Background: an optimization exercise with open tools, aiming at small area, a short achievable clock period and few clock cycles. Do not read the settings as production practice.
Only simulation tests tie the RTL to the original design; equivalence was not proved.
Not every run is shown, and edits may drop behaviour that the tests do not exercise.

==> design.v <==
`default_nettype none
module Decode
(
    input   wire    [31:0]  instr_i,
    output  wire    [4:0]   rd_sel_o,
    output  wire    [4:0]   rs1_sel_o,
    output  wire    [4:0]   rs2_sel_o,
    output  wire    [31:0]  imm_o,
    output  reg             jump_en_o,
    output  reg     [2:0]   comparison_type_o,
    output  reg             rf_we_o,
    output  reg     [2:0]   rf_din_sel_o,
    output  reg             a_op_sel_o,
    output  reg             b_op_sel_o,
    output  reg             cmp_b_op_sel_o,
    output  reg     [3:0]   alu_op_sel_o,
    output  wire    [2:0]   mem_access_width_o,
    output  reg             d_mem_load_store,
    output  reg             mem_we_o,
    output  wire    [2:0]   csru_op_sel_o,
    output  reg             csru_we_o
);
    wire    [6:0]   opcode  = instr_i[6:0];
    wire    [2:0]   func3   = instr_i[14:12];
    wire    [6:0]   func7   = instr_i[31:25];
    assign mem_access_width_o = func3;
    assign csru_op_sel_o = func3;
    assign  rd_sel_o    = instr_i[11:7];
    assign  rs1_sel_o   = instr_i[19:15];
    assign  rs2_sel_o   = instr_i[24:20];
    reg    [2:0] imm_format;
    reg [31:0] getExtImm;
    always @(*)   
    begin
        case(imm_format)
                3'd0    :   getExtImm = {{21{instr_i[31]}}, instr_i[30:25], instr_i[24:21], instr_i[20]};
                3'd1    :   getExtImm = {{21{instr_i[31]}}, instr_i[30:25], instr_i[11:8], instr_i[7]};
                3'd2    :   getExtImm = {{20{instr_i[31]}}, instr_i[7], instr_i[30:25], instr_i[11:8], 1'b0};
                3'd3    :   getExtImm = {instr_i[31], instr_i[30:20], instr_i[19:12], {12{1'b0}}};
                3'd4    :   getExtImm = {{12{instr_i[31]}}, instr_i[19:12], instr_i[20], instr_i[30:25], instr_i[24:21], 1'b0};
                default:
                    getExtImm = 32'd0;
        endcase
    end
    assign imm_o = getExtImm;
    always @(*) begin
        jump_en_o = 1'b0;
        comparison_type_o = 3'd0;
        rf_we_o = 1'b0;
        rf_din_sel_o = 3'd0;
        a_op_sel_o = 1'b0;
        b_op_sel_o = 1'b0;
        cmp_b_op_sel_o = 1'b0;
        alu_op_sel_o = 4'd0;
        mem_we_o = 1'b0;
        d_mem_load_store = 1'b0;
        imm_format = 3'd3;
        csru_we_o = 0;
        casez({func7, func3, opcode})
            17'b???????_???_0110111: 
            begin
                rf_we_o = 1'b1;
                rf_din_sel_o = 3'd0;
                imm_format = 3'd3;
            end
            17'b???????_???_0010111: 
            begin
                rf_we_o = 1'b1;
                rf_din_sel_o = 3'd2;
                a_op_sel_o = 1'b1;
                b_op_sel_o = 1'b1;
                alu_op_sel_o = 4'd0;
                imm_format = 3'd3;
            end
            17'b???????_???_1101111: 
            begin
                jump_en_o = 1'b1;
                comparison_type_o = 3'd0;
                rf_we_o = 1'b1;
                rf_din_sel_o = 3'd1;
                a_op_sel_o = 1'b1;
                b_op_sel_o = 1'b1;
                alu_op_sel_o = 4'd0;
                imm_format = 3'd4;
            end
            17'b???????_000_1100111: 
            begin
                jump_en_o = 1'b1;
                comparison_type_o = 3'd0;
                rf_we_o = 1'b1;
                rf_din_sel_o = 3'd1;
                a_op_sel_o = 1'b0;
                b_op_sel_o = 1'b1;
                alu_op_sel_o = 4'd0;
                imm_format = 3'd0;
            end
            17'b???????_000_1100011: begin
                jump_en_o = 1'b1;
                comparison_type_o = 3'd1;
                a_op_sel_o = 1'b1;
                b_op_sel_o = 1'b1;
                cmp_b_op_sel_o = 1'b0;
                alu_op_sel_o = 4'd0;
                imm_format = 3'd2;
            end
            17'b???????_001_1100011: 
            begin
                jump_en_o = 1'b1;
                comparison_type_o = 3'd2;
                a_op_sel_o = 1'b1;
                b_op_sel_o = 1'b1;
                cmp_b_op_sel_o = 1'b0;
                alu_op_sel_o = 4'd0;
                imm_format = 3'd2;
            end
            17'b???????_100_1100011:
            begin
                jump_en_o = 1'b1;
                comparison_type_o = 3'd3;
                a_op_sel_o = 1'b1;
                b_op_sel_o = 1'b1;
                cmp_b_op_sel_o = 1'b0;
                alu_op_sel_o = 4'd0;
                imm_format = 3'd2;
            end
            17'b???????_101_1100011: 
            begin
                jump_en_o = 1'b1;
                comparison_type_o = 3'd4;
                a_op_sel_o = 1'b1;
                b_op_sel_o = 1'b1;
                cmp_b_op_sel_o = 1'b0;
                alu_op_sel_o = 4'd0;
                imm_format = 3'd2;
            end
            17'b???????_110_1100011: 
            begin
                jump_en_o = 1'b1;
                comparison_type_o = 3'd5;
                a_op_sel_o = 1'b1;
                b_op_sel_o = 1'b1;
                cmp_b_op_sel_o = 1'b0;
                alu_op_sel_o = 4'd0;
                imm_format = 3'd2;
            end
            17'b???????_111_1100011: 
            begin
                jump_en_o = 1'b1;
                comparison_type_o = 3'd6;
                a_op_sel_o = 1'b1;
                b_op_sel_o = 1'b1;
                cmp_b_op_sel_o = 1'b0;
                alu_op_sel_o = 4'd0;
                imm_format = 3'd2;
            end
            17'b???????_???_0000011: 
            begin
                rf_we_o = 1'b1;
                rf_din_sel_o = 3'd4;
                a_op_sel_o = 1'b0;
                b_op_sel_o = 1'b1;
                alu_op_sel_o = 4'd0;
                mem_we_o = 1'b0;
                d_mem_load_store = 1'b1;
                imm_format = 3'd0;
            end
            17'b???????_???_0100011: 
            begin
                a_op_sel_o = 1'b0;
                b_op_sel_o = 1'b1;
                alu_op_sel_o = 4'd0;
                mem_we_o = 1'b1;
                d_mem_load_store = 1'b1;
                imm_format = 3'd1;
            end
            17'b???????_000_0010011: 
            begin
                rf_we_o = 1'b1;
                rf_din_sel_o = 3'd2;
                a_op_sel_o = 1'b0;
                b_op_sel_o = 1'b1;
                alu_op_sel_o = 4'd0;
                imm_format = 3'd0;
            end
            17'b???????_010_0010011: 
            begin
                comparison_type_o = 3'd3;
                rf_we_o = 1'b1;
                rf_din_sel_o = 3'd3;
                cmp_b_op_sel_o = 1'b1;
                imm_format = 3'd0;
            end
            17'b???????_011_0010011: 
            begin
                comparison_type_o = 3'd5;
                rf_we_o = 1'b1;
                rf_din_sel_o = 3'd3;
                cmp_b_op_sel_o = 1'b1;
                imm_format = 3'd0;
            end
            17'b???????_100_0010011: 
            begin
                rf_we_o = 1'b1;
                rf_din_sel_o = 3'd2;
                a_op_sel_o = 1'b0;
                b_op_sel_o = 1'b1;
                alu_op_sel_o = 4'd2;
                imm_format = 3'd0;
            end
            17'b???????_110_0010011: 
            begin
                rf_we_o = 1'b1;
                rf_din_sel_o = 3'd2;
                a_op_sel_o = 1'b0;
                b_op_sel_o = 1'b1;
                alu_op_sel_o = 4'd3;
                imm_format = 3'd0;
            end
            17'b???????_111_0010011: 
            begin
                rf_we_o = 1'b1;
                rf_din_sel_o = 3'd2;
                a_op_sel_o = 1'b0;
                b_op_sel_o = 1'b1;
                alu_op_sel_o = 4'd4;
                imm_format = 3'd0;
            end
            17'b0000000_001_0010011: 
            begin
                rf_we_o = 1'b1;
                rf_din_sel_o = 3'd2;
                a_op_sel_o = 1'b0;
                b_op_sel_o = 1'b1;
                alu_op_sel_o = 4'd5;
                imm_format = 3'd0;
            end
            17'b0000000_101_0010011: 
            begin
                rf_we_o = 1'b1;
                rf_din_sel_o = 3'd2;
                a_op_sel_o = 1'b0;
                b_op_sel_o = 1'b1;
                alu_op_sel_o = 4'd6;
                imm_format = 3'd0;
            end
            17'b0100000_101_0010011: 
            begin
                rf_we_o = 1'b1;
                rf_din_sel_o = 3'd2;
                a_op_sel_o = 1'b0;
                b_op_sel_o = 1'b1;
                alu_op_sel_o = 4'd7;
                imm_format = 3'd0;
            end
            17'b0000000_000_0110011: 
            begin
                rf_we_o = 1'b1;
                rf_din_sel_o = 3'd2;
                a_op_sel_o = 1'b0;
                b_op_sel_o = 1'b0;
                alu_op_sel_o = 4'd0;
            end
            17'b0100000_000_0110011:
            begin
                rf_we_o = 1'b1;
                rf_din_sel_o = 3'd2;
                a_op_sel_o = 1'b0;
                b_op_sel_o = 1'b0;
                alu_op_sel_o = 4'd1;
            end
            17'b0000000_001_0110011:
            begin
                rf_we_o = 1'b1;
                rf_din_sel_o = 3'd2;
                a_op_sel_o = 1'b0;
                b_op_sel_o = 1'b0;
                alu_op_sel_o = 4'd5;
            end
            17'b0000000_010_0110011:
            begin
                comparison_type_o = 3'd3;
                rf_we_o = 1'b1;
                rf_din_sel_o = 3'd3;
                cmp_b_op_sel_o = 1'b0;
            end
            17'b0000000_011_0110011:
            begin
                comparison_type_o = 3'd5;
                rf_we_o = 1'b1;
                rf_din_sel_o = 3'd3;
                cmp_b_op_sel_o = 1'b0;
            end
            17'b0000000_100_0110011:
            begin
                rf_we_o = 1'b1;
                rf_din_sel_o = 3'd2;
                a_op_sel_o = 1'b0;
                b_op_sel_o = 1'b0;
                alu_op_sel_o = 4'd2;
            end
            17'b0000000_101_0110011: 
            begin
                rf_we_o = 1'b1;
                rf_din_sel_o = 3'd2;
                a_op_sel_o = 1'b0;
                b_op_sel_o = 1'b0;
                alu_op_sel_o = 4'd6;
            end
            17'b0100000_101_0110011:
            begin
                rf_we_o = 1'b1;
                rf_din_sel_o = 3'd2;
                a_op_sel_o = 1'b0;
                b_op_sel_o = 1'b0;
                alu_op_sel_o = 4'd7;
            end
            17'b0000000_110_0110011:begin
                rf_we_o = 1'b1;
                rf_din_sel_o = 3'd2;
                a_op_sel_o = 1'b0;
                b_op_sel_o = 1'b0;
                alu_op_sel_o = 4'd3;
            end
            17'b0000000_111_0110011: 
            begin
                rf_we_o = 1'b1;
                rf_din_sel_o = 3'd2;
                a_op_sel_o = 1'b0;
                b_op_sel_o = 1'b0;
                alu_op_sel_o = 4'd4;
            end
            17'b0000001_000_0110011: 
            begin
                rf_we_o = 1'b1;
                rf_din_sel_o = 3'd2;
                a_op_sel_o = 1'b0;
                b_op_sel_o = 1'b0;
                alu_op_sel_o = 4'd8;
            end
            17'b0000001_001_0110011: 
            begin
                rf_we_o = 1'b1;
                rf_din_sel_o = 3'd2;
                a_op_sel_o = 1'b0;
                b_op_sel_o = 1'b0;
                alu_op_sel_o = 4'd9;
            end
            17'b0000001_011_0110011: 
            begin
                rf_we_o = 1'b1;
                rf_din_sel_o = 3'd2;
                a_op_sel_o = 1'b0;
                b_op_sel_o = 1'b0;
                alu_op_sel_o = 4'd10;
            end
            17'b0000001_010_0110011: 
            begin
                rf_we_o = 1'b1;
                rf_din_sel_o = 3'd2;
                a_op_sel_o = 1'b0;
                b_op_sel_o = 1'b0;
                alu_op_sel_o = 4'd11;
            end
            17'b0000001_100_0110011: 
            begin
                rf_we_o = 1'b1;
                rf_din_sel_o = 3'd2;
                a_op_sel_o = 1'b0;
                b_op_sel_o = 1'b0;
                alu_op_sel_o = 4'd12;
            end
            17'b0000001_101_0110011: 
            begin
                rf_we_o = 1'b1;
                rf_din_sel_o = 3'd2;
                a_op_sel_o = 1'b0;
                b_op_sel_o = 1'b0;
                alu_op_sel_o = 4'd13;
            end
            17'b0000001_110_0110011: 
            begin
                rf_we_o = 1'b1;
                rf_din_sel_o = 3'd2;
                a_op_sel_o = 1'b0;
                b_op_sel_o = 1'b0;
                alu_op_sel_o = 4'd14;
            end
            17'b0000001_111_0110011: 
            begin
                rf_we_o = 1'b1;
                rf_din_sel_o = 3'd2;
                a_op_sel_o = 1'b0;
                b_op_sel_o = 1'b0;
                alu_op_sel_o = 4'd15;
            end
            17'b???????_???_1110011:begin
                rf_we_o = (rd_sel_o!=0);    
                rf_din_sel_o = 3'd5;
                csru_we_o = 1;
                imm_format = 3'd0;
            end
            default: begin
                jump_en_o = 0;
                comparison_type_o = 3'd0;
                rf_we_o = 0;
                rf_din_sel_o = 0;
                a_op_sel_o = 0;
                b_op_sel_o = 0;
                cmp_b_op_sel_o = 0;
                alu_op_sel_o = 0;
                mem_we_o = 1'b0;
                imm_format = 0;
                csru_we_o = 0;
                    if(opcode != 7'b1110011 && opcode != 7'b0001111)  
                        $display("!Warning: Unimplemented Opcode: %b", opcode);
            end            
        endcase
    end
endmodule
`default_nettype none
module RegisterFile  #(    
    parameter	REG_WIDTH = 16, 
    parameter	REG_ADDR_WIDTH =  4
) (
    input	wire    [REG_ADDR_WIDTH-1:0]	Ra_Sel_i,
    output  wire	[REG_WIDTH-1:0]         Ra_o,
    input   wire	[REG_ADDR_WIDTH-1:0]   	Rb_Sel_i,
    output  wire    [REG_WIDTH-1:0]        	Rb_o,
    input   wire                            Data_We_i,
    input   wire    [REG_ADDR_WIDTH-1:0]    Rd_Sel_i,
    input   wire    [REG_WIDTH-1:0]         Data_i,
    input   wire    Clk_i, 
    input   wire    Rst_i
);
    localparam REG_COUNT = 2**REG_ADDR_WIDTH;
        reg	[REG_WIDTH-1:0]	regs	[1:REG_COUNT-1] ;     
    integer i;
    always @ (posedge Clk_i) begin
        if (Rst_i) begin
            for(i=1; i<REG_COUNT; i=i+1)
                regs[i] <= {REG_WIDTH{1'b0}};
        end
        else if(Data_We_i) begin
                if(Rd_Sel_i != 0)
                    regs[Rd_Sel_i] <= Data_i;
        end
    end
        assign	Ra_o = (Ra_Sel_i == 0) ? {REG_WIDTH{1'b0}} : regs[Ra_Sel_i];
        assign	Rb_o = (Rb_Sel_i == 0) ? {REG_WIDTH{1'b0}} : regs[Rb_Sel_i];
endmodule
`default_nettype none
module Alu
(
    input   wire    [31:0]  a_i,
    input   wire    [31:0]  b_i,
    input   wire    [3:0]   sel_i,
    output  reg     [31:0]  result_o
);
    wire sel_add    = (sel_i == 4'd0);
    wire sel_sub    = (sel_i == 4'd1);
    wire sel_xor    = (sel_i == 4'd2);
    wire sel_or     = (sel_i == 4'd3);
    wire sel_and    = (sel_i == 4'd4);
    wire sel_sll    = (sel_i == 4'd5);
    wire sel_srl    = (sel_i == 4'd6);
    wire sel_sra    = (sel_i == 4'd7);
    wire sel_mul    = (sel_i == 4'd8);
    wire sel_mulh   = (sel_i == 4'd9);
    wire sel_mulhu  = (sel_i == 4'd10);
    wire sel_mulhsu = (sel_i == 4'd11);
    wire sel_div    = (sel_i == 4'd12);
    wire sel_divu   = (sel_i == 4'd13);
    wire sel_rem    = (sel_i == 4'd14);
    wire sel_remu   = (sel_i == 4'd15);
    wire [31:0] arith_result = a_i + (sel_sub ? ((~b_i)+1) : b_i);
    wire [63:0] extend_a_i = (sel_mul | sel_mulh) ? {{32{a_i[31]}}, a_i} :
                             sel_mulhu            ? {32'd0, a_i} :
                                                    {{32{a_i[31]}}, a_i};  
    wire [63:0] extend_b_i = (sel_mul | sel_mulh) ? {{32{b_i[31]}}, b_i} :
                             sel_mulhu            ? {32'd0, b_i} :
                                                    {32'd0, b_i};          
    wire [63:0] full_mul_result = extend_a_i * extend_b_i;
    wire [31:0] final_mul_result = sel_mul ? full_mul_result[31:0] : full_mul_result[63:32];
    wire sign_a = a_i[31];
    wire sign_b = b_i[31];
    wire [31:0] tmp_div_a = (sign_a & (sel_div | sel_rem)) ? (~{a_i} + 32'd1) : a_i;
    wire [31:0] tmp_div_b = (sign_b & (sel_div | sel_rem)) ? (~{b_i} + 32'd1) : b_i;
    wire [31:0] sign_div_result = tmp_div_a / tmp_div_b;
    wire [31:0] sign_rem_result = tmp_div_a % tmp_div_b;
    wire div_by_zero  = (b_i == 32'd0);
    wire div_overflow = (a_i == (32'd1 << 31) && b_i == -32'd1 && (sel_div || sel_rem));
    wire [31:0] final_div_result =
        div_by_zero                    ? -32'd1 :
        div_overflow                   ? (32'd1 << 31) :
        ((sign_a ^ sign_b) & sel_div)  ? (~{sign_div_result} + 32'd1) :
                                         sign_div_result;
    wire [31:0] final_rem_result =
        div_by_zero                    ? a_i :
        div_overflow                   ? 32'd0 :
        (sign_a & sel_rem)             ? (~{sign_rem_result} + 32'd1) :
                                         sign_rem_result;
    function [31:0] reverse;
        input [31:0]    ain;
        integer i;
        begin
            for(i=0; i<32; i=i+1) begin
                reverse[32-1-i] = ain[i];
            end
        end
    endfunction
    wire signed [32:0] shift_input = sel_srl ? {1'b0, a_i} :
                                     sel_sra ? {a_i[31], a_i} :
                                               {1'b0, reverse(a_i)};  
    /*verilator lint_off UNUSED*/
    wire [32:0] shift_output = shift_input >>> b_i[4:0];     
    /*verilator lint_on UNUSED*/
    wire [31:0] final_shift_output = sel_sll ? reverse(shift_output[31:0]) : shift_output[31:0];
    always @(*) begin
        result_o = (sel_add | sel_sub)                       ? arith_result :
                   (sel_sll | sel_srl | sel_sra)             ? final_shift_output :
                   sel_xor                                   ? (a_i ^ b_i) :
                   sel_or                                    ? (a_i | b_i) :
                   sel_and                                   ? (a_i & b_i) :
                   (sel_mul | sel_mulh | sel_mulhu | sel_mulhsu) ? final_mul_result :
                   (sel_div | sel_divu)                      ? final_div_result :
                   (sel_rem | sel_remu)                      ? final_rem_result :
                                                               arith_result;
    end        
endmodule
`default_nettype none
module CSR_Unit
(
    input   wire    clk_i,
    input   wire    rst_i,
    input   wire [11:0]     addr_i,
    input   wire [31:0]     data_i,
    input   wire [1:0]      op_i,
    input   wire            we_i,
    output  wire [31:0]     data_o
);
    always @(we_i) begin end
    reg  [31:0] write_value;     
    always @(write_value) begin end
    reg  [31:0] read_value;      
    always @(*)   begin
        case(op_i[1:0])
            2'b00: write_value = data_i;                    
            2'b01: write_value = data_i & read_value;       
            2'b10: write_value = ~(data_i & read_value);    
            default:
            write_value = read_value;
        endcase
    end
    reg [63:0]  csr_cycle;
    always @(posedge clk_i) begin
        if(rst_i)
            csr_cycle <= 64'd0;
        else
            csr_cycle <= csr_cycle + 1'b1;
    end
    always @(*)   begin
        read_value = 0;
        case(addr_i)
            12'hc00: begin
                read_value = csr_cycle[31:0];
            end
            12'hc80: begin
                read_value = csr_cycle[63:32];
            end
            default: begin
                read_value = 0;
            end
        endcase
    end
    assign data_o = read_value;
endmodule
`default_nettype none
module AtomRV
(
    input   wire            clk_i,           
    input   wire            rst_i,           
    output  wire    [31:0]  imem_addr_o,     
    input   wire    [31:0]  imem_data_i,     
    output  wire            imem_valid_o,    
    input   wire            imem_ack_i,      
    output  wire    [31:0]  dmem_addr_o,     
    input   wire    [31:0]  dmem_data_i,     
    output  reg     [31:0]  dmem_data_o,     
    output  reg      [3:0]  dmem_sel_o,      
    output  wire            dmem_we_o,       
    output  wire            dmem_valid_o,    
    input   wire            dmem_ack_i       
);
    wire jump_decision = d_jump_en & comparison_result;  
    wire raw_imem_handshake = (imem_valid_o && imem_ack_i);
    wire imem_handshake = raw_imem_handshake && !ignore_imem_handshake;
    wire dmem_handshake = (dmem_valid_o && dmem_ack_i);
    wire waiting_for_dbus_response = (!dmem_handshake && dmem_valid_o);
    wire stall_stage2 = waiting_for_dbus_response;
    wire waiting_for_ibus_response = !imem_handshake;
    wire stall_stage1 = waiting_for_ibus_response || stall_stage2;
    wire flush_pipeline = jump_decision || (stall_stage2 ? 0 : stall_stage1);
    reg ignore_imem_handshake;
    always @(posedge clk_i) begin
        if(rst_i)
            ignore_imem_handshake <= 0;
        else begin
            case(ignore_imem_handshake)
                0:  if(jump_decision)
                        ignore_imem_handshake <= 1;
                1:  if(raw_imem_handshake)
                        ignore_imem_handshake <= 0;
            endcase
        end
    end
    reg imem_valid_q;
    always @(posedge clk_i)
        imem_valid_q <= !rst_i;
    assign imem_valid_o = imem_valid_q;
    reg [31:0] ProgramCounter   ;
    wire [31:0] pc_plus_four = ProgramCounter + 32'd4;
    always @(posedge clk_i) begin 
        if(rst_i)
            ProgramCounter <= 32'h0000000;
        else if(jump_decision)
            ProgramCounter <= {alu_out[31:1], 1'b0};     
        else if (!stall_stage1) begin
            ProgramCounter <= pc_plus_four;
        end
    end
    assign imem_addr_o = ProgramCounter;
    reg [31:0]  ProgramCounter_Old ;
    always @(posedge clk_i) begin 
        if(rst_i)
            ProgramCounter_Old <= 32'd0;
        else if(!stall_stage1)
            ProgramCounter_Old <= ProgramCounter;
    end
    reg [31:0]  link_address;
    always @(posedge clk_i) begin 
        if(rst_i)
            link_address <= 32'd0;
        else if(!stall_stage1)
            link_address <= pc_plus_four;
    end
    reg [31:0] InstructionRegister;
    always @(posedge clk_i) begin
        if(rst_i)
            InstructionRegister <= 32'h00000013;
        else begin
            if(flush_pipeline)
                InstructionRegister <= 32'h00000013;
            else if(!stall_stage1)
                InstructionRegister <= imem_data_i;
        end
    end
    wire    [4:0]   d_rd_sel;
    wire    [4:0]   d_rs1_sel;
    wire    [4:0]   d_rs2_sel;
    wire    [31:0]  d_imm;
    wire            d_jump_en;
    wire    [2:0]   d_comparison_type;
    wire            d_rf_we;
    wire    [2:0]   d_rf_din_sel;
    wire            d_a_op_sel;
    wire            d_b_op_sel;
    wire            d_cmp_b_op_sel;
    wire    [3:0]   d_alu_op_sel;
    wire    [2:0]   d_mem_access_width;
    wire            d_mem_load_store;
    wire            d_mem_we;
    wire    [2:0]   d_csru_op_sel;
    wire            d_csru_we;
    Decode decode
    (
        .instr_i            (InstructionRegister),
        .rd_sel_o           (d_rd_sel),
        .rs1_sel_o          (d_rs1_sel),
        .rs2_sel_o          (d_rs2_sel),
        .imm_o              (d_imm),
        .jump_en_o          (d_jump_en),
        .comparison_type_o  (d_comparison_type),
        .rf_we_o            (d_rf_we),
        .rf_din_sel_o       (d_rf_din_sel),
        .a_op_sel_o         (d_a_op_sel),
        .b_op_sel_o         (d_b_op_sel),
        .cmp_b_op_sel_o     (d_cmp_b_op_sel),
        .alu_op_sel_o       (d_alu_op_sel),
        .mem_access_width_o (d_mem_access_width),
        .d_mem_load_store   (d_mem_load_store),
        .mem_we_o           (d_mem_we),
        .csru_op_sel_o      (d_csru_op_sel),
        .csru_we_o          (d_csru_we)
    );
    reg    [31:0]  rf_rd_data;
    always @(*) begin
        case(d_rf_din_sel)
            3'd0:   rf_rd_data = d_imm;
            3'd1:   rf_rd_data = link_address;
            3'd2:   rf_rd_data = alu_out;
            3'd3:   rf_rd_data = {31'd0, comparison_result};
            3'd4:   rf_rd_data = memload;
            3'd5:   rf_rd_data = csru_data_o;
            default: rf_rd_data = 32'd0;
        endcase
    end
    wire    [31:0]  rf_rs1;
    wire    [31:0]  rf_rs2;
    RegisterFile  #(.REG_WIDTH(32), .REG_ADDR_WIDTH(5)) rf
    (
        .Ra_Sel_i   (d_rs1_sel),
        .Ra_o       (rf_rs1),
        .Rb_Sel_i   (d_rs2_sel),
        .Rb_o       (rf_rs2),
        .Data_We_i  (d_rf_we & !stall_stage2),
        .Rd_Sel_i   (d_rd_sel),
        .Data_i     (rf_rd_data),
        .Clk_i      (clk_i),
        .Rst_i      (rst_i)
    );
    wire    [31:0]  alu_a_in = (d_a_op_sel) ? ProgramCounter_Old : rf_rs1;
    wire    [31:0]  alu_b_in = (d_b_op_sel) ? d_imm : rf_rs2;
    wire    [31:0]  alu_out;
    Alu alu
    (
        .a_i        (alu_a_in),
        .b_i        (alu_b_in),
        .sel_i      (d_alu_op_sel),
        .result_o   (alu_out)
    );
    reg comparison_result;
    wire [31:0] cmp_A = rf_rs1;
    wire [31:0] cmp_B = (d_cmp_b_op_sel) ? d_imm : rf_rs2;
    wire signed  [31:0]  cmp_A_signed = cmp_A;
    wire signed  [31:0]  cmp_B_signed = cmp_B;
    always @(*)      
    begin
        case(d_comparison_type)
            3'd0:   comparison_result = 1'b1;
            3'd1:   comparison_result = (cmp_A == cmp_B);
            3'd2:   comparison_result = (cmp_A != cmp_B);
            3'd3:   comparison_result = (cmp_A_signed < cmp_B_signed);
            3'd4:   comparison_result = (cmp_A_signed >= cmp_B_signed);
            3'd5:  comparison_result = (cmp_A < cmp_B);
            3'd6:  comparison_result = (cmp_A >= cmp_B);
            default:    comparison_result = 1'b0;
        endcase
    end
    wire    [11:0]  csru_addr_i = d_imm[11:0];
    wire    [31:0]  csru_data_o;
    wire    [31:0]  csru_data_i = d_csru_op_sel[2] ? {{27{1'b0}}, d_rs1_sel} : rf_rs1;
    CSR_Unit csr_unit
    (
        .clk_i   (clk_i),
        .rst_i   (rst_i),
        .addr_i (csru_addr_i),
        .data_i (csru_data_i),
        .op_i   (d_csru_op_sel[1:0]),
        .we_i   (d_csru_we),
        .data_o (csru_data_o)
    );
    wire [31:0] dmem_address = alu_out;
    wire [31:0] dmem_data_out = rf_rs2;
    assign dmem_addr_o = {dmem_address[31:2], {2{1'b0}}};  
    assign dmem_valid_o = d_mem_load_store;
    assign dmem_we_o = d_mem_we; 
    reg [31:0] memload;
    always @(*)  
    begin
        case(d_mem_access_width[1:0])
            2'b00:  begin    
                        case(dmem_address[1:0])
                            2'b00:  memload = {{24{d_mem_access_width[2] ? 1'b0 : dmem_data_i[7]}},  dmem_data_i[7:0]};
                            2'b01:  memload = {{24{d_mem_access_width[2] ? 1'b0 : dmem_data_i[15]}}, dmem_data_i[15:8]};
                            2'b10:  memload = {{24{d_mem_access_width[2] ? 1'b0 : dmem_data_i[23]}}, dmem_data_i[23:16]};
                            2'b11:  memload = {{24{d_mem_access_width[2] ? 1'b0 : dmem_data_i[31]}}, dmem_data_i[31:24]};
                        endcase
                    end
            2'b01:  begin    
                        case(dmem_address[1])
                            1'b0:  memload = {{16{d_mem_access_width[2] ? 1'b0 : dmem_data_i[15]}}, dmem_data_i[15:0]};
                            1'b1:  memload = {{16{d_mem_access_width[2] ? 1'b0 : dmem_data_i[31]}}, dmem_data_i[31:16]};
                        endcase
                    end
            2'b10:  begin    
                        memload = dmem_data_i;
                    end
            default: memload = 32'h00000000;
        endcase 
    end
    always @(*) begin  
        if (d_mem_we) begin
            case(d_mem_access_width[1:0])
                2'b00:  begin  
                            case(dmem_address[1:0])
                                2'b00:  dmem_sel_o = 4'b0001;
                                2'b01:  dmem_sel_o = 4'b0010;
                                2'b10:  dmem_sel_o = 4'b0100;
                                2'b11:  dmem_sel_o = 4'b1000;
                            endcase
                        end
                2'b01:  begin  
                            case(dmem_address[1])
                                1'b0:  dmem_sel_o = 4'b0011;
                                1'b1:  dmem_sel_o = 4'b1100;
                            endcase
                        end
                2'b10: dmem_sel_o = 4'b1111;    
                default: dmem_sel_o = 4'b1111;
            endcase
        end
        else
            dmem_sel_o = 4'b1111;    
    end
    always @(*) begin  
        if (d_mem_we) begin
            case(d_mem_access_width[1:0])
                2'b00:  begin  
                            case(dmem_address[1:0])
                                2'b00:  dmem_data_o = { {24{1'b0}}, dmem_data_out[7:0] };
                                2'b01:  dmem_data_o = { {16{1'b0}}, dmem_data_out[7:0], {8{1'b0}} };
                                2'b10:  dmem_data_o = { {8{1'b0}} , dmem_data_out[7:0], {16{1'b0}} };
                                2'b11:  dmem_data_o = { dmem_data_out[7:0], {24{1'b0}} };
                            endcase
                        end
                2'b01:  begin  
                            case(dmem_address[1])
                                1'b0:  dmem_data_o = { {16{1'b0}}, dmem_data_out[15:0] };
                                1'b1:  dmem_data_o = { dmem_data_out[15:0], {16{1'b0}} };
                            endcase
                        end
                2'b10: dmem_data_o = dmem_data_out;    
                default: dmem_data_o = dmem_data_out;
            endcase
        end
        else
            dmem_data_o = 32'h00000000;    
    end
endmodule
==> run.sh <==
#!/bin/bash
# synth_recipe.tcl (not shown) runs the flow's synth.tcl, then flattens the netlist and writes it again
# the make line also repeats each setting of config.mk as NAME=value (left out here)
make -C /OpenROAD-flow-scripts/flow DESIGN_CONFIG=/design/flow/config.mk WORK_HOME=/design/flow/orfs CLKGATE_MAP_FILE= SYNTH_SCRIPT=/design/flow/synth_recipe.tcl finish
==> config.mk <==
export PLATFORM = sky130hd
export DESIGN_NAME = AtomRV
export DESIGN_NICKNAME = AtomRV
export VERILOG_FILES = /design/flow/design.v
export SDC_FILE = /design/flow/constraint.sdc
export NUM_CORES = 8
export LEC_CHECK = 0
export CAP_MARGIN = 20
export CORE_MARGIN = 2
export CORE_UTILIZATION = 40
export SLEW_MARGIN = 20
==> constraint.sdc <==
create_clock -name core_clock -period 180.0 [get_ports {clk_i}]
set_input_delay 36.0000 -clock core_clock [delete_from_list [all_inputs] [get_ports {clk_i}]]
set_output_delay 36.0000 -clock core_clock [all_outputs]
set_load 0.01 [all_outputs]
==> run_1/m3.png <==
(1 px per um)
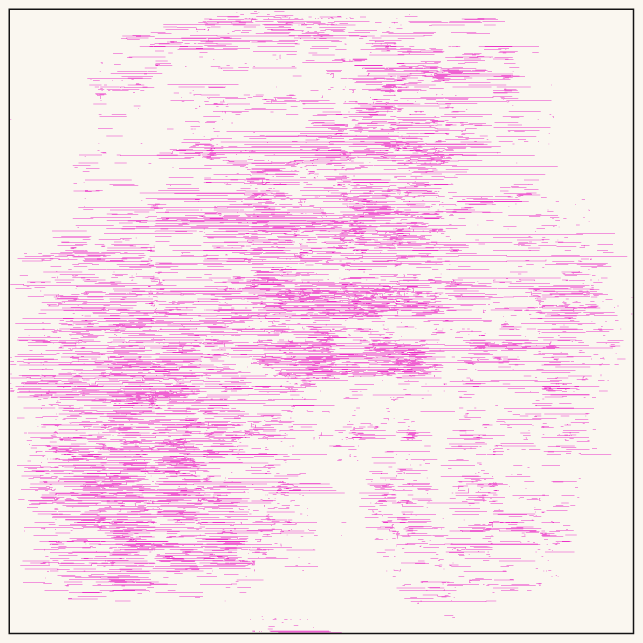
share of all routed wire: 12%
main direction: horizontal
nets with wire on the layer: 2305

==> run_1/clock_nets.png <==
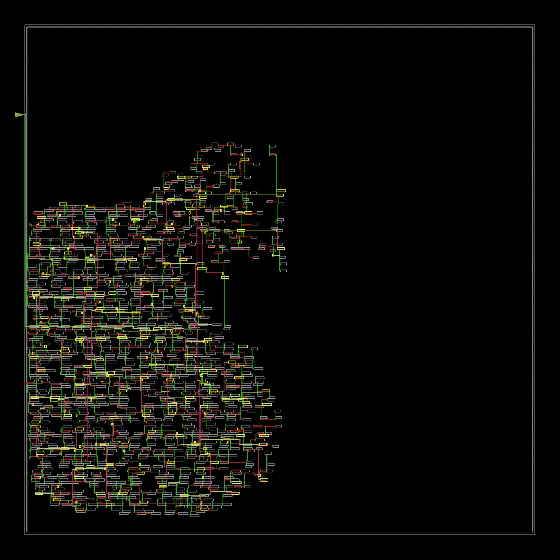
clock latency (worst-skew pair): 0.83 ns
CTS sink cnt: 1224
Final Skew: 0.0600 ns
clk_buf instances: 149

==> reports/results.ini, run 1 <==
[die]
num_tap_cells = 5038
io_pins = 171
core_area_um2 = 382000
initial_core_util = 0.401
rows = 227

[sta]
rsz0062_at_grt = false
fmax_mhz = 6.46
fin_crit_sh = 0.860

[finish]
top_register = rf.regs
inv_count = 1608
final_common_cell = nor2_1
seq_share = 0.209
seq_cells = 1224
area_growth_pct = 8.78
multiInputGateArea_um2 = 109000
multi_input_area_share = 0.656
diodes = 41
instances_no_fill = 21900
nets = 19100
final_cell_mix = 2424 x nor2_1, 1811 x nand2_1, 1546 x inv_1
largest_reg_flops = 1024
ff_latch_area_um2 = 34800

[synthesis]
synth_fa_ha_area_frac = 0.267
syn_area_um2 = 153000
synth_top_area_share = 0.201
synth_edf_count = 1024
synthTopCellsByCount = 2437 x nor2_1, 1877 x nand2_1, 1556 x inv_1

[min_path]
holdPathEnd = link_address[3]$_SDFFE_PP0P_

[drt]
dr_wl_met3_um = 92000
vias = 141000
drt_iter0_drc = 20300

[place]
hpwl_um = 591000

[setup_path]
critPathLaunchType = flop
r2r_cells = 432
cp_common_cell = a21oi_1
arrival_ns = 118.86
crit_fanout = 93
crit_cells = 433

[global_route]
overflow = 0
grt_pass1_vias = 136000
grt_max_degree = 94

[run_status]
outcome = timing/DRC/antenna clean

[clocking]
path_clk_slew_ns = 0.07
post_cts_buffers = 0

Testbench counts for the RTL of run 1, summed over its fixed seeds: cycles 43,286.
==> run_1/route_heat.png <==
(0.5 px per um) The die is cut into 31 by 31 equal tiles; dark purple is low, yellow is high, scaled to the fullest tile. Values are wire area over tile area, all layers added.
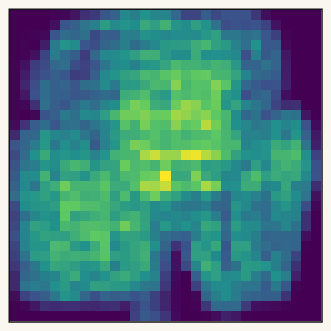
tiles over half the peak: 39%
fullest tile: 0.90
densest ninth of the die: center

==> run_1/clock_wires.png <==
(1 px per um)
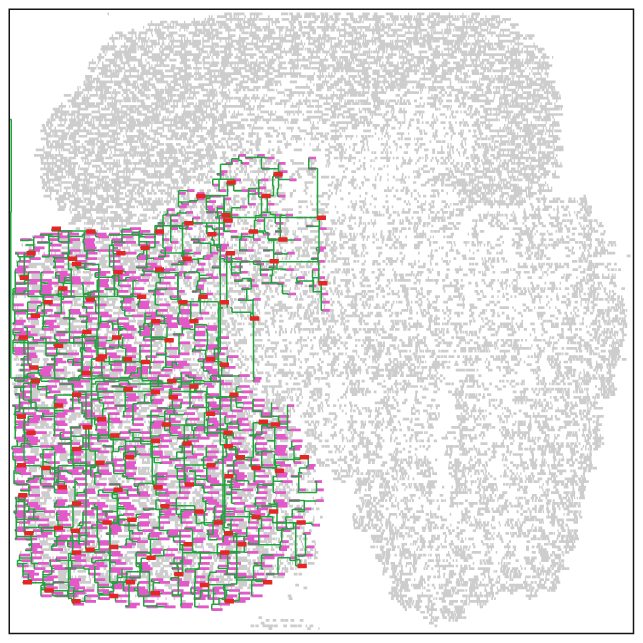
legend:
  flip-flops:
    color: magenta
    count: 1224
  clock wires:
    color: green
    length: 16000 um
  clock-net drivers:
    color: red
    count: 119
routed clock nets: 120

==> run_1/util_map.png <==
(0.5 px per um) The die is cut into 31 by 31 equal tiles; dark purple is low, yellow is high, 0 to 100% covered.
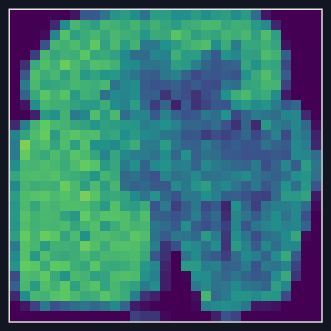

--- run 2: outline of the changes from run 1 ---
design.v: 839 -> 1189 lines; modules unchanged: 0
  AtomRV_mul: new, 812 lines
  AtomRV: edited, 262 -> 356 lines
  AtomRV_add: new, 19 lines
  removed: Decode, RegisterFile, Alu, CSR_Unit
==> module AtomRV as of run 2 <==
module AtomRV
(
    input   wire            clk_i,
    input   wire            rst_i,
    output  wire    [31:0]  imem_addr_o,
    input   wire    [31:0]  imem_data_i,
    output  wire            imem_valid_o,
    input   wire            imem_ack_i,
    output  wire    [31:0]  dmem_addr_o,
    input   wire    [31:0]  dmem_data_i,
    output  reg     [31:0]  dmem_data_o,
    output  reg      [3:0]  dmem_sel_o,
    output  wire            dmem_we_o,
    output  wire            dmem_valid_o,
    input   wire            dmem_ack_i
);
    localparam CB  = 4;
    localparam NCH = 32 / CB;
    localparam CW  = (CB == 8) ? 2 : 3;      
    reg rst_q;
    always @(posedge clk_i) rst_q <= rst_i;
    wire        x_go;         
    wire        x_redirect;   
    wire [29:0] x_target;     
    reg  [29:0] pc_f;         
    reg         ivalid;
    reg         iout;         
    reg         idrop;        
    assign imem_addr_o  = {pc_f, 2'b00};
    assign imem_valid_o = ivalid;
    reg  [31:0] ir;
    reg         xv;           
    wire f_accept = imem_ack_i & !idrop & (!xv | x_go) & !x_redirect;
    wire [29:0] pc_inc;
    AtomRV_add #(30) u_pcinc (.x(pc_f), .y(30'd0), .ci(1'b1), .s(pc_inc), .co());
    always @(posedge clk_i) begin
        ivalid <= !rst_i;
        if (rst_q) begin
            iout  <= 1'b0;
            idrop <= 1'b0;
            pc_f  <= 30'd0;
            xv    <= 1'b0;
        end else begin
            iout  <= (iout | ivalid) & !imem_ack_i;
            idrop <= !imem_ack_i & (idrop | (x_redirect & (iout | ivalid)));
            if (x_redirect)
                pc_f <= x_target;
            else if (f_accept)
                pc_f <= pc_inc;
            if (f_accept)
                xv <= 1'b1;
            else if (x_go)
                xv <= 1'b0;
        end
        if (f_accept)
            ir <= imem_data_i;
    end
    wire [4:0] opc = ir[6:2];
    wire [2:0] f3  = ir[14:12];
    wire [4:0] rd  = ir[11:7];
    wire [4:0] rs1 = ir[19:15];
    wire [4:0] rs2 = ir[24:20];
    wire is_lui   = (opc == 5'b01101);
    wire is_auipc = (opc == 5'b00101);
    wire is_jal   = (opc == 5'b11011);
    wire is_jalr  = (opc == 5'b11001);
    wire is_br    = (opc == 5'b11000);
    wire is_ld    = (opc == 5'b00000);
    wire is_st    = (opc == 5'b01000);
    wire is_opi   = (opc == 5'b00100);
    wire is_op    = (opc == 5'b01100);
    wire is_sys   = (opc == 5'b11100);
    wire is_md    = is_op & ir[25];
    wire is_alu   = (is_op & !ir[25]) | is_opi;
    wire [31:0] imm_i = {{20{ir[31]}}, ir[31:20]};
    wire [31:0] imm_s = {{20{ir[31]}}, ir[31:25], ir[11:7]};
    wire [31:0] imm_b = {{20{ir[31]}}, ir[7], ir[30:25], ir[11:8], 1'b0};
    wire [31:0] imm_u = {ir[31:12], 12'd0};
    wire [31:0] imm_j = {{12{ir[31]}}, ir[19:12], ir[20], ir[30:21], 1'b0};
    wire uses_rs1 = !(is_lui | is_auipc | is_jal | is_sys);
    wire uses_rs2 = is_br | is_st | is_op;
    wire x_wen    = (rd != 5'd0) & !(is_br | is_st);
    reg         m_wen;
    reg  [4:0]  m_rd;
    reg         m_load;
    reg  [2:0]  m_ldf;
    reg  [31:0] m_res;
    reg         dvalid;
    reg         dwe;
    wire [31:0] wr_data;
    wire [31:0] rf [0:31];
    assign rf[0] = 32'd0;
    genvar gi;
    generate
        for (gi = 1; gi < 32; gi = gi + 1) begin : g_rf
            reg [31:0] q;
            always @(posedge clk_i)
                if (m_wen && m_rd == gi)
                    q <= wr_data;
            assign rf[gi] = q;
        end
    endgenerate
    reg [31:0] rf_a, rf_b;
    integer ri;
    always @(*) begin
        rf_a = 32'd0;
        rf_b = 32'd0;
        for (ri = 1; ri < 32; ri = ri + 1) begin
            if (rs1 == ri) rf_a = rf[ri];
            if (rs2 == ri) rf_b = rf[ri];
        end
    end
    wire m_fwd   = m_wen & !m_load;
    wire fwd_a   = m_fwd & (m_rd == rs1);
    wire fwd_b   = m_fwd & (m_rd == rs2);
    wire [31:0] a = fwd_a ? m_res : rf_a;
    wire [31:0] b = fwd_b ? m_res : rf_b;
    wire hazard = m_wen & m_load &
                  ((uses_rs1 & (m_rd == rs1)) | (uses_rs2 & (m_rd == rs2)));
    wire [31:0] opb = (is_op | is_br) ? b : (is_st ? imm_s : imm_i);
    wire is_slt = (f3 == 3'b010) | (f3 == 3'b011);
    wire sub    = is_br | (is_alu & is_slt) | (is_op & (f3 == 3'b000) & ir[30]);
    wire [31:0] sum;
    wire        sum_co;
    AtomRV_add #(32) u_alu (.x(a), .y(sub ? ~opb : opb), .ci(sub), .s(sum), .co(sum_co));
    wire ltu = !sum_co;
    wire lt  = (a[31] ^ opb[31]) ? a[31] : sum[31];
    wire eq  = (sum == 32'd0);
    wire br_cond = f3[0] ^ (f3[2] ? (f3[1] ? ltu : lt) : eq);
    reg          md_busy;
    reg          md_fix;       
    reg  [4:0]   md_cnt;
    reg  [63:0]  md_p;         
    reg  [31:0]  md_dn;        
    reg          md_nq, md_nr;
    wire md_act   = xv & is_md & !hazard;
    wire md_first = !md_busy;
    wire dv_setup = is_md & f3[2];           
    wire        dv_sgn = !f3[0];
    wire        dv_na  = dv_sgn & a[31];
    wire        dv_nd  = dv_sgn & b[31];
    wire [31:0] dv_ua, dv_ud;
    AtomRV_add #(32) u_nega (.x(a ^ {32{dv_na}}), .y(32'd0), .ci(dv_na), .s(dv_ua), .co());
    AtomRV_add #(32) u_negd (.x(b ^ {32{dv_nd}}), .y(32'd0), .ci(dv_nd), .s(dv_ud), .co());
    function [5:0] clz32;
        input [31:0] v;
        reg [15:0] v16;
        reg [7:0]  v8;
        reg [3:0]  v4;
        reg [1:0]  v2;
        reg        z16, z8, z4, z2;
        begin
            z16 = (v[31:16] == 16'd0);
            v16 = z16 ? v[15:0] : v[31:16];
            z8  = (v16[15:8] == 8'd0);
            v8  = z8 ? v16[7:0] : v16[15:8];
            z4  = (v8[7:4] == 4'd0);
            v4  = z4 ? v8[3:0] : v8[7:4];
            z2  = (v4[3:2] == 2'd0);
            v2  = z2 ? v4[1:0] : v4[3:2];
            clz32 = (v == 32'd0) ? 6'd32 : {1'b0, z16, z8, z4, z2, !v2[1]};
        end
    endfunction
    wire [5:0]  dv_za = clz32(dv_ua);
    wire [5:0]  dv_zd = clz32(dv_ud);
    wire [6:0]  dv_j0;
    AtomRV_add #(7) u_j0 (.x({1'b0, dv_zd}), .y(~{1'b0, dv_za}), .ci(1'b1), .s(dv_j0), .co());
    wire        dv_d0 = (b == 32'd0);
    wire        dv_q0 = dv_j0[6];              
    function [31:0] rev32;
        input [31:0] v;
        integer k;
        begin
            for (k = 0; k < 32; k = k + 1) rev32[k] = v[31-k];
        end
    endfunction
    wire        sh_left = !f3[2] | dv_setup;
    wire [31:0] sh_src  = dv_setup ? dv_ud : a;
    wire [4:0]  sh_amt  = dv_setup ? dv_j0[4:0] : opb[4:0];
    wire [31:0] sh_in   = sh_left ? rev32(sh_src) : sh_src;
    wire        sh_fill = ir[30] & !sh_left & a[31];
    wire signed [32:0] sh_sin  = {sh_fill, sh_in};
    wire signed [32:0] sh_wide = sh_sin >>> sh_amt;
    wire [31:0] sh_out  = sh_left ? rev32(sh_wide[31:0]) : sh_wide[31:0];
    reg [31:0] alu_out;
    always @(*) begin
        case (f3)
            3'b000:  alu_out = sum;
            3'b001:  alu_out = sh_out;
            3'b010:  alu_out = {31'd0, lt};
            3'b011:  alu_out = {31'd0, ltu};
            3'b100:  alu_out = a ^ opb;
            3'b101:  alu_out = sh_out;
            3'b110:  alu_out = a | opb;
            default: alu_out = a & opb;
        endcase
    end
    wire [29:0] pc_x;
    AtomRV_add #(30) u_pcdec (.x(pc_f), .y(30'h3FFF_FFFF), .ci(1'b0), .s(pc_x), .co());
    wire [31:0] pc_imm = is_auipc ? imm_u : (is_jal ? imm_j : imm_b);
    wire [29:0] pct;
    AtomRV_add #(30) u_pct (.x(pc_x), .y(pc_imm[31:2]), .ci(1'b0), .s(pct), .co());
    wire x_taken = is_jal | is_jalr | (is_br & br_cond);
    assign x_target = is_jalr ? sum[31:2] : pct;
    reg  [63:0] cyc;
    wire [63:0] cyc_inc;
    AtomRV_add #(64) u_cyc (.x(cyc), .y(64'd0), .ci(1'b1), .s(cyc_inc), .co());
    always @(posedge clk_i)
        if (rst_q) cyc <= 64'd1;
        else       cyc <= cyc_inc;
    wire [31:0] csr_val = (ir[31:20] == 12'hC00) ? cyc[31:0] :
                          (ir[31:20] == 12'hC80) ? cyc[63:32] : 32'd0;
    wire        mu_sa = (f3[1:0] != 2'b11) & a[31];
    wire        mu_sb = !f3[1] & b[31];
    wire [32:0] mu_A  = {mu_sa, a};
    wire [32:0] mu_B  = {mu_sb, b};
    wire [NCH-1:0] mu_need;
    assign mu_need[0] = 1'b1;
    genvar gm;
    generate
        for (gm = 1; gm < NCH; gm = gm + 1) begin : g_mk
            assign mu_need[gm] = (mu_B[32:CB*gm] != {(33-CB*gm){1'b0}}) &&
                                 (mu_B[32:CB*gm] != {(33-CB*gm){1'b1}});
        end
    endgenerate
    reg  [CW-1:0] mu_k1;     
    integer mi;
    always @(*) begin
        mu_k1 = {CW{1'b0}};
        for (mi = 1; mi < NCH; mi = mi + 1)
            if (mu_need[mi])
                mu_k1 = mi[CW-1:0];
    end
    wire [CW-1:0] mu_c     = md_first ? mu_k1 : md_cnt[CW-1:0];
    wire [CB-1:0] mu_chunk = b[CB*mu_c +: CB];
    wire [CB:0]   mu_C     = {md_first & mu_sb, mu_chunk};
    wire [63:0]   mu_acc   = md_first ? 64'd0 : {md_p[63-CB:0], {CB{1'b0}}};
    wire [63:0]   mu_p;
    AtomRV_mul u_mul (.A(mu_A), .C(mu_C), .P(mu_acc), .S(mu_p));
    wire          mu_done  = (mu_c == {CW{1'b0}});
    wire [CW-1:0] mu_cn    = mu_c - {{(CW-1){1'b0}}, 1'b1};
    wire [31:0] dv_r0 = md_p[63:32];
    wire [31:0] dv_q  = md_p[31:0];
    wire [31:0] dv_s1;
    wire        dv_b1;                     
    AtomRV_add #(32) u_dv1 (.x(dv_r0), .y(md_dn), .ci(1'b1), .s(dv_s1), .co(dv_b1));
    wire [31:0] dv_r1 = dv_b1 ? dv_s1 : dv_r0;
    wire [31:0] dv_s2;
    wire        dv_b2;
    AtomRV_add #(32) u_dv2 (.x(dv_r1), .y({1'b1, md_dn[31:1]}), .ci(1'b1), .s(dv_s2), .co(dv_b2));
    wire [31:0] dv_r2 = dv_b2 ? dv_s2 : dv_r1;
    wire        dv_one = (md_cnt == 5'd0);                 
    wire [31:0] dv_qn  = dv_one ? {dv_q[30:0], dv_b1} : {dv_q[29:0], dv_b1, dv_b2};
    wire [31:0] dv_rn  = dv_one ? dv_r1 : dv_r2;
    wire        dv_last = (md_cnt[4:1] == 4'd0);
    wire        dv_neg  = f3[1] ? md_nr : md_nq;
    wire [31:0] dv_fx;
    wire [31:0] dv_fsel = f3[1] ? md_p[63:32] : md_p[31:0];
    AtomRV_add #(32) u_dvneg (.x(~dv_fsel), .y(32'd0), .ci(1'b1), .s(dv_fx), .co());
    reg  [31:0] dv_res;
    reg         dv_done;
    always @(*) begin
        if (md_first) begin
            dv_done = dv_d0 | dv_q0;
            dv_res  = f3[1] ? a : (dv_d0 ? 32'hFFFF_FFFF : 32'd0);
        end else if (md_fix) begin
            dv_done = 1'b1;
            dv_res  = dv_fx;
        end else begin
            dv_done = dv_last & !dv_neg;
            dv_res  = f3[1] ? dv_rn : dv_qn;
        end
    end
    wire        md_done = f3[2] ? dv_done : mu_done;
    wire [31:0] md_res  = f3[2] ? dv_res : ((f3[1:0] == 2'b00) ? mu_p[31:0] : mu_p[63:32]);
    wire m_hold = dvalid & !dmem_ack_i;
    always @(posedge clk_i) begin
        if (rst_q) begin
            md_busy <= 1'b0;
            md_fix  <= 1'b0;
        end else begin
            md_busy <= md_act & !md_done & (md_busy | !m_hold);
            md_fix  <= md_act & md_busy & f3[2] & !md_fix & dv_last & dv_neg;
        end
        if (!f3[2]) begin
            md_p   <= mu_p;
            md_cnt <= {{(5-CW){1'b0}}, mu_cn};
        end else if (md_first) begin
            md_p   <= {dv_ua, 32'd0};
            md_dn  <= ~sh_out;
            md_cnt <= dv_j0[4:0];
            md_nq  <= dv_na ^ dv_nd;
            md_nr  <= dv_na;
        end else if (!md_fix) begin
            md_p   <= {dv_rn, dv_qn};
            md_dn  <= {2'b11, md_dn[31:2]};
            md_cnt <= md_cnt - 5'd2;
        end
    end
    wire [31:0] link = {pc_f, 2'b00};
    reg  [31:0] x_res;
    always @(*) begin
        if (is_lui)                 x_res = imm_u;
        else if (is_auipc)          x_res = {pct, 2'b00};
        else if (is_jal | is_jalr)  x_res = link;
        else if (is_sys)            x_res = csr_val;
        else if (is_md)             x_res = md_res;
        else if (is_ld | is_st)     x_res = sum;
        else                        x_res = alu_out;
    end
    wire x_stall = hazard | (is_md & !md_done) | m_hold;
    assign x_go       = xv & !x_stall;
    assign x_redirect = x_go & x_taken;
    wire [1:0] sa = sum[1:0];
    wire [3:0] st_sel = f3[1] ? 4'b1111 :
                        f3[0] ? (sa[1] ? 4'b1100 : 4'b0011) :
                        (4'b0001 << sa);
    wire [31:0] st_data = {f3[1] ? b[31:24] : (f3[0] ? b[15:8] : b[7:0]),
                           f3[1] ? b[23:16] : b[7:0],
                           (f3[1] | f3[0]) ? b[15:8] : b[7:0],
                           b[7:0]};
    always @(posedge clk_i) begin
        if (rst_i | rst_q)
            dvalid <= 1'b0;
        else if (x_go)
            dvalid <= is_ld | is_st;
        else if (dmem_ack_i)
            dvalid <= 1'b0;
        if (rst_q)
            m_wen <= 1'b0;
        else if (x_go)
            m_wen <= x_wen;
        else if (!m_hold)
            m_wen <= 1'b0;
        if (!m_hold) begin
            m_rd        <= rd;
            m_load      <= is_ld;
            m_ldf       <= f3;
            m_res       <= x_res;
            dwe         <= is_st;
            dmem_sel_o  <= st_sel;
            dmem_data_o <= st_data;
        end
    end
    assign dmem_addr_o  = {m_res[31:2], 2'b00};
    assign dmem_valid_o = dvalid;
    assign dmem_we_o    = dwe;
    wire [1:0]  la = m_res[1:0];
    wire [7:0]  ld_b = la[1] ? (la[0] ? dmem_data_i[31:24] : dmem_data_i[23:16])
                             : (la[0] ? dmem_data_i[15:8]  : dmem_data_i[7:0]);
    wire [15:0] ld_h = la[1] ? dmem_data_i[31:16] : dmem_data_i[15:0];
    wire [31:0] ld_data = m_ldf[1] ? dmem_data_i :
                          m_ldf[0] ? {{16{!m_ldf[2] & ld_h[15]}}, ld_h} :
                                     {{24{!m_ldf[2] & ld_b[7]}}, ld_b};
    assign wr_data = m_load ? ld_data : m_res;
endmodule
==> module AtomRV_add as of run 2 <==
module AtomRV_add #(parameter W = 32)
(
    input  wire [W-1:0] x,
    input  wire [W-1:0] y,
    input  wire         ci,
    output wire [W-1:0] s,
    output wire         co
);
    wire [W:0] c;
    assign c[0] = ci;
    genvar i;
    generate
        for (i = 0; i < W; i = i + 1) begin : g
            assign s[i]   = x[i] ^ y[i] ^ c[i];
            assign c[i+1] = (x[i] & y[i]) | (c[i] & (x[i] ^ y[i]));
        end
    endgenerate
    assign co = c[W];
endmodule
--- a/config.mk
+++ b/config.mk
@@ -6,6 +6,7 @@
 export NUM_CORES = 8
 export LEC_CHECK = 0
+export ABC_AREA = 1
 export CAP_MARGIN = 20
 export CORE_MARGIN = 2
-export CORE_UTILIZATION = 40
+export CORE_UTILIZATION = 55
 export SLEW_MARGIN = 20
==> run_2/util_map.png <==
(1 px per um) The die is cut into 40 by 40 equal tiles; dark purple is low, yellow is high, 0 to 100% covered.
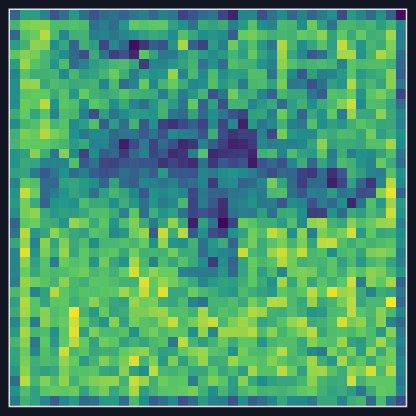
tiles over 75% full: 19%
fullest tile: 99%
nearly empty tiles: 0.10%
mean over tiles: 58%

==> run_2/m3.png <==
(1.5 px per um)
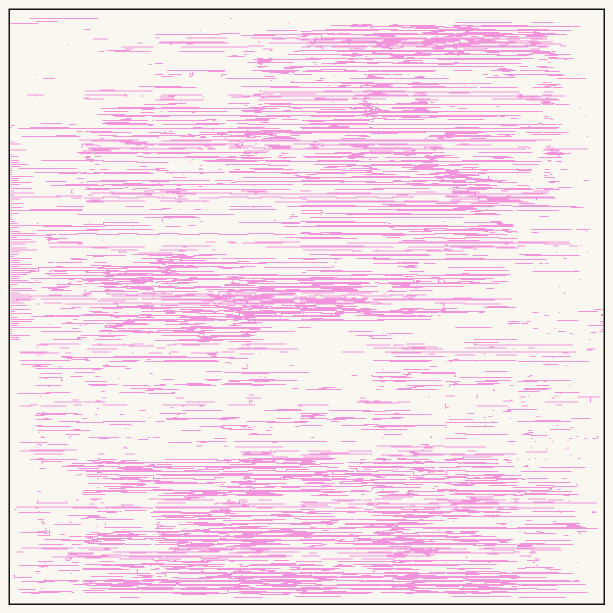
share of all routed wire: 16%
wire length on this layer: 55.1 mm

==> run_2/clock_wires.png <==
(1.5 px per um)
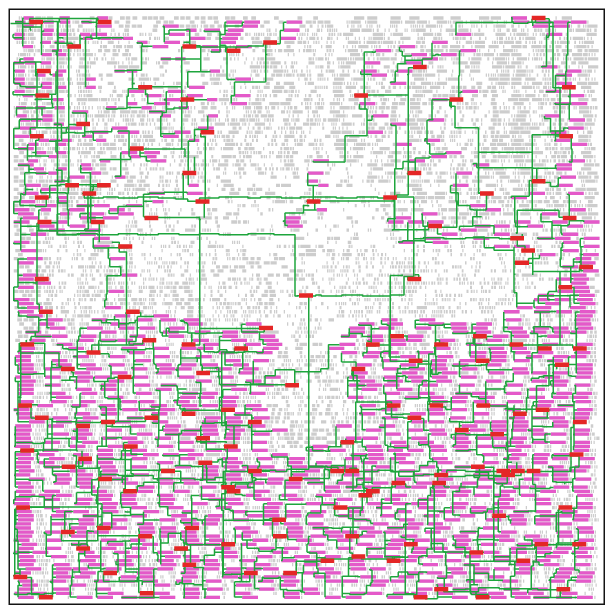
legend:
  clock wires:
    color: green
    length: 17000 um
  flip-flops:
    color: magenta
    count: 1306
  clock-net drivers:
    color: red
    count: 146
routed clock nets: 147

==> reports/results.ini, run 2 <==
[finish]
diodes = 9
top_register = g_rf.q
final_cell_mix = 2881 x nand2_1, 1268 x inv_1, 1201 x edfxtp_1
seq_cells = 1306
comb.multi_input.count = 6997
instances_no_fill = 12300
area_growth_pct = 11.1
nets = 10800
multi_input_area_share = 0.424
fin_util = 0.616
seq_share = 0.407
inv_count = 1312
final_common_cell = nand2_1
multiInputGateArea_um2 = 39700
ff_latch_area_um2 = 38200

[setup_path]
crit_fanout = 31
crit_cells = 11
cp_common_cell = buf_4
r2r_cells = 121
startpoint = dmem_ack_i
arrival_ns = 39.68
critPathLaunchType = input pin

[die]
core_area_um2 = 152000
die_x_um = 396
io_pins = 171
initial_core_util = 0.555
num_tap_cells = 2030
rows = 143

[min_path]
holdPathEnd = cyc[0]$_SDFF_PP1_

[synthesis]
syn_area_um2 = 84400
synth_top_area_share = 0.427
synth_fa_ha_area_frac = 0.116
synthTopCellsByCount = 2882 x nand2_1, 1273 x inv_1, 1201 x edfxtp_1

[clocking]
clkSinkCount = 1306
clk_latency_ns = 0.84
clk_path_buf_depth = 3

[drt]
met1_length_um = 134000
via_per_inst = 6.23
firstDrtPassIters = 8
drt_iter0_drc = 11900
dr_wl_met3_um = 55100
vias = 76800
drt-total-wl_um = 346000

[global_route]
use_met1 = 0.606
overflow = 0
gr-usage-met3 = 0.169
grt_pass1_vias = 72000
grt_max_degree = 69

[sta]
fin_crit_sh = 0.218
timing.final.ws_setup_ns = 140.74
clock-skew-final_ns = 0.0742
rsz0062_at_grt = false

[run_status]
outcome = timing/DRC/antenna clean

[place]
hpwl_um = 247000

Testbench counts for the RTL of run 2, summed over its fixed seeds: cycles 46,307.
==> run_2/route_heat.png <==
(1 px per um) The die is cut into 40 by 40 equal tiles; dark purple is low, yellow is high, scaled to the fullest tile. Values are wire area over tile area, all layers added.
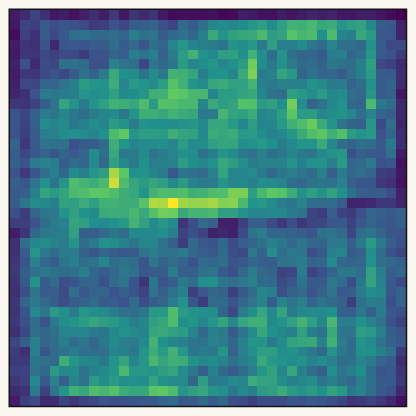

==> run 2 -> run 3 <==
--- a/design.v
+++ b/design.v
@@ -676,23 +676,23 @@
     wire t668 = P[63] & t666;
     wire t669 = ~t0;
-    wire t670 = P[0] ^ t669;
-    wire t671 = P[0] & t669;
-    wire t672 = ~t33;
-    wire t673 = t482 ^ t672 ^ t671;
-    wire t674 = (t482 & t672) | (t671 & (t482 ^ t672));
-    wire t675 = ~t485;
-    wire t676 = t483 ^ t675 ^ t674;
-    wire t677 = (t483 & t675) | (t674 & (t483 ^ t675));
-    wire t678 = ~t486;
-    wire t679 = ~t488;
-    wire t680 = t678 ^ t679 ^ t677;
-    wire t681 = (t678 & t679) | (t677 & (t678 ^ t679));
-    wire t682 = ~t489;
-    wire t683 = ~t491;
-    wire t684 = t682 ^ t683 ^ t681;
-    wire t685 = (t682 & t683) | (t681 & (t682 ^ t683));
-    wire t686 = ~t492;
-    wire t687 = t686 ^ t494 ^ t685;
-    wire t688 = (t686 & t494) | (t685 & (t686 ^ t494));
+    wire t670 = ~t33;
+    wire t671 = ~t485;
+    wire t672 = ~t486;
+    wire t673 = ~t488;
+    wire t674 = ~t489;
+    wire t675 = ~t491;
+    wire t676 = ~t492;
+    wire t677 = P[0] ^ t669;
+    wire t678 = P[0] & t669;
+    wire t679 = t482 ^ t670 ^ t678;
+    wire t680 = (t482 & t670) | (t678 & (t482 ^ t670));
+    wire t681 = t483 ^ t671 ^ t680;
+    wire t682 = (t483 & t671) | (t680 & (t483 ^ t671));
+    wire t683 = t672 ^ t673 ^ t682;
+    wire t684 = (t672 & t673) | (t682 & (t672 ^ t673));
+    wire t685 = t674 ^ t675 ^ t684;
+    wire t686 = (t674 & t675) | (t684 & (t674 ^ t675));
+    wire t687 = t676 ^ t494 ^ t686;
+    wire t688 = (t676 & t494) | (t686 & (t676 ^ t494));
     wire t689 = t495 ^ t497 ^ t688;
     wire t690 = (t495 & t497) | (t688 & (t495 ^ t497));
@@ -755,6 +755,6 @@
     wire t747 = t582 ^ t583 ^ t746;
     wire t748 = (t582 & t583) | (t746 & (t582 ^ t583));
-    wire t749 = t584 ^ t586 ^ t748;
-    wire t750 = (t584 & t586) | (t748 & (t584 ^ t586));
+    wire t749 = t584 ^ t586 ^ 1'b0;
+    wire t750 = (t584 & t586) | (1'b0 & (t584 ^ t586));
     wire t751 = t587 ^ t589 ^ t750;
     wire t752 = (t587 & t589) | (t750 & (t587 ^ t589));
@@ -810,5 +810,90 @@
     wire t802 = (t662 & t664) | (t800 & (t662 ^ t664));
     wire t803 = t665 ^ t667 ^ t802;
-    assign S = {t803, t801, t799, t797, t795, t793, t791, t789, t787, t785, t783, t781, t779, t777, t775, t773, t771, t769, t767, t765, t763, t761, t759, t757, t755, t753, t751, t749, t747, t745, t743, t741, t739, t737, t735, t733, t731, t729, t727, t725, t723, t721, t719, t717, t715, t713, t711, t709, t707, t705, t703, t701, t699, t697, t695, t693, t691, t689, t687, t684, t680, t676, t673, t670};
+    wire t804 = (t665 & t667) | (t802 & (t665 ^ t667));
+    wire t805 = t584 ^ t586 ^ 1'b1;
+    wire t806 = (t584 & t586) | (1'b1 & (t584 ^ t586));
+    wire t807 = t587 ^ t589 ^ t806;
+    wire t808 = (t587 & t589) | (t806 & (t587 ^ t589));
+    wire t809 = t590 ^ t592 ^ t808;
+    wire t810 = (t590 & t592) | (t808 & (t590 ^ t592));
+    wire t811 = t593 ^ t595 ^ t810;
+    wire t812 = (t593 & t595) | (t810 & (t593 ^ t595));
+    wire t813 = t596 ^ t598 ^ t812;
+    wire t814 = (t596 & t598) | (t812 & (t596 ^ t598));
+    wire t815 = t599 ^ t601 ^ t814;
+    wire t816 = (t599 & t601) | (t814 & (t599 ^ t601));
+    wire t817 = t602 ^ t604 ^ t816;
+    wire t818 = (t602 & t604) | (t816 & (t602 ^ t604));
+    wire t819 = t605 ^ t607 ^ t818;
+    wire t820 = (t605 & t607) | (t818 & (t605 ^ t607));
+    wire t821 = t608 ^ t610 ^ t820;
+    wire t822 = (t608 & t610) | (t820 & (t608 ^ t610));
+    wire t823 = t611 ^ t613 ^ t822;
+    wire t824 = (t611 & t613) | (t822 & (t611 ^ t613));
+    wire t825 = t614 ^ t616 ^ t824;
+    wire t826 = (t614 & t616) | (t824 & (t614 ^ t616));
+    wire t827 = t617 ^ t619 ^ t826;
+    wire t828 = (t617 & t619) | (t826 & (t617 ^ t619));
+    wire t829 = t620 ^ t622 ^ t828;
+    wire t830 = (t620 & t622) | (t828 & (t620 ^ t622));
+    wire t831 = t623 ^ t625 ^ t830;
+    wire t832 = (t623 & t625) | (t830 & (t623 ^ t625));
+    wire t833 = t626 ^ t628 ^ t832;
+    wire t834 = (t626 & t628) | (t832 & (t626 ^ t628));
+    wire t835 = t629 ^ t631 ^ t834;
+    wire t836 = (t629 & t631) | (t834 & (t629 ^ t631));
+    wire t837 = t632 ^ t634 ^ t836;
+    wire t838 = (t632 & t634) | (t836 & (t632 ^ t634));
+    wire t839 = t635 ^ t637 ^ t838;
+    wire t840 = (t635 & t637) | (t838 & (t635 ^ t637));
+    wire t841 = t638 ^ t640 ^ t840;
+    wire t842 = (t638 & t640) | (t840 & (t638 ^ t640));
+    wire t843 = t641 ^ t643 ^ t842;
+    wire t844 = (t641 & t643) | (t842 & (t641 ^ t643));
+    wire t845 = t644 ^ t646 ^ t844;
+    wire t846 = (t644 & t646) | (t844 & (t644 ^ t646));
+    wire t847 = t647 ^ t649 ^ t846;
+    wire t848 = (t647 & t649) | (t846 & (t647 ^ t649));
+    wire t849 = t650 ^ t652 ^ t848;
+    wire t850 = (t650 & t652) | (t848 & (t650 ^ t652));
+    wire t851 = t653 ^ t655 ^ t850;
+    wire t852 = (t653 & t655) | (t850 & (t653 ^ t655));
+    wire t853 = t656 ^ t658 ^ t852;
+    wire t854 = (t656 & t658) | (t852 & (t656 ^ t658));
+    wire t855 = t659 ^ t661 ^ t854;
+    wire t856 = (t659 & t661) | (t854 & (t659 ^ t661));
+    wire t857 = t662 ^ t664 ^ t856;
+    wire t858 = (t662 & t664) | (t856 & (t662 ^ t664));
+    wire t859 = t665 ^ t667 ^ t858;
+    wire t860 = (t665 & t667) | (t858 & (t665 ^ t667));
+    wire t861 = t748 ? t805 : t749;
+    wire t862 = t748 ? t807 : t751;
+    wire t863 = t748 ? t809 : t753;
+    wire t864 = t748 ? t811 : t755;
+    wire t865 = t748 ? t813 : t757;
+    wire t866 = t748 ? t815 : t759;
+    wire t867 = t748 ? t817 : t761;
+    wire t868 = t748 ? t819 : t763;
+    wire t869 = t748 ? t821 : t765;
+    wire t870 = t748 ? t823 : t767;
+    wire t871 = t748 ? t825 : t769;
+    wire t872 = t748 ? t827 : t771;
+    wire t873 = t748 ? t829 : t773;
+    wire t874 = t748 ? t831 : t775;
+    wire t875 = t748 ? t833 : t777;
+    wire t876 = t748 ? t835 : t779;
+    wire t877 = t748 ? t837 : t781;
+    wire t878 = t748 ? t839 : t783;
+    wire t879 = t748 ? t841 : t785;
+    wire t880 = t748 ? t843 : t787;
+    wire t881 = t748 ? t845 : t789;
+    wire t882 = t748 ? t847 : t791;
+    wire t883 = t748 ? t849 : t793;
+    wire t884 = t748 ? t851 : t795;
+    wire t885 = t748 ? t853 : t797;
+    wire t886 = t748 ? t855 : t799;
+    wire t887 = t748 ? t857 : t801;
+    wire t888 = t748 ? t859 : t803;
+    assign S = {t888, t887, t886, t885, t884, t883, t882, t881, t880, t879, t878, t877, t876, t875, t874, t873, t872, t871, t870, t869, t868, t867, t866, t865, t864, t863, t862, t861, t747, t745, t743, t741, t739, t737, t735, t733, t731, t729, t727, t725, t723, t721, t719, t717, t715, t713, t711, t709, t707, t705, t703, t701, t699, t697, t695, t693, t691, t689, t687, t685, t683, t681, t679, t677};
 endmodule
 `default_nettype none
@@ -843,7 +928,11 @@
     assign imem_addr_o  = {pc_f, 2'b00};
     assign imem_valid_o = ivalid;
+    reg  [31:0] fb;
     reg  [31:0] ir;
+    reg         cur_fb;       
     reg         xv;           
-    wire f_accept = imem_ack_i & !idrop & (!xv | x_go) & !x_redirect;
+    reg         nv;           
+    wire [31:0] cur = cur_fb ? fb : ir;
+    wire f_accept = imem_ack_i & !idrop & !nv & !x_redirect;
     wire [29:0] pc_inc;
     AtomRV_add #(30) u_pcinc (.x(pc_f), .y(30'd0), .ci(1'b1), .s(pc_inc), .co());
@@ -851,8 +940,10 @@
         ivalid <= !rst_i;
         if (rst_q) begin
-            iout  <= 1'b0;
-            idrop <= 1'b0;
-            pc_f  <= 30'd0;
-            xv    <= 1'b0;
+            iout   <= 1'b0;
+            idrop  <= 1'b0;
+            pc_f   <= 30'd0;
+            xv     <= 1'b0;
+            nv     <= 1'b0;
+            cur_fb <= 1'b0;
         end else begin
             iout  <= (iout | ivalid) & !imem_ack_i;
@@ -862,17 +953,22 @@
             else if (f_accept)
                 pc_f <= pc_inc;
-            if (f_accept)
-                xv <= 1'b1;
-            else if (x_go)
-                xv <= 1'b0;
+            if (xv & !x_go) begin
+                cur_fb <= 1'b0;
+                nv     <= (nv & !x_redirect) | f_accept;
+            end else begin
+                xv     <= (nv & !x_redirect) | f_accept;
+                cur_fb <= 1'b1;
+                nv     <= 1'b0;
+            end
         end
-        if (f_accept)
-            ir <= imem_data_i;
+        if (!nv)
+            fb <= imem_data_i;
+        ir <= cur;
     end
-    wire [4:0] opc = ir[6:2];
-    wire [2:0] f3  = ir[14:12];
-    wire [4:0] rd  = ir[11:7];
-    wire [4:0] rs1 = ir[19:15];
-    wire [4:0] rs2 = ir[24:20];
+    wire [4:0] opc = cur[6:2];
+    wire [2:0] f3  = cur[14:12];
+    wire [4:0] rd  = cur[11:7];
+    wire [4:0] rs1 = cur[19:15];
+    wire [4:0] rs2 = cur[24:20];
     wire is_lui   = (opc == 5'b01101);
     wire is_auipc = (opc == 5'b00101);
@@ -885,11 +981,11 @@
     wire is_op    = (opc == 5'b01100);
     wire is_sys   = (opc == 5'b11100);
-    wire is_md    = is_op & ir[25];
-    wire is_alu   = (is_op & !ir[25]) | is_opi;
-    wire [31:0] imm_i = {{20{ir[31]}}, ir[31:20]};
-    wire [31:0] imm_s = {{20{ir[31]}}, ir[31:25], ir[11:7]};
-    wire [31:0] imm_b = {{20{ir[31]}}, ir[7], ir[30:25], ir[11:8], 1'b0};
-    wire [31:0] imm_u = {ir[31:12], 12'd0};
-    wire [31:0] imm_j = {{12{ir[31]}}, ir[19:12], ir[20], ir[30:21], 1'b0};
+    wire is_md    = is_op & cur[25];
+    wire is_alu   = (is_op & !cur[25]) | is_opi;
+    wire [31:0] imm_i = {{20{cur[31]}}, cur[31:20]};
+    wire [31:0] imm_s = {{20{cur[31]}}, cur[31:25], cur[11:7]};
+    wire [31:0] imm_b = {{20{cur[31]}}, cur[7], cur[30:25], cur[11:8], 1'b0};
+    wire [31:0] imm_u = {cur[31:12], 12'd0};
+    wire [31:0] imm_j = {{12{cur[31]}}, cur[19:12], cur[20], cur[30:21], 1'b0};
     wire uses_rs1 = !(is_lui | is_auipc | is_jal | is_sys);
     wire uses_rs2 = is_br | is_st | is_op;
@@ -934,5 +1030,5 @@
     wire [31:0] opb = (is_op | is_br) ? b : (is_st ? imm_s : imm_i);
     wire is_slt = (f3 == 3'b010) | (f3 == 3'b011);
-    wire sub    = is_br | (is_alu & is_slt) | (is_op & (f3 == 3'b000) & ir[30]);
+    wire sub    = is_br | (is_alu & is_slt) | (is_op & (f3 == 3'b000) & cur[30]);
     wire [31:0] sum;
     wire        sum_co;
@@ -993,5 +1089,5 @@
     wire [4:0]  sh_amt  = dv_setup ? dv_j0[4:0] : opb[4:0];
     wire [31:0] sh_in   = sh_left ? rev32(sh_src) : sh_src;
-    wire        sh_fill = ir[30] & !sh_left & a[31];
+    wire        sh_fill = cur[30] & !sh_left & a[31];
     wire signed [32:0] sh_sin  = {sh_fill, sh_in};
     wire signed [32:0] sh_wide = sh_sin >>> sh_amt;
@@ -1010,6 +1106,7 @@
         endcase
     end
-    wire [29:0] pc_x;
-    AtomRV_add #(30) u_pcdec (.x(pc_f), .y(30'h3FFF_FFFF), .ci(1'b0), .s(pc_x), .co());
+    wire [29:0] pc_x, pc_x1;
+    AtomRV_add #(30) u_pcdec (.x(pc_f), .y({29'h1FFF_FFFF, !nv}), .ci(1'b0), .s(pc_x), .co());
+    AtomRV_add #(30) u_pcx1 (.x(pc_f), .y({30{nv}}), .ci(1'b0), .s(pc_x1), .co());
     wire [31:0] pc_imm = is_auipc ? imm_u : (is_jal ? imm_j : imm_b);
     wire [29:0] pct;
@@ -1023,6 +1120,6 @@
         if (rst_q) cyc <= 64'd1;
         else       cyc <= cyc_inc;
-    wire [31:0] csr_val = (ir[31:20] == 12'hC00) ? cyc[31:0] :
-                          (ir[31:20] == 12'hC80) ? cyc[63:32] : 32'd0;
+    wire [31:0] csr_val = (cur[31:20] == 12'hC00) ? cyc[31:0] :
+                          (cur[31:20] == 12'hC80) ? cyc[63:32] : 32'd0;
     wire        mu_sa = (f3[1:0] != 2'b11) & a[31];
     wire        mu_sb = !f3[1] & b[31];
@@ -1071,5 +1168,5 @@
     wire [31:0] dv_fx;
     wire [31:0] dv_fsel = f3[1] ? md_p[63:32] : md_p[31:0];
-    AtomRV_add #(32) u_dvneg (.x(~dv_fsel), .y(32'd0), .ci(1'b1), .s(dv_fx), .co());
+    AtomRV_add #(32) u_dvneg (.x(dv_fsel ^ {32{dv_neg}}), .y(32'd0), .ci(dv_neg), .s(dv_fx), .co());
     reg  [31:0] dv_res;
     reg         dv_done;
@@ -1082,6 +1179,6 @@
             dv_res  = dv_fx;
         end else begin
-            dv_done = dv_last & !dv_neg;
-            dv_res  = f3[1] ? dv_rn : dv_qn;
+            dv_done = 1'b0;
+            dv_res  = dv_fx;
         end
     end
@@ -1095,5 +1192,5 @@
         end else begin
             md_busy <= md_act & !md_done & (md_busy | !m_hold);
-            md_fix  <= md_act & md_busy & f3[2] & !md_fix & dv_last & dv_neg;
+            md_fix  <= md_act & md_busy & f3[2] & !md_fix & dv_last;
         end
         if (!f3[2]) begin
@@ -1112,5 +1209,5 @@
         end
     end
-    wire [31:0] link = {pc_f, 2'b00};
+    wire [31:0] link = {pc_x1, 2'b00};
     reg  [31:0] x_res;
     always @(*) begin
@@ -1123,6 +1220,6 @@
         else                        x_res = alu_out;
     end
-    wire x_stall = hazard | (is_md & !md_done) | m_hold;
-    assign x_go       = xv & !x_stall;
+    wire x_stall_i = hazard | (is_md & !md_done);
+    assign x_go       = xv & !x_stall_i & !m_hold;
     assign x_redirect = x_go & x_taken;
     wire [1:0] sa = sum[1:0];
==> run_3/route_heat.png <==
(1 px per um) The die is cut into 40 by 40 equal tiles; dark purple is low, yellow is high, scaled to the fullest tile. Values are wire area over tile area, all layers added.
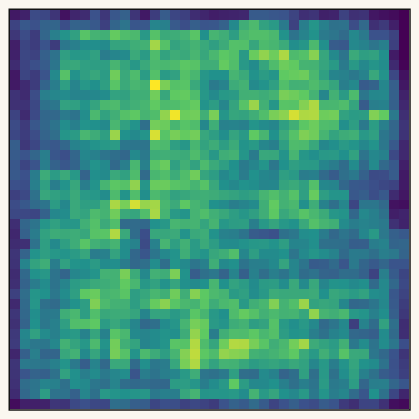
tiles over half the peak: 51%
fullest tile: 0.87
mean over tiles: 0.42
nearly empty tiles: 0.40%

==> run_3/clock_wires.png <==
(1.5 px per um)
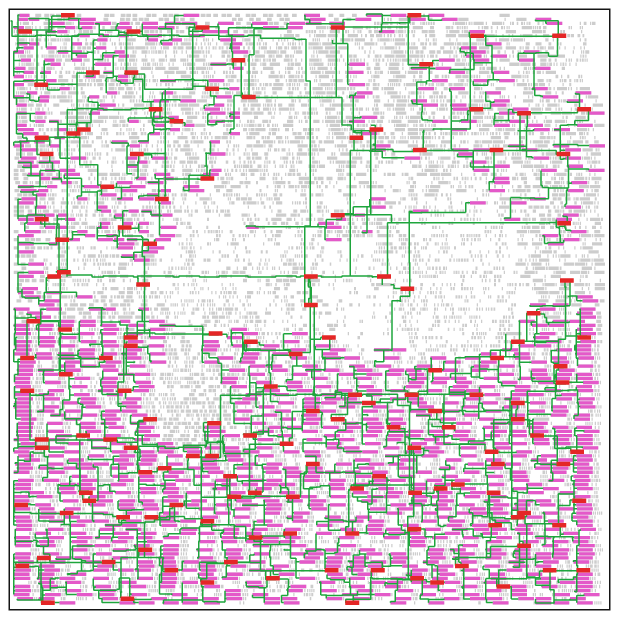
legend:
  clock-net drivers:
    color: red
    count: 146
  flip-flops:
    color: magenta
    count: 1338
  clock wires:
    color: green
    length: 17200 um
routed clock nets: 147

==> reports/results.ini, run 3 <==
[run_status]
outcome = timing/DRC/antenna clean

[setup_path]
r2r_cells = 117
cp_common_cell = fa_1
crit_cells = 117
startpoint = cur_fb$_SDFF_PP0_
arrival_ns = 40.84
crit_fanout = 35

[clocking]
clkSinkCount = 1338
post_cts_buffers = 0

[global_route]
grt_pass1_vias = 72600
overflow = 0
use_met1 = 0.628
gr-usage-met3 = 0.192

[die]
rows = 145
die_x_um = 399
initial_core_util = 0.552
core_area_um2 = 156000

[finish]
nClkBuffers = 194
ff_latch_area_um2 = 38800
nets = 11000
largest_reg_flops = 992
comb.multi_input.count = 7106
diodes = 9
seq_cells = 1338
instances_no_fill = 12400
multiInputGateArea_um2 = 40700
multi_input_area_share = 0.429
area_growth_pct = 10.6

[sta]
clock-skew-final_ns = 0.0570
rsz0062_at_grt = false
fmax_mhz = 24.8
fin_crit_sh = 0.224

[drt]
dr_wl_met3_um = 63500
drt_iter0_drc = 13300
via_per_inst = 6.29
drt-total-wl_um = 366000
vias = 78200

[place]
hpwl_um = 258000

[synthesis]
synth_fa_ha_area_frac = 0.121
synth_edf_count = 1201
syn_area_um2 = 85900
synthTopCellsByCount = 2800 x nand2_1, 1224 x inv_1, 1201 x edfxtp_1
synth_top_area_share = 0.420

[min_path]
holdPathEnd = cyc[0]$_SDFF_PP1_

Testbench counts for the RTL of run 3, summed over its fixed seeds: cycles 46,586.
==> run_3/util_map.png <==
(1 px per um) The die is cut into 40 by 40 equal tiles; dark purple is low, yellow is high, 0 to 100% covered.
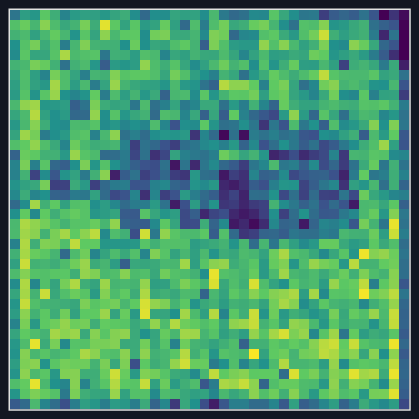
mean over tiles: 58%
emptiest ninth of the die: center
nearly empty tiles: 0.30%
fullest tile: 100%
tiles over 75% full: 20%

==> run_3/clock_nets.png <==
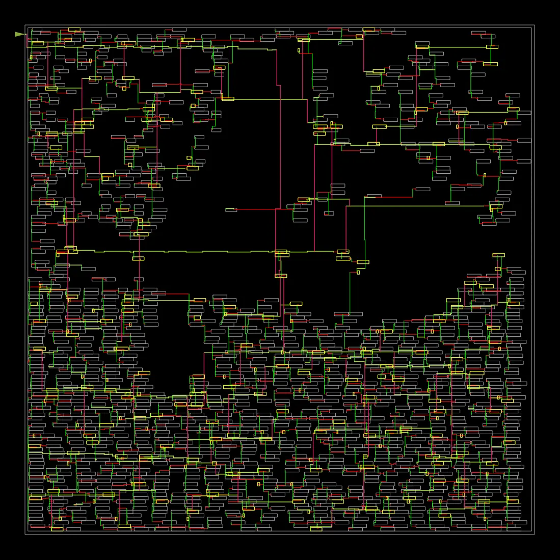

==> run 3 -> run 4 <==
--- a/design.v
+++ b/design.v
@@ -1124,26 +1124,36 @@
     wire        mu_sa = (f3[1:0] != 2'b11) & a[31];
     wire        mu_sb = !f3[1] & b[31];
-    wire [32:0] mu_A  = {mu_sa, a};
-    wire [32:0] mu_B  = {mu_sb, b};
-    wire [NCH-1:0] mu_need;
-    assign mu_need[0] = 1'b1;
+    wire [32:0] mu_X  = {mu_sa, a};
+    wire [32:0] mu_Y  = {mu_sb, b};
+    wire [NCH-1:0] mu_nx, mu_ny;
+    assign mu_nx[0] = 1'b1;
+    assign mu_ny[0] = 1'b1;
     genvar gm;
     generate
         for (gm = 1; gm < NCH; gm = gm + 1) begin : g_mk
-            assign mu_need[gm] = (mu_B[32:CB*gm] != {(33-CB*gm){1'b0}}) &&
-                                 (mu_B[32:CB*gm] != {(33-CB*gm){1'b1}});
+            assign mu_nx[gm] = (mu_X[32:CB*gm] != {(33-CB*gm){1'b0}}) &&
+                               (mu_X[32:CB*gm] != {(33-CB*gm){1'b1}});
+            assign mu_ny[gm] = (mu_Y[32:CB*gm] != {(33-CB*gm){1'b0}}) &&
+                               (mu_Y[32:CB*gm] != {(33-CB*gm){1'b1}});
         end
     endgenerate
-    reg  [CW-1:0] mu_k1;     
+    reg  [CW-1:0] mu_kx, mu_ky;     
     integer mi;
     always @(*) begin
-        mu_k1 = {CW{1'b0}};
-        for (mi = 1; mi < NCH; mi = mi + 1)
-            if (mu_need[mi])
-                mu_k1 = mi[CW-1:0];
+        mu_kx = {CW{1'b0}};
+        mu_ky = {CW{1'b0}};
+        for (mi = 1; mi < NCH; mi = mi + 1) begin
+            if (mu_nx[mi]) mu_kx = mi[CW-1:0];
+            if (mu_ny[mi]) mu_ky = mi[CW-1:0];
+        end
     end
+    reg           md_swap;
+    wire          mu_swap  = md_first ? (mu_kx < mu_ky) : md_swap;
+    wire [32:0]   mu_A     = mu_swap ? mu_Y : mu_X;
+    wire [32:0]   mu_B     = mu_swap ? mu_X : mu_Y;
+    wire [CW-1:0] mu_k1    = mu_swap ? mu_kx : mu_ky;
     wire [CW-1:0] mu_c     = md_first ? mu_k1 : md_cnt[CW-1:0];
-    wire [CB-1:0] mu_chunk = b[CB*mu_c +: CB];
-    wire [CB:0]   mu_C     = {md_first & mu_sb, mu_chunk};
+    wire [CB-1:0] mu_chunk = mu_B[CB*mu_c +: CB];
+    wire [CB:0]   mu_C     = {md_first & mu_B[32], mu_chunk};
     wire [63:0]   mu_acc   = md_first ? 64'd0 : {md_p[63-CB:0], {CB{1'b0}}};
     wire [63:0]   mu_p;
@@ -1197,4 +1207,5 @@
             md_p   <= mu_p;
             md_cnt <= {{(5-CW){1'b0}}, mu_cn};
+            md_swap <= mu_swap;
         end else if (md_first) begin
             md_p   <= {dv_ua, 32'd0};
==> flow/run.sh (new file) <==
#!/bin/bash
# Own layout flow: the standard ORFS flow (standard.sh) with two changes:
#  - synthesis maps logic with an area-oriented ABC script (flow/abc_map.script)
#    instead of ORFS's; everything else in synth_recipe.tcl is unchanged, so the
#    registers are the standard synthesis's;
#  - the port buffers that global placement inserts are buf_2 cells;
#  - timing repair aims for 142 ns of setup slack (at the design's 180 ns
#    clock, with its input and output delays), so that it sizes and buffers
#    the paths that set the achieved period; the constraints are unchanged.
# Every tool writes its full log under orfs/logs (ORFS) or ./*.log here.
set -euo pipefail
W=$(pwd)
ABC_SCRIPT="$W/flow/abc_map.script"
{
  echo "proc abc {args} {"
  echo "  set i [lsearch \$args -script]"
  echo "  set args [lreplace \$args [expr {\$i + 1}] [expr {\$i + 1}] {$ABC_SCRIPT}]"
  echo "  puts \"own flow: abc \$args\""
  echo "  yosys abc {*}\$args"
  echo "}"
  cat "$W/synth_recipe.tcl"
} > "$W/own_synth.tcl"
sed -e "s#SYNTH_SCRIPT=[^ ]*#SYNTH_SCRIPT=$W/own_synth.tcl 'BUFFER_PORTS_ARGS=-buffer_cell sky130_fd_sc_hd__buf_2' SETUP_SLACK_MARGIN=142#" \
    "$W/standard.sh" > "$W/own_standard.sh"
grep -q own_synth.tcl "$W/own_standard.sh"
bash "$W/own_standard.sh" > "$W/own_flow.log" 2>&1
==> flow/abc_map.script (new file) <==
&get -n
&st
&dch
&nf -R 1000
&put
==> standard.sh (new file) <==
#!/bin/bash
# synth_recipe.tcl (not shown) runs the flow's synth.tcl, then flattens the netlist and writes it again
# the make line also repeats each setting of config.mk as NAME=value (left out here)
make -C /OpenROAD-flow-scripts/flow DESIGN_CONFIG=/design/flow/config.mk WORK_HOME=/design/flow/orfs CLKGATE_MAP_FILE= SYNTH_SCRIPT=/design/flow/synth_recipe.tcl "${@:-finish}"
--- a/config.mk
+++ b/config.mk
@@ -6,7 +6,6 @@
 export NUM_CORES = 8
 export LEC_CHECK = 0
-export ABC_AREA = 1
 export CAP_MARGIN = 20
 export CORE_MARGIN = 2
-export CORE_UTILIZATION = 55
+export CORE_UTILIZATION = 40
 export SLEW_MARGIN = 20
removed: run.sh
==> run_4/clock_nets.png <==
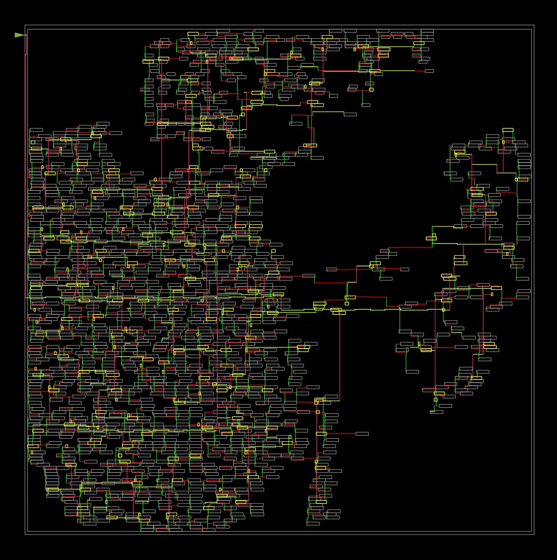
Final Skew: 0.0745 ns
clock latency (worst-skew pair): 0.85 ns

==> run_4/clock_wires.png <==
(1 px per um)
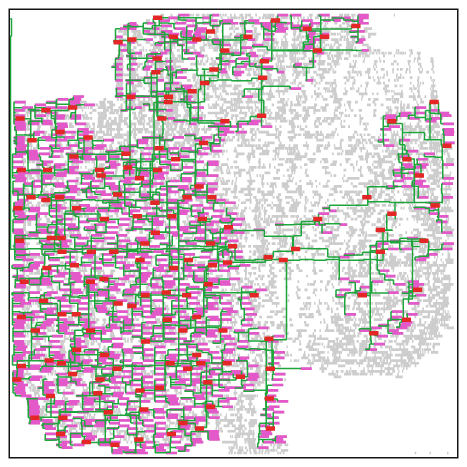
legend:
  clock-net drivers:
    color: red
    count: 152
  flip-flops:
    color: magenta
    count: 1339
  clock wires:
    color: green
    length: 17900 um
routed clock nets: 153

==> reports/results.ini, run 4 <==
[global_route]
gr-usage-met3 = 0.0606
use_met1 = 0.401
grt_pass1_vias = 64500
overflow = 0
grt_max_degree = 89

[die]
io_pins = 171
num_tap_cells = 2624
die_x_um = 447
rows = 162
core_area_um2 = 195000

[setup_path]
startpoint = m_res[11]$_SDFFCE_PP0N_
crit_cells = 1
crit_fanout = 4

[finish]
final_common_cell = nand2_1
fin_util = 0.474
top_register = g_rf.q
area_growth_pct = 17.7
largest_reg_flops = 992
multi_input_area_share = 0.431
ff_latch_area_um2 = 38800
comb.multi_input.count = 5466
seq_share = 0.420
nets = 8592
final_cell_mix = 1334 x nand2_1, 1202 x edfxtp_1, 533 x o21ai_0
diodes = 19
multiInputGateArea_um2 = 39800
seq_cells = 1339

[drt]
drt_iter0_drc = 7891
vias = 67000
met1_length_um = 125000
dr_wl_met3_um = 26500

[synthesis]
synth_fa_ha_area_frac = 0.133
synth_top_area_share = 0.460
synth_edf_count = 1202
synthTopCellsByCount = 1353 x nand2_1, 1202 x edfxtp_1, 555 x o21ai_0
syn_area_um2 = 78500

[clocking]
post_cts_buffers = 39
clk_path_buf_depth = 3
path_clk_slew_ns = 0.07

[min_path]
holdPathEnd = cyc[0]$_SDFF_PP1_

[sta]
timing.final.ws_setup_ns = 142.03

[run_status]
outcome = timing/DRC/antenna clean

Testbench counts for the RTL of run 4, summed over its fixed seeds: cycles 45,160.
==> run_4/route_heat.png <==
The die is cut into 22 by 22 equal tiles; dark purple is low, yellow is high, scaled to the fullest tile. Values are wire area over tile area, all layers added.
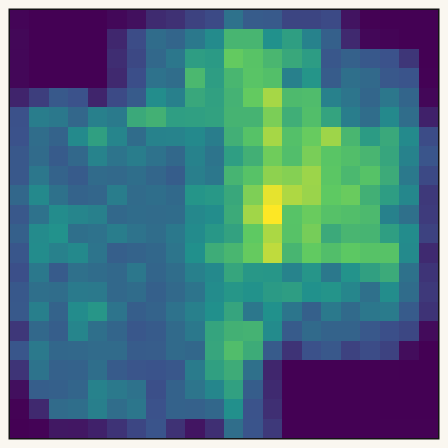
emptiest ninth of the die: south-east
mean over tiles: 0.29
fullest tile: 0.78

==> run_4/util_map.png <==
The die is cut into 22 by 22 equal tiles; dark purple is low, yellow is high, 0 to 100% covered.
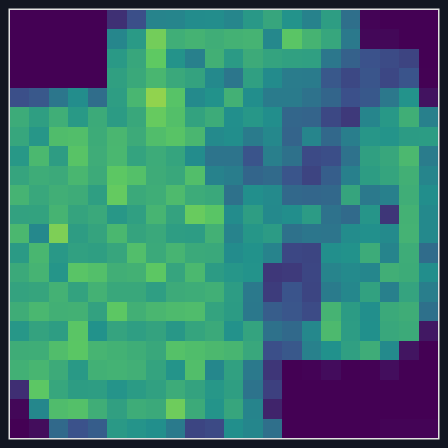

==> run 4 -> run 5 <==
--- a/design.v
+++ b/design.v
@@ -1178,5 +1178,5 @@
     wire [31:0] dv_fx;
     wire [31:0] dv_fsel = f3[1] ? md_p[63:32] : md_p[31:0];
-    AtomRV_add #(32) u_dvneg (.x(dv_fsel ^ {32{dv_neg}}), .y(32'd0), .ci(dv_neg), .s(dv_fx), .co());
+    AtomRV_add #(32) u_dvneg (.x(~dv_fsel), .y(32'd0), .ci(1'b1), .s(dv_fx), .co());
     reg  [31:0] dv_res;
     reg         dv_done;
@@ -1189,6 +1189,6 @@
             dv_res  = dv_fx;
         end else begin
-            dv_done = 1'b0;
-            dv_res  = dv_fx;
+            dv_done = dv_last & !dv_neg;
+            dv_res  = f3[1] ? dv_rn : dv_qn;
         end
     end
@@ -1202,5 +1202,5 @@
         end else begin
             md_busy <= md_act & !md_done & (md_busy | !m_hold);
-            md_fix  <= md_act & md_busy & f3[2] & !md_fix & dv_last;
+            md_fix  <= md_act & md_busy & f3[2] & !md_fix & dv_last & dv_neg;
         end
         if (!f3[2]) begin
--- a/flow/run.sh
+++ b/flow/run.sh
@@ -1,4 +1,4 @@
 #!/bin/bash
-# Own layout flow: the standard ORFS flow (standard.sh) with two changes:
+# Own layout flow: the standard ORFS flow (standard.sh) with these changes:
 #  - synthesis maps logic with an area-oriented ABC script (flow/abc_map.script)
 #    instead of ORFS's; everything else in synth_recipe.tcl is unchanged, so the
--- a/config.mk
+++ b/config.mk
@@ -8,4 +8,4 @@
 export CAP_MARGIN = 20
 export CORE_MARGIN = 2
-export CORE_UTILIZATION = 40
+export CORE_UTILIZATION = 55
 export SLEW_MARGIN = 20
==> run_5/util_map.png <==
(1 px per um) The die is cut into 38 by 38 equal tiles; dark purple is low, yellow is high, 0 to 100% covered.
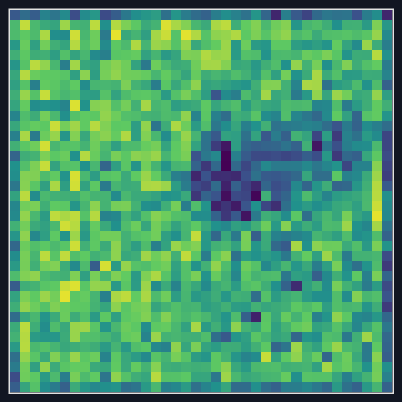
tiles over 75% full: 22%
mean over tiles: 61%
fullest tile: 96%
nearly empty tiles: 0.20%

==> run_5/clock_nets.png <==
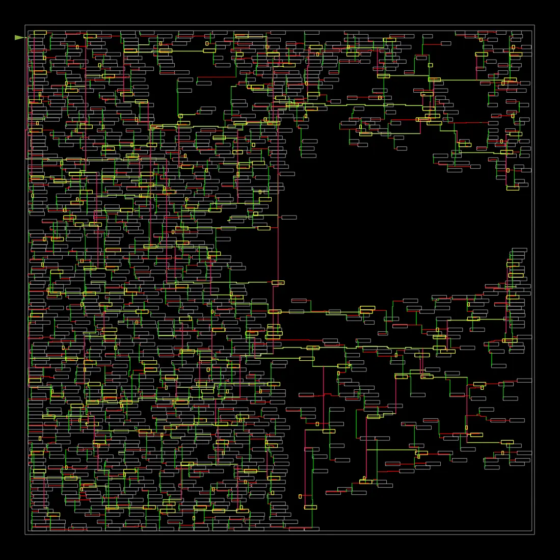
Seq cells: 1339
CTS buffer count: 144

==> run_5/m3.png <==
(1.5 px per um)
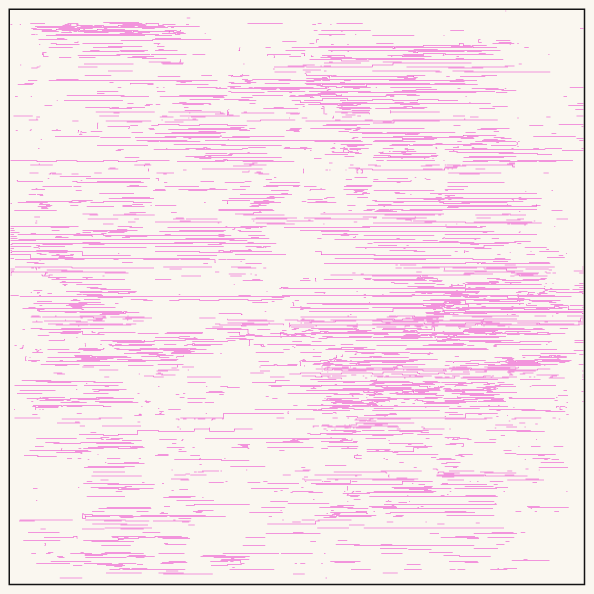
nets with wire on the layer: 1017
wire length on this layer: 35.4 mm
share of all routed wire: 11%
main direction: horizontal

==> reports/results.ini, run 5 <==
[sta]
fin_crit_sh = 0.211
clock-skew-final_ns = 0.0522
timing.final.ws_setup_ns = 142.01
fmax_mhz = 26.3

[synthesis]
syn_area_um2 = 78800
synth_top_area_share = 0.458
synth_edf_count = 1202
synthTopCellsByCount = 1215 x nand2_1, 1202 x edfxtp_1, 561 x o21ai_0

[die]
die_x_um = 382
num_tap_cells = 1890
io_pins = 171
rows = 138
core_area_um2 = 142000

[clocking]
clkSinkCount = 1339
clk_latency_ns = 0.80
clk_path_buf_depth = 3

[drt]
drt_iter0_drc = 8839
met1_length_um = 113000
dr_wl_met3_um = 35400
firstDrtPassIters = 7
vias = 67400
drt-total-wl_um = 317000

[finish]
seq_share = 0.427
diodes = 17
fin_util = 0.641
largest_reg_flops = 992
nClkBuffers = 175
multiInputGateArea_um2 = 40200
inv_count = 394
top_register = g_rf.q
instances_no_fill = 9726
ff_latch_area_um2 = 38800
multi_input_area_share = 0.441
comb.multi_input.count = 5349
nets = 8405

[global_route]
grt_pass1_vias = 64700
grt_max_degree = 135
gr-usage-met3 = 0.118

[setup_path]
crit_fanout = 4
arrival_ns = 1.99
r2r_cells = 124
crit_cells = 1

[min_path]
holdPathEnd = cyc[0]$_SDFF_PP1_

[place]
hpwl_um = 222000

[run_status]
outcome = timing/DRC/antenna clean

Testbench counts for the RTL of run 5, summed over its fixed seeds: cycles 44,881.
==> run_5/route_heat.png <==
(1 px per um) The die is cut into 38 by 38 equal tiles; dark purple is low, yellow is high, scaled to the fullest tile. Values are wire area over tile area, all layers added.
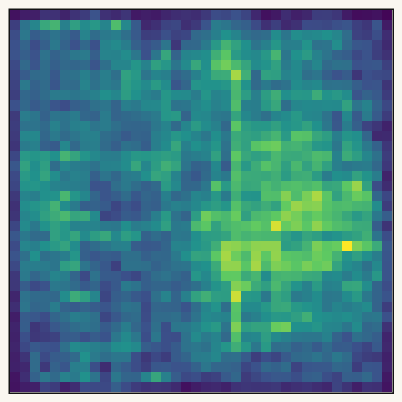

==> run 5 -> run 6 <==
--- a/design.v
+++ b/design.v
@@ -1041,5 +1041,5 @@
     reg          md_fix;       
     reg  [4:0]   md_cnt;
-    reg  [63:0]  md_p;         
+    wire [63:0]  md_p;         
     reg  [31:0]  md_dn;        
     reg          md_nq, md_nr;
@@ -1205,9 +1205,7 @@
         end
         if (!f3[2]) begin
-            md_p   <= mu_p;
             md_cnt <= {{(5-CW){1'b0}}, mu_cn};
             md_swap <= mu_swap;
         end else if (md_first) begin
-            md_p   <= {dv_ua, 32'd0};
             md_dn  <= ~sh_out;
             md_cnt <= dv_j0[4:0];
@@ -1215,9 +1213,19 @@
             md_nr  <= dv_na;
         end else if (!md_fix) begin
-            md_p   <= {dv_rn, dv_qn};
             md_dn  <= {2'b11, md_dn[31:2]};
             md_cnt <= md_cnt - 5'd2;
         end
     end
+    reg  [63:0] md_pn;
+    always @(*) begin
+        if (!f3[2])
+            md_pn = mu_p;
+        else if (md_first)
+            md_pn = {dv_ua, 32'd0};
+        else if (!md_fix)
+            md_pn = {dv_rn, dv_qn};
+        else
+            md_pn = md_p;
+    end
     wire [31:0] link = {pc_x1, 2'b00};
     reg  [31:0] x_res;
@@ -1259,11 +1267,12 @@
             m_load      <= is_ld;
             m_ldf       <= f3;
-            m_res       <= x_res;
+            m_res       <= (is_md & !x_go) ? md_pn[63:32] : x_res;
             dwe         <= is_st;
             dmem_sel_o  <= st_sel;
-            dmem_data_o <= st_data;
+            dmem_data_o <= is_md ? md_pn[31:0] : st_data;
         end
     end
     assign dmem_addr_o  = {m_res[31:2], 2'b00};
+    assign md_p         = {m_res, dmem_data_o};
     assign dmem_valid_o = dvalid;
     assign dmem_we_o    = dwe;
--- a/config.mk
+++ b/config.mk
@@ -9,3 +9,5 @@
 export CORE_MARGIN = 2
 export CORE_UTILIZATION = 55
+export CTS_CLUSTER_DIAMETER = 80
+export CTS_CLUSTER_SIZE = 28
 export SLEW_MARGIN = 20
==> run_6/route_heat.png <==
(1 px per um) The die is cut into 38 by 38 equal tiles; dark purple is low, yellow is high, scaled to the fullest tile. Values are wire area over tile area, all layers added.
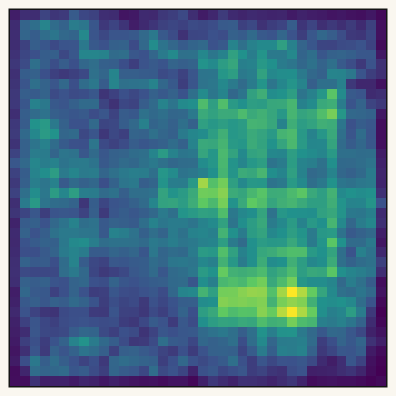
mean over tiles: 0.42
tiles over half the peak: 20%
nearly empty tiles: 0.30%

==> run_6/m3.png <==
(2 px per um)
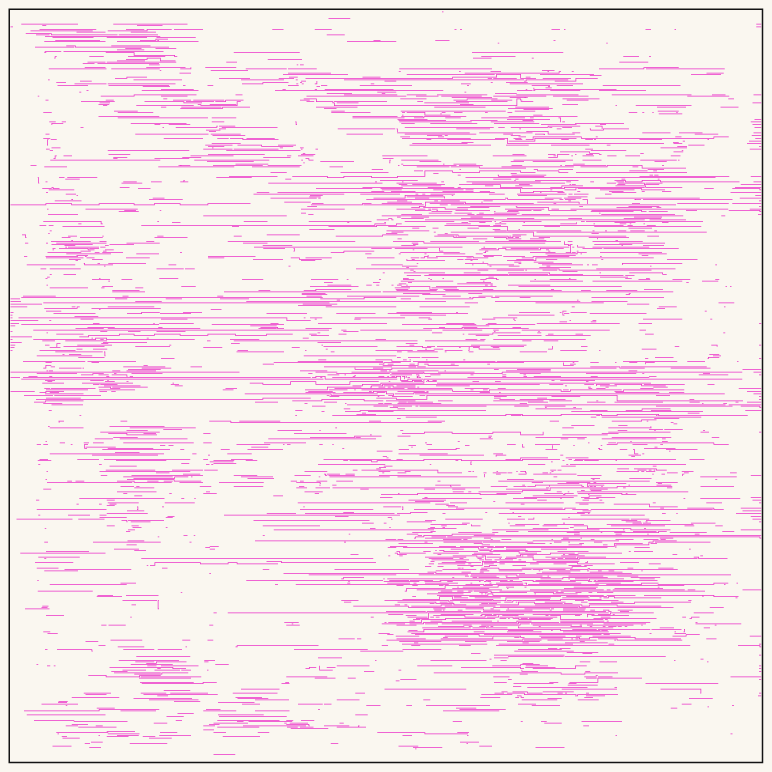
wire length on this layer: 39.8 mm
nets with wire on the layer: 1138

==> reports/results.ini, run 6 <==
[die]
io_pins = 171
initial_core_util = 0.554
die_x_um = 376

[clocking]
clk_path_buf_depth = 3
post_cts_buffers = 1
path_clk_slew_ns = 0.11

[global_route]
grt_max_degree = 80
grt_pass1_vias = 62200

[run_status]
outcome = timing/DRC/antenna clean

[drt]
via_per_inst = 7.31
drt_iter0_drc = 9716
dr_wl_met3_um = 39800
met1_length_um = 112000
firstDrtPassIters = 14

[min_path]
holdPathEnd = cyc[0]$_SDFF_PP1_

[synthesis]
synth_edf_count = 1138

[finish]
inv_count = 392
final_common_cell = edfxtp_1
largest_reg_flops = 992
seq_share = 0.428
seq_cells = 1275
comb.multi_input.count = 4856
final_cell_mix = 1138 x edfxtp_1, 755 x a221o_1, 680 x nand2_1

[setup_path]
critPathLaunchType = flop
startpoint = m_res[16]$_DFFE_PP_

Testbench counts for the RTL of run 6, summed over its fixed seeds: cycles 44,881.
==> run_6/clock_wires.png <==
(1.5 px per um)
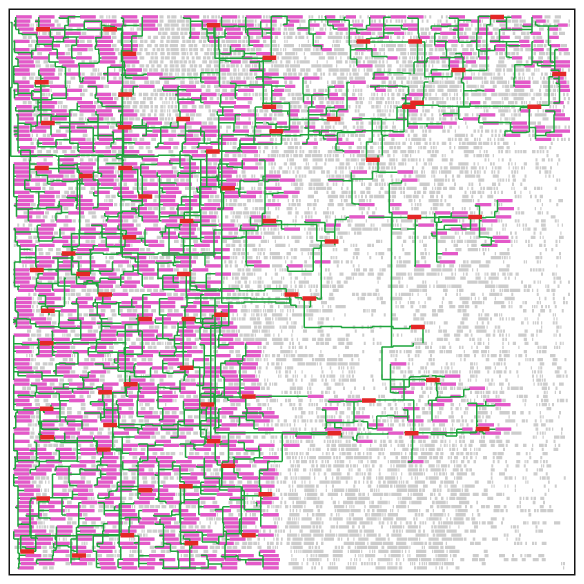
legend:
  clock-net drivers:
    color: red
    count: 72
  clock wires:
    color: green
    length: 14000 um
  flip-flops:
    color: magenta
    count: 1275
routed clock nets: 73

==> run_6/util_map.png <==
(1 px per um) The die is cut into 38 by 38 equal tiles; dark purple is low, yellow is high, 0 to 100% covered.
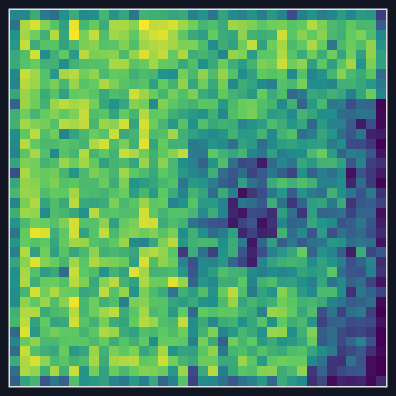

==> run 6 -> run 7 <==
--- a/design.v
+++ b/design.v
@@ -934,10 +934,12 @@
     reg         nv;           
     wire [31:0] cur = cur_fb ? fb : ir;
-    wire f_accept = imem_ack_i & !idrop & !nv & !x_redirect;
+    wire        md_hold_fb;
+    wire [31:0] md_dn_next;
+    wire f_accept = imem_ack_i & !idrop & !nv & !x_redirect & !md_hold_fb;
     wire [29:0] pc_inc;
     AtomRV_add #(30) u_pcinc (.x(pc_f), .y(30'd0), .ci(1'b1), .s(pc_inc), .co());
     always @(posedge clk_i) begin
-        ivalid <= !rst_i;
-        if (rst_q) begin
+        ivalid <= 1'b1;
+        if (rst_i) begin
             iout   <= 1'b0;
             idrop  <= 1'b0;
@@ -963,5 +965,5 @@
         end
         if (!nv)
-            fb <= imem_data_i;
+            fb <= md_hold_fb ? md_dn_next : imem_data_i;
         ir <= cur;
     end
@@ -1042,5 +1044,5 @@
     reg  [4:0]   md_cnt;
     wire [63:0]  md_p;         
-    reg  [31:0]  md_dn;        
+    wire [31:0]  md_dn = fb;   
     reg          md_nq, md_nr;
     wire md_act   = xv & is_md & !hazard;
@@ -1208,10 +1210,8 @@
             md_swap <= mu_swap;
         end else if (md_first) begin
-            md_dn  <= ~sh_out;
             md_cnt <= dv_j0[4:0];
             md_nq  <= dv_na ^ dv_nd;
             md_nr  <= dv_na;
         end else if (!md_fix) begin
-            md_dn  <= {2'b11, md_dn[31:2]};
             md_cnt <= md_cnt - 5'd2;
         end
@@ -1240,4 +1240,6 @@
     end
     wire x_stall_i = hazard | (is_md & !md_done);
+    assign md_hold_fb = xv & is_md & (hazard | !md_done);
+    assign md_dn_next = md_first ? ~sh_out : {2'b11, md_dn[31:2]};
     assign x_go       = xv & !x_stall_i & !m_hold;
     assign x_redirect = x_go & x_taken;
@@ -1267,5 +1269,5 @@
             m_load      <= is_ld;
             m_ldf       <= f3;
-            m_res       <= (is_md & !x_go) ? md_pn[63:32] : x_res;
+            m_res       <= (is_md & !md_done) ? md_pn[63:32] : x_res;
             dwe         <= is_st;
             dmem_sel_o  <= st_sel;
--- a/flow/run.sh
+++ b/flow/run.sh
@@ -5,5 +5,5 @@
 #    registers are the standard synthesis's;
 #  - the port buffers that global placement inserts are buf_2 cells;
-#  - timing repair aims for 142 ns of setup slack (at the design's 180 ns
+#  - timing repair aims for 142.5 ns of setup slack (at the design's 180 ns
 #    clock, with its input and output delays), so that it sizes and buffers
 #    the paths that set the achieved period; the constraints are unchanged.
@@ -21,5 +21,5 @@
   cat "$W/synth_recipe.tcl"
 } > "$W/own_synth.tcl"
-sed -e "s#SYNTH_SCRIPT=[^ ]*#SYNTH_SCRIPT=$W/own_synth.tcl 'BUFFER_PORTS_ARGS=-buffer_cell sky130_fd_sc_hd__buf_2' SETUP_SLACK_MARGIN=142#" \
+sed -e "s#SYNTH_SCRIPT=[^ ]*#SYNTH_SCRIPT=$W/own_synth.tcl 'BUFFER_PORTS_ARGS=-buffer_cell sky130_fd_sc_hd__buf_2' SETUP_SLACK_MARGIN=142.5#" \
     "$W/standard.sh" > "$W/own_standard.sh"
 grep -q own_synth.tcl "$W/own_standard.sh"
==> run_7/util_map.png <==
(1 px per um) The die is cut into 37 by 37 equal tiles; dark purple is low, yellow is high, 0 to 100% covered.
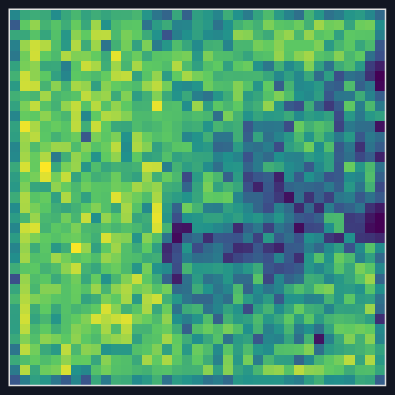
tiles over 75% full: 23%
nearly empty tiles: 0.30%
emptiest ninth of the die: east
mean over tiles: 59%
fullest tile: 100%

==> run_7/route_heat.png <==
(1 px per um) The die is cut into 37 by 37 equal tiles; dark purple is low, yellow is high, scaled to the fullest tile. Values are wire area over tile area, all layers added.
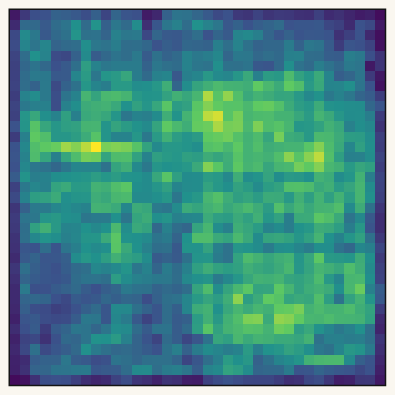
emptiest ninth of the die: south-west
tiles over half the peak: 42%
mean over tiles: 0.47

==> run_7/m3.png <==
(2 px per um)
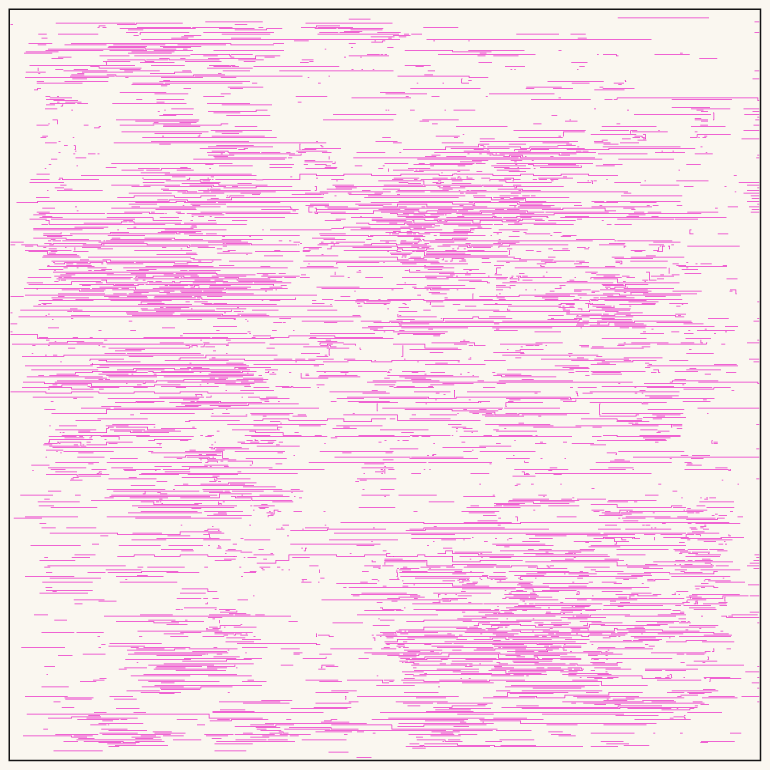
share of all routed wire: 13%
wire length on this layer: 46.2 mm
nets with wire on the layer: 1251

==> reports/results.ini, run 7 <==
[synthesis]
synthTopCellsByCount = 1108 x edfxtp_1, 804 x a221o_1, 667 x nand2_1

[finish]
comb.multi_input.count = 4897
multiInputGateArea_um2 = 39500
fin_util = 0.623
instances_no_fill = 8957
nets = 7789
diodes = 14

[die]
num_tap_cells = 1794
initial_core_util = 0.552
io_pins = 171
rows = 136

[sta]
timing.final.ws_setup_ns = 142.47

[global_route]
overflow = 0
use_met1 = 0.574
grt_max_degree = 104
grt_pass1_vias = 64100

[clocking]
clk_path_buf_depth = 3
clkSinkCount = 1243

[drt]
drt-total-wl_um = 353000
via_per_inst = 7.56
dr_wl_met3_um = 46200

[min_path]
holdPathEnd = cyc[0]$_SDFF_PP1_

[run_status]
outcome = timing/DRC/antenna clean

Testbench counts for the RTL of run 7, summed over its fixed seeds: cycles 44,833.
==> run_7/clock_wires.png <==
(1.5 px per um)
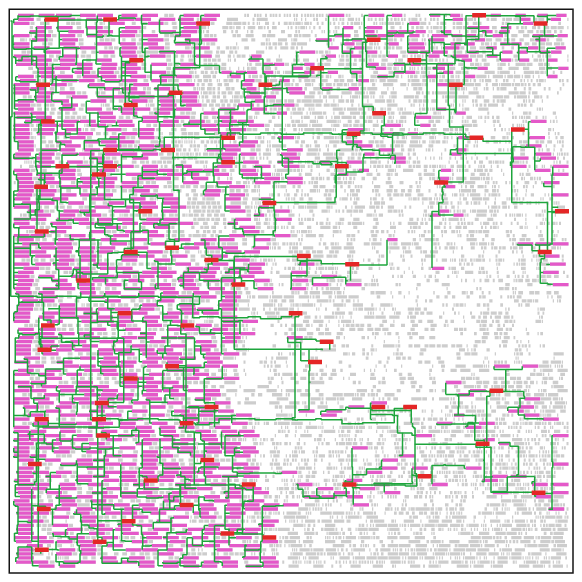

==> run 7 -> run 8 <==
--- a/design.v
+++ b/design.v
@@ -936,5 +936,6 @@
     wire        md_hold_fb;
     wire [31:0] md_dn_next;
-    wire f_accept = imem_ack_i & !idrop & !nv & !x_redirect & !md_hold_fb;
+    wire        jmp_hold;
+    wire f_accept = imem_ack_i & !idrop & !nv & !x_redirect & !md_hold_fb & !jmp_hold;
     wire [29:0] pc_inc;
     AtomRV_add #(30) u_pcinc (.x(pc_f), .y(30'd0), .ci(1'b1), .s(pc_inc), .co());
@@ -1108,7 +1109,7 @@
         endcase
     end
-    wire [29:0] pc_x, pc_x1;
+    wire [29:0] pc_x;
     AtomRV_add #(30) u_pcdec (.x(pc_f), .y({29'h1FFF_FFFF, !nv}), .ci(1'b0), .s(pc_x), .co());
-    AtomRV_add #(30) u_pcx1 (.x(pc_f), .y({30{nv}}), .ci(1'b0), .s(pc_x1), .co());
+    assign jmp_hold = xv & (is_jal | is_jalr);
     wire [31:0] pc_imm = is_auipc ? imm_u : (is_jal ? imm_j : imm_b);
     wire [29:0] pct;
@@ -1228,5 +1229,5 @@
             md_pn = md_p;
     end
-    wire [31:0] link = {pc_x1, 2'b00};
+    wire [31:0] link = {pc_f, 2'b00};      
     reg  [31:0] x_res;
     always @(*) begin
==> run_8/clock_wires.png <==
(1.5 px per um)
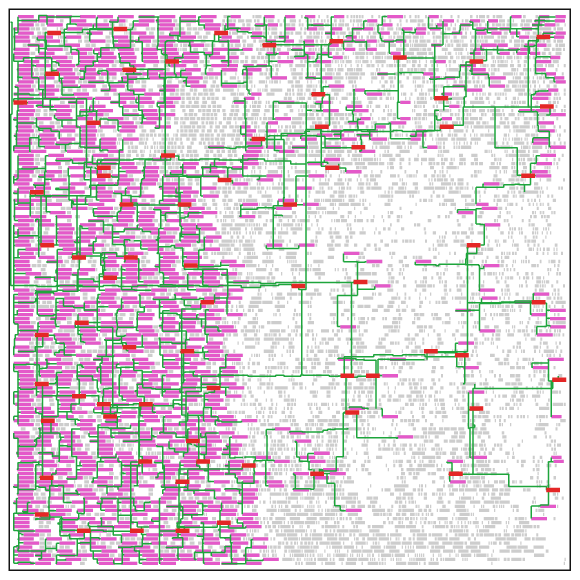
legend:
  clock wires:
    color: green
    length: 13600 um
  clock-net drivers:
    color: red
    count: 72
  flip-flops:
    color: magenta
    count: 1243
flops lie: spread over the die
routed clock nets: 73

==> run_8/clock_nets.png <==
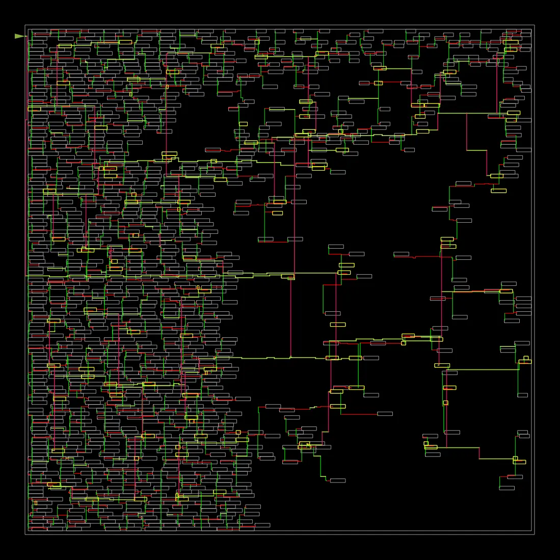
clk_buf instances: 75
CTS buffer count: 72

==> run_8/route_heat.png <==
(1 px per um) The die is cut into 37 by 37 equal tiles; dark purple is low, yellow is high, scaled to the fullest tile. Values are wire area over tile area, all layers added.
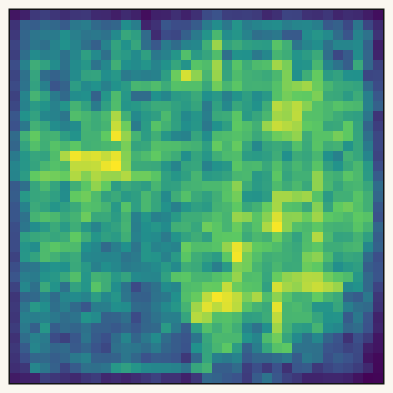
fullest tile: 0.98
mean over tiles: 0.51
nearly empty tiles: 0.10%
emptiest ninth of the die: south-west
tiles over half the peak: 57%

==> reports/results.ini, run 8 <==
[clocking]
path_clk_slew_ns = 0.11
post_cts_buffers = 57
clk_path_buf_depth = 3
clkSinkCount = 1243

[finish]
inv_count = 380
comb.multi_input.count = 4872
largest_reg_flops = 992
final_common_cell = edfxtp_1
nets = 7835
seq_cells = 1243
multiInputGateArea_um2 = 38900
seq_share = 0.419
ff_latch_area_um2 = 36000
instances_no_fill = 9042
multi_input_area_share = 0.453
fin_util = 0.635
final_cell_mix = 1108 x edfxtp_1, 803 x a221o_1, 612 x nand2_1

[global_route]
use_met1 = 0.600
grt_pass1_vias = 65100
overflow = 0
grt_max_degree = 68
gr-usage-met3 = 0.205

[die]
die_x_um = 373
num_tap_cells = 1781
initial_core_util = 0.554
rows = 135

[sta]
clock-skew-final_ns = 0.0661
fmax_mhz = 26.5
rsz0062_at_grt = true
fin_crit_sh = 0.209

[drt]
vias = 69800
firstDrtPassIters = 7
drt-total-wl_um = 371000
met1_length_um = 118000
dr_wl_met3_um = 54200
drt_iter0_drc = 12200
via_per_inst = 7.72

[synthesis]
synth_top_area_share = 0.444
yosys_warnings = 1

[setup_path]
critPathLaunchType = input pin
arrival_ns = 38.10
crit_fanout = 24
r2r_cells = 121
startpoint = dmem_data_i[23]

[run_status]
outcome = timing/DRC/antenna clean

[place]
hpwl_um = 253000

[min_path]
holdPathEnd = cyc[0]$_SDFF_PP1_

Testbench counts for the RTL of run 8, summed over its fixed seeds: cycles 44,833.
==> run_8/util_map.png <==
(1 px per um) The die is cut into 37 by 37 equal tiles; dark purple is low, yellow is high, 0 to 100% covered.
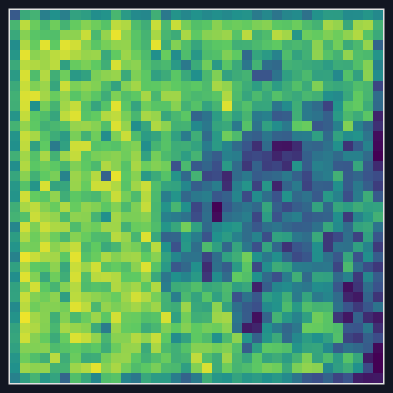

==> run 8 -> run 9 <==
--- a/design.v
+++ b/design.v
@@ -1,3 +1,29 @@
 `default_nettype none
+module AtomRV_rfq
+(
+    input  wire         clk_i,
+    input  wire [991:0] d_i,
+    output reg  [991:0] q_o
+);
+    always @(posedge clk_i)
+        q_o <= d_i;
+endmodule
+module AtomRV_rfw
+(
+    input  wire [991:0] q_i,         
+    input  wire [30:0]  sel_i,       
+    input  wire [30:0]  keep_i,      
+    input  wire [31:0]  data_i,      
+    output wire [991:0] d_o          
+);
+    genvar i;
+    generate
+        for (i = 0; i < 31; i = i + 1) begin : g
+            assign d_o[32*i +: 32] = ({32{sel_i[i]}} & data_i) |
+                                     ({32{keep_i[i]}} & q_i[32*i +: 32]);
+        end
+    endgenerate
+endmodule
+`default_nettype none
 module AtomRV_mul (
     input  wire [32:0] A,
@@ -1004,14 +1030,15 @@
     wire [31:0] rf [0:31];
     assign rf[0] = 32'd0;
+    wire [991:0] rf_q, rf_d;
+    wire [30:0]  rf_sel;
     genvar gi;
     generate
         for (gi = 1; gi < 32; gi = gi + 1) begin : g_rf
-            reg [31:0] q;
-            always @(posedge clk_i)
-                if (m_wen && m_rd == gi)
-                    q <= wr_data;
-            assign rf[gi] = q;
+            assign rf_sel[gi-1] = m_wen && (m_rd == gi);
+            assign rf[gi] = rf_q[32*(gi-1) +: 32];
         end
     endgenerate
+    AtomRV_rfq u_rfq (.clk_i(clk_i), .d_i(rf_d), .q_o(rf_q));
+    AtomRV_rfw u_rfw (.q_i(rf_q), .sel_i(rf_sel), .keep_i(~rf_sel), .data_i(wr_data), .d_o(rf_d));
     reg [31:0] rf_a, rf_b;
     integer ri;
--- a/config.mk
+++ b/config.mk
@@ -12,2 +12,4 @@
 export CTS_CLUSTER_SIZE = 28
 export SLEW_MARGIN = 20
+export SYNTH_HIERARCHICAL = 1
+export SYNTH_MINIMUM_KEEP_SIZE = 2500
==> run_9/util_map.png <==
(1 px per um) The die is cut into 37 by 37 equal tiles; dark purple is low, yellow is high, 0 to 100% covered.
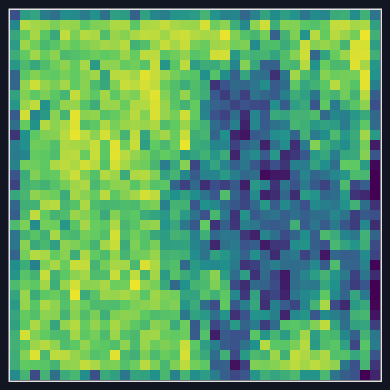
tiles over 75% full: 34%
fullest tile: 98%
emptiest ninth of the die: east

==> run_9/clock_wires.png <==
(1.5 px per um)
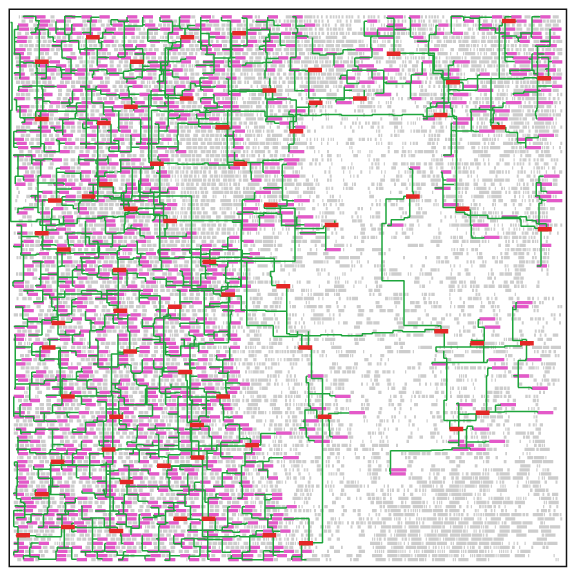
legend:
  flip-flops:
    color: magenta
    count: 1243
  clock-net drivers:
    color: red
    count: 70
  clock wires:
    color: green
    length: 14400 um
routed clock nets: 71
flops lie: spread over the die

==> reports/results.ini, run 9 <==
[die]
num_tap_cells = 1768
core_area_um2 = 133000
die_x_um = 370
io_pins = 171

[drt]
met1_length_um = 134000
drt-total-wl_um = 425000
drt_iter0_drc = 18400

[finish]
comb.multi_input.count = 5908
seq_cells = 1243
ff_latch_area_um2 = 26100
area_growth_pct = 15.6
multi_input_area_share = 0.559
nets = 8941
top_register = u_rfq.q_o
multiInputGateArea_um2 = 47700
fin_util = 0.640
final_cell_mix = 1122 x dfxtp_1, 1051 x a22o_1, 789 x a221o_1
seq_share = 0.305

[sta]
fmax_mhz = 26.5
timing.final.ws_setup_ns = 142.31

[global_route]
gr-usage-met3 = 0.321

[place]
hpwl_um = 278000

[synthesis]
synthTopCellsByCount = 1127 x dfxtp_1, 1052 x a22o_1, 790 x a221o_1
yosys_warnings = 8
synth_edf_count = 116
synth_top_area_share = 0.305

[run_status]
outcome = timing/DRC/antenna clean

[setup_path]
arrival_ns = 38.42
startpoint = dmem_data_i[15]
critPathLaunchType = input pin

[clocking]
clk_path_buf_depth = 3

Testbench counts for the RTL of run 9, summed over its fixed seeds: cycles 44,833.
==> run_9/clock_nets.png <==
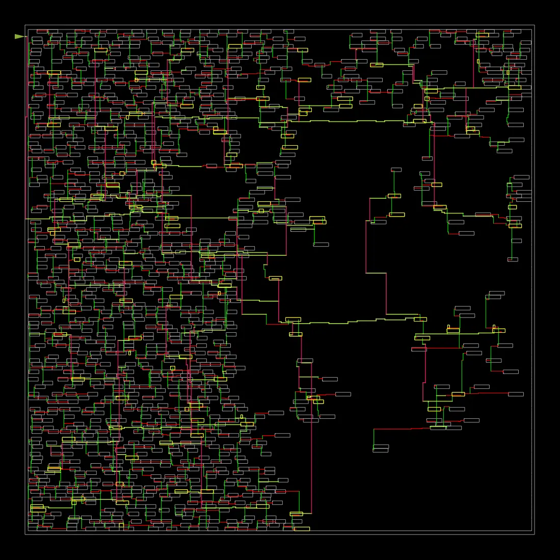
Final Skew: 0.0797 ns
clock latency (worst-skew pair): 0.80 ns
CTS buffer count: 70


## Gallery

Clock routing.
image #1
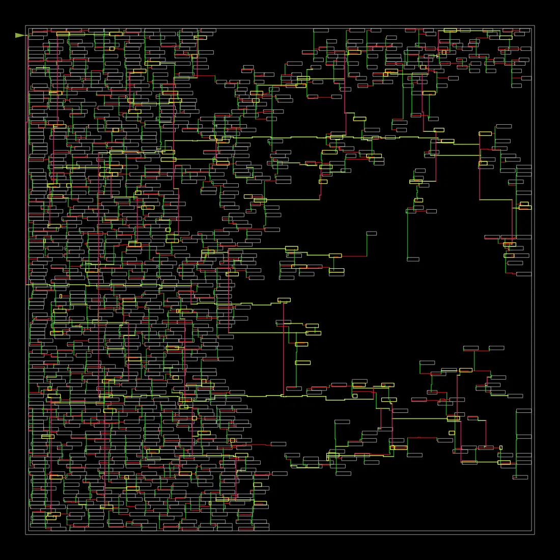
image #2
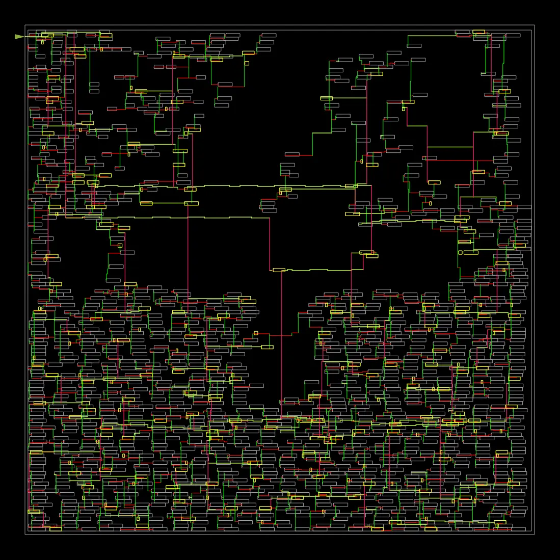
image #3
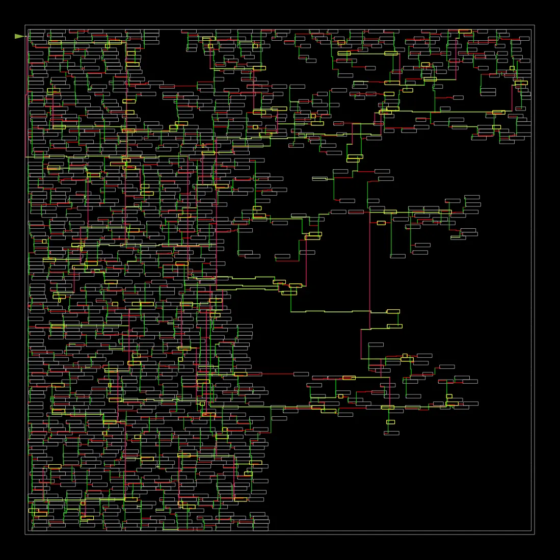
image #1 -> run 7
image #2 -> run 2
image #3 -> run 6


==> notes/layouts.md <==
Pictures saved along the way, in no particular order.

Met3 routing.
(a)
(2 px per um)
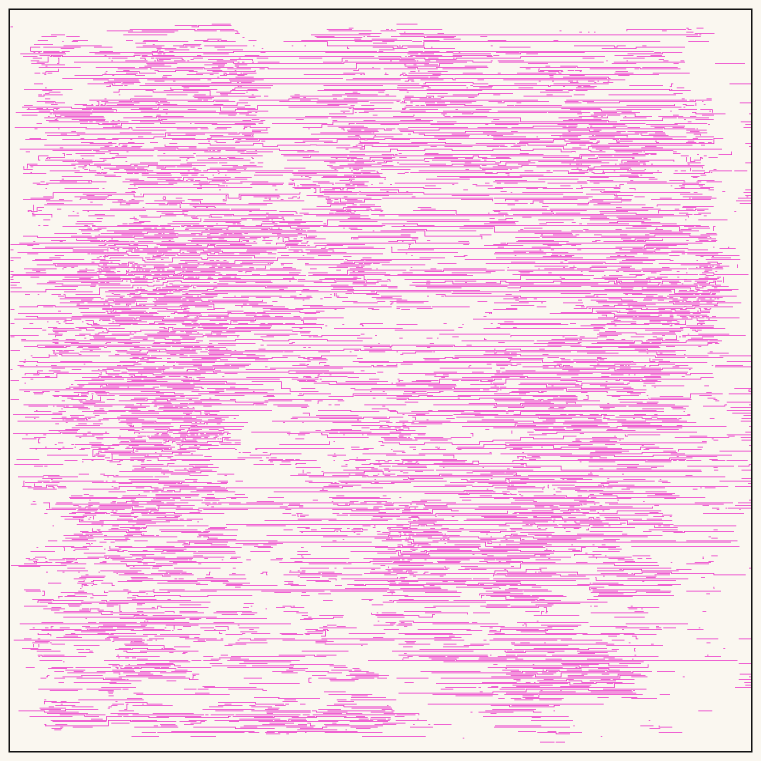
(b)
(1.5 px per um)
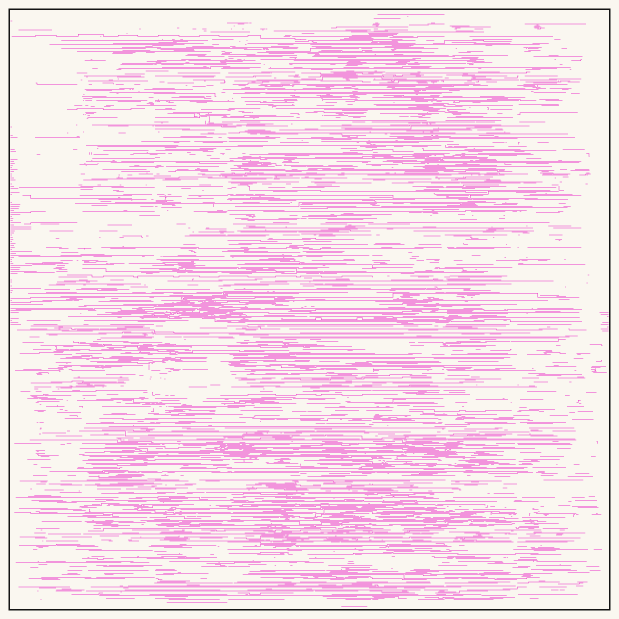
(c)
(1.5 px per um)
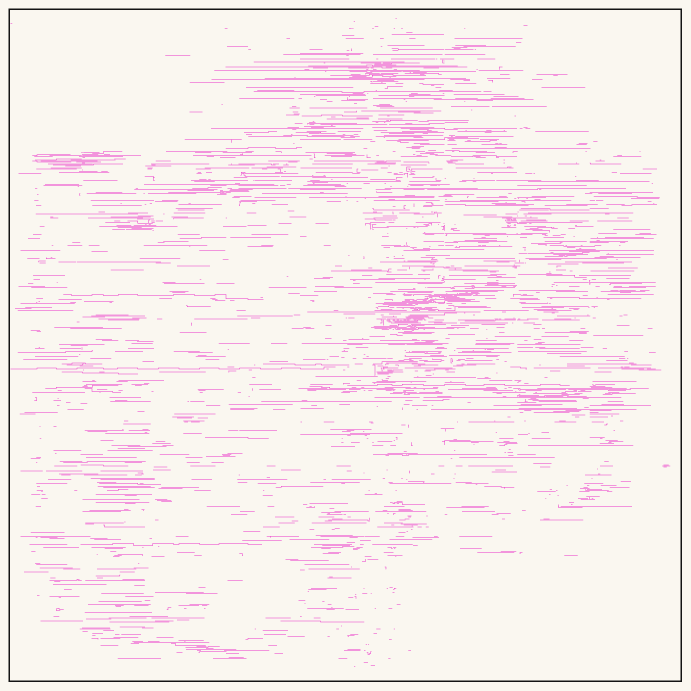
Run 3 is (b).
Run 9 is (a).
Run 4 is (c).
Of these, largest die: (c)

Key to (c):
longest straight run: 142 um
main direction: horizontal

[port drivers added, routing unchanged]
Ports are ideal in the flow. The routed layouts listed here were re-timed in OpenROAD. Step 1 assumes that a clkbuf_16 drives the clock port and a buf_2 every other input. Step 2 moves the port delays by t, midway between the first and last clock arrival at a register: inputs arrive t later, outputs are due t later. That takes back most of the time a late clock gives input paths. a / b / c = ideal / step 1 / step 2; a / b = the first two.
run | shift t [ns] | setup WS [ns] | worst setup path after step 2 | slew at the worst register clock pin (ns)
run 1 | 0.872 | 25.142 / 25.068 / 25.940 | register to output | 0.07 / 0.07
run 2 | 0.889 | 140.740 / 140.809 / 139.920 | input to register | 0.07 / 0.07
run 3 | 0.910 | 139.732 / 139.732 / 139.732 | register to register | 0.07 / 0.07
run 4 | 0.899 | 142.033 / 141.942 / 141.339 | input to register | 0.07 / 0.07
run 5 | 0.863 | 142.012 / 141.927 / 141.329 | input to register | 0.07 / 0.07
run 6 | 0.830 | 141.982 / 141.896 / 141.287 | input to register | 0.11 / 0.11
run 7 | 0.826 | 142.468 / 142.379 / 141.779 | input to register | 0.11 / 0.11
run 8 | 0.834 | 142.328 / 142.271 / 141.437 | input to register | 0.11 / 0.11
run 9 | 0.852 | 142.306 / 142.291 / 141.522 | input to register | 0.11 / 0.11
After both steps every run listed still meets setup and hold. The setup slack of run 8, which loses most, moves by -0.057 ns with the drivers and by -0.891 ns with both steps.
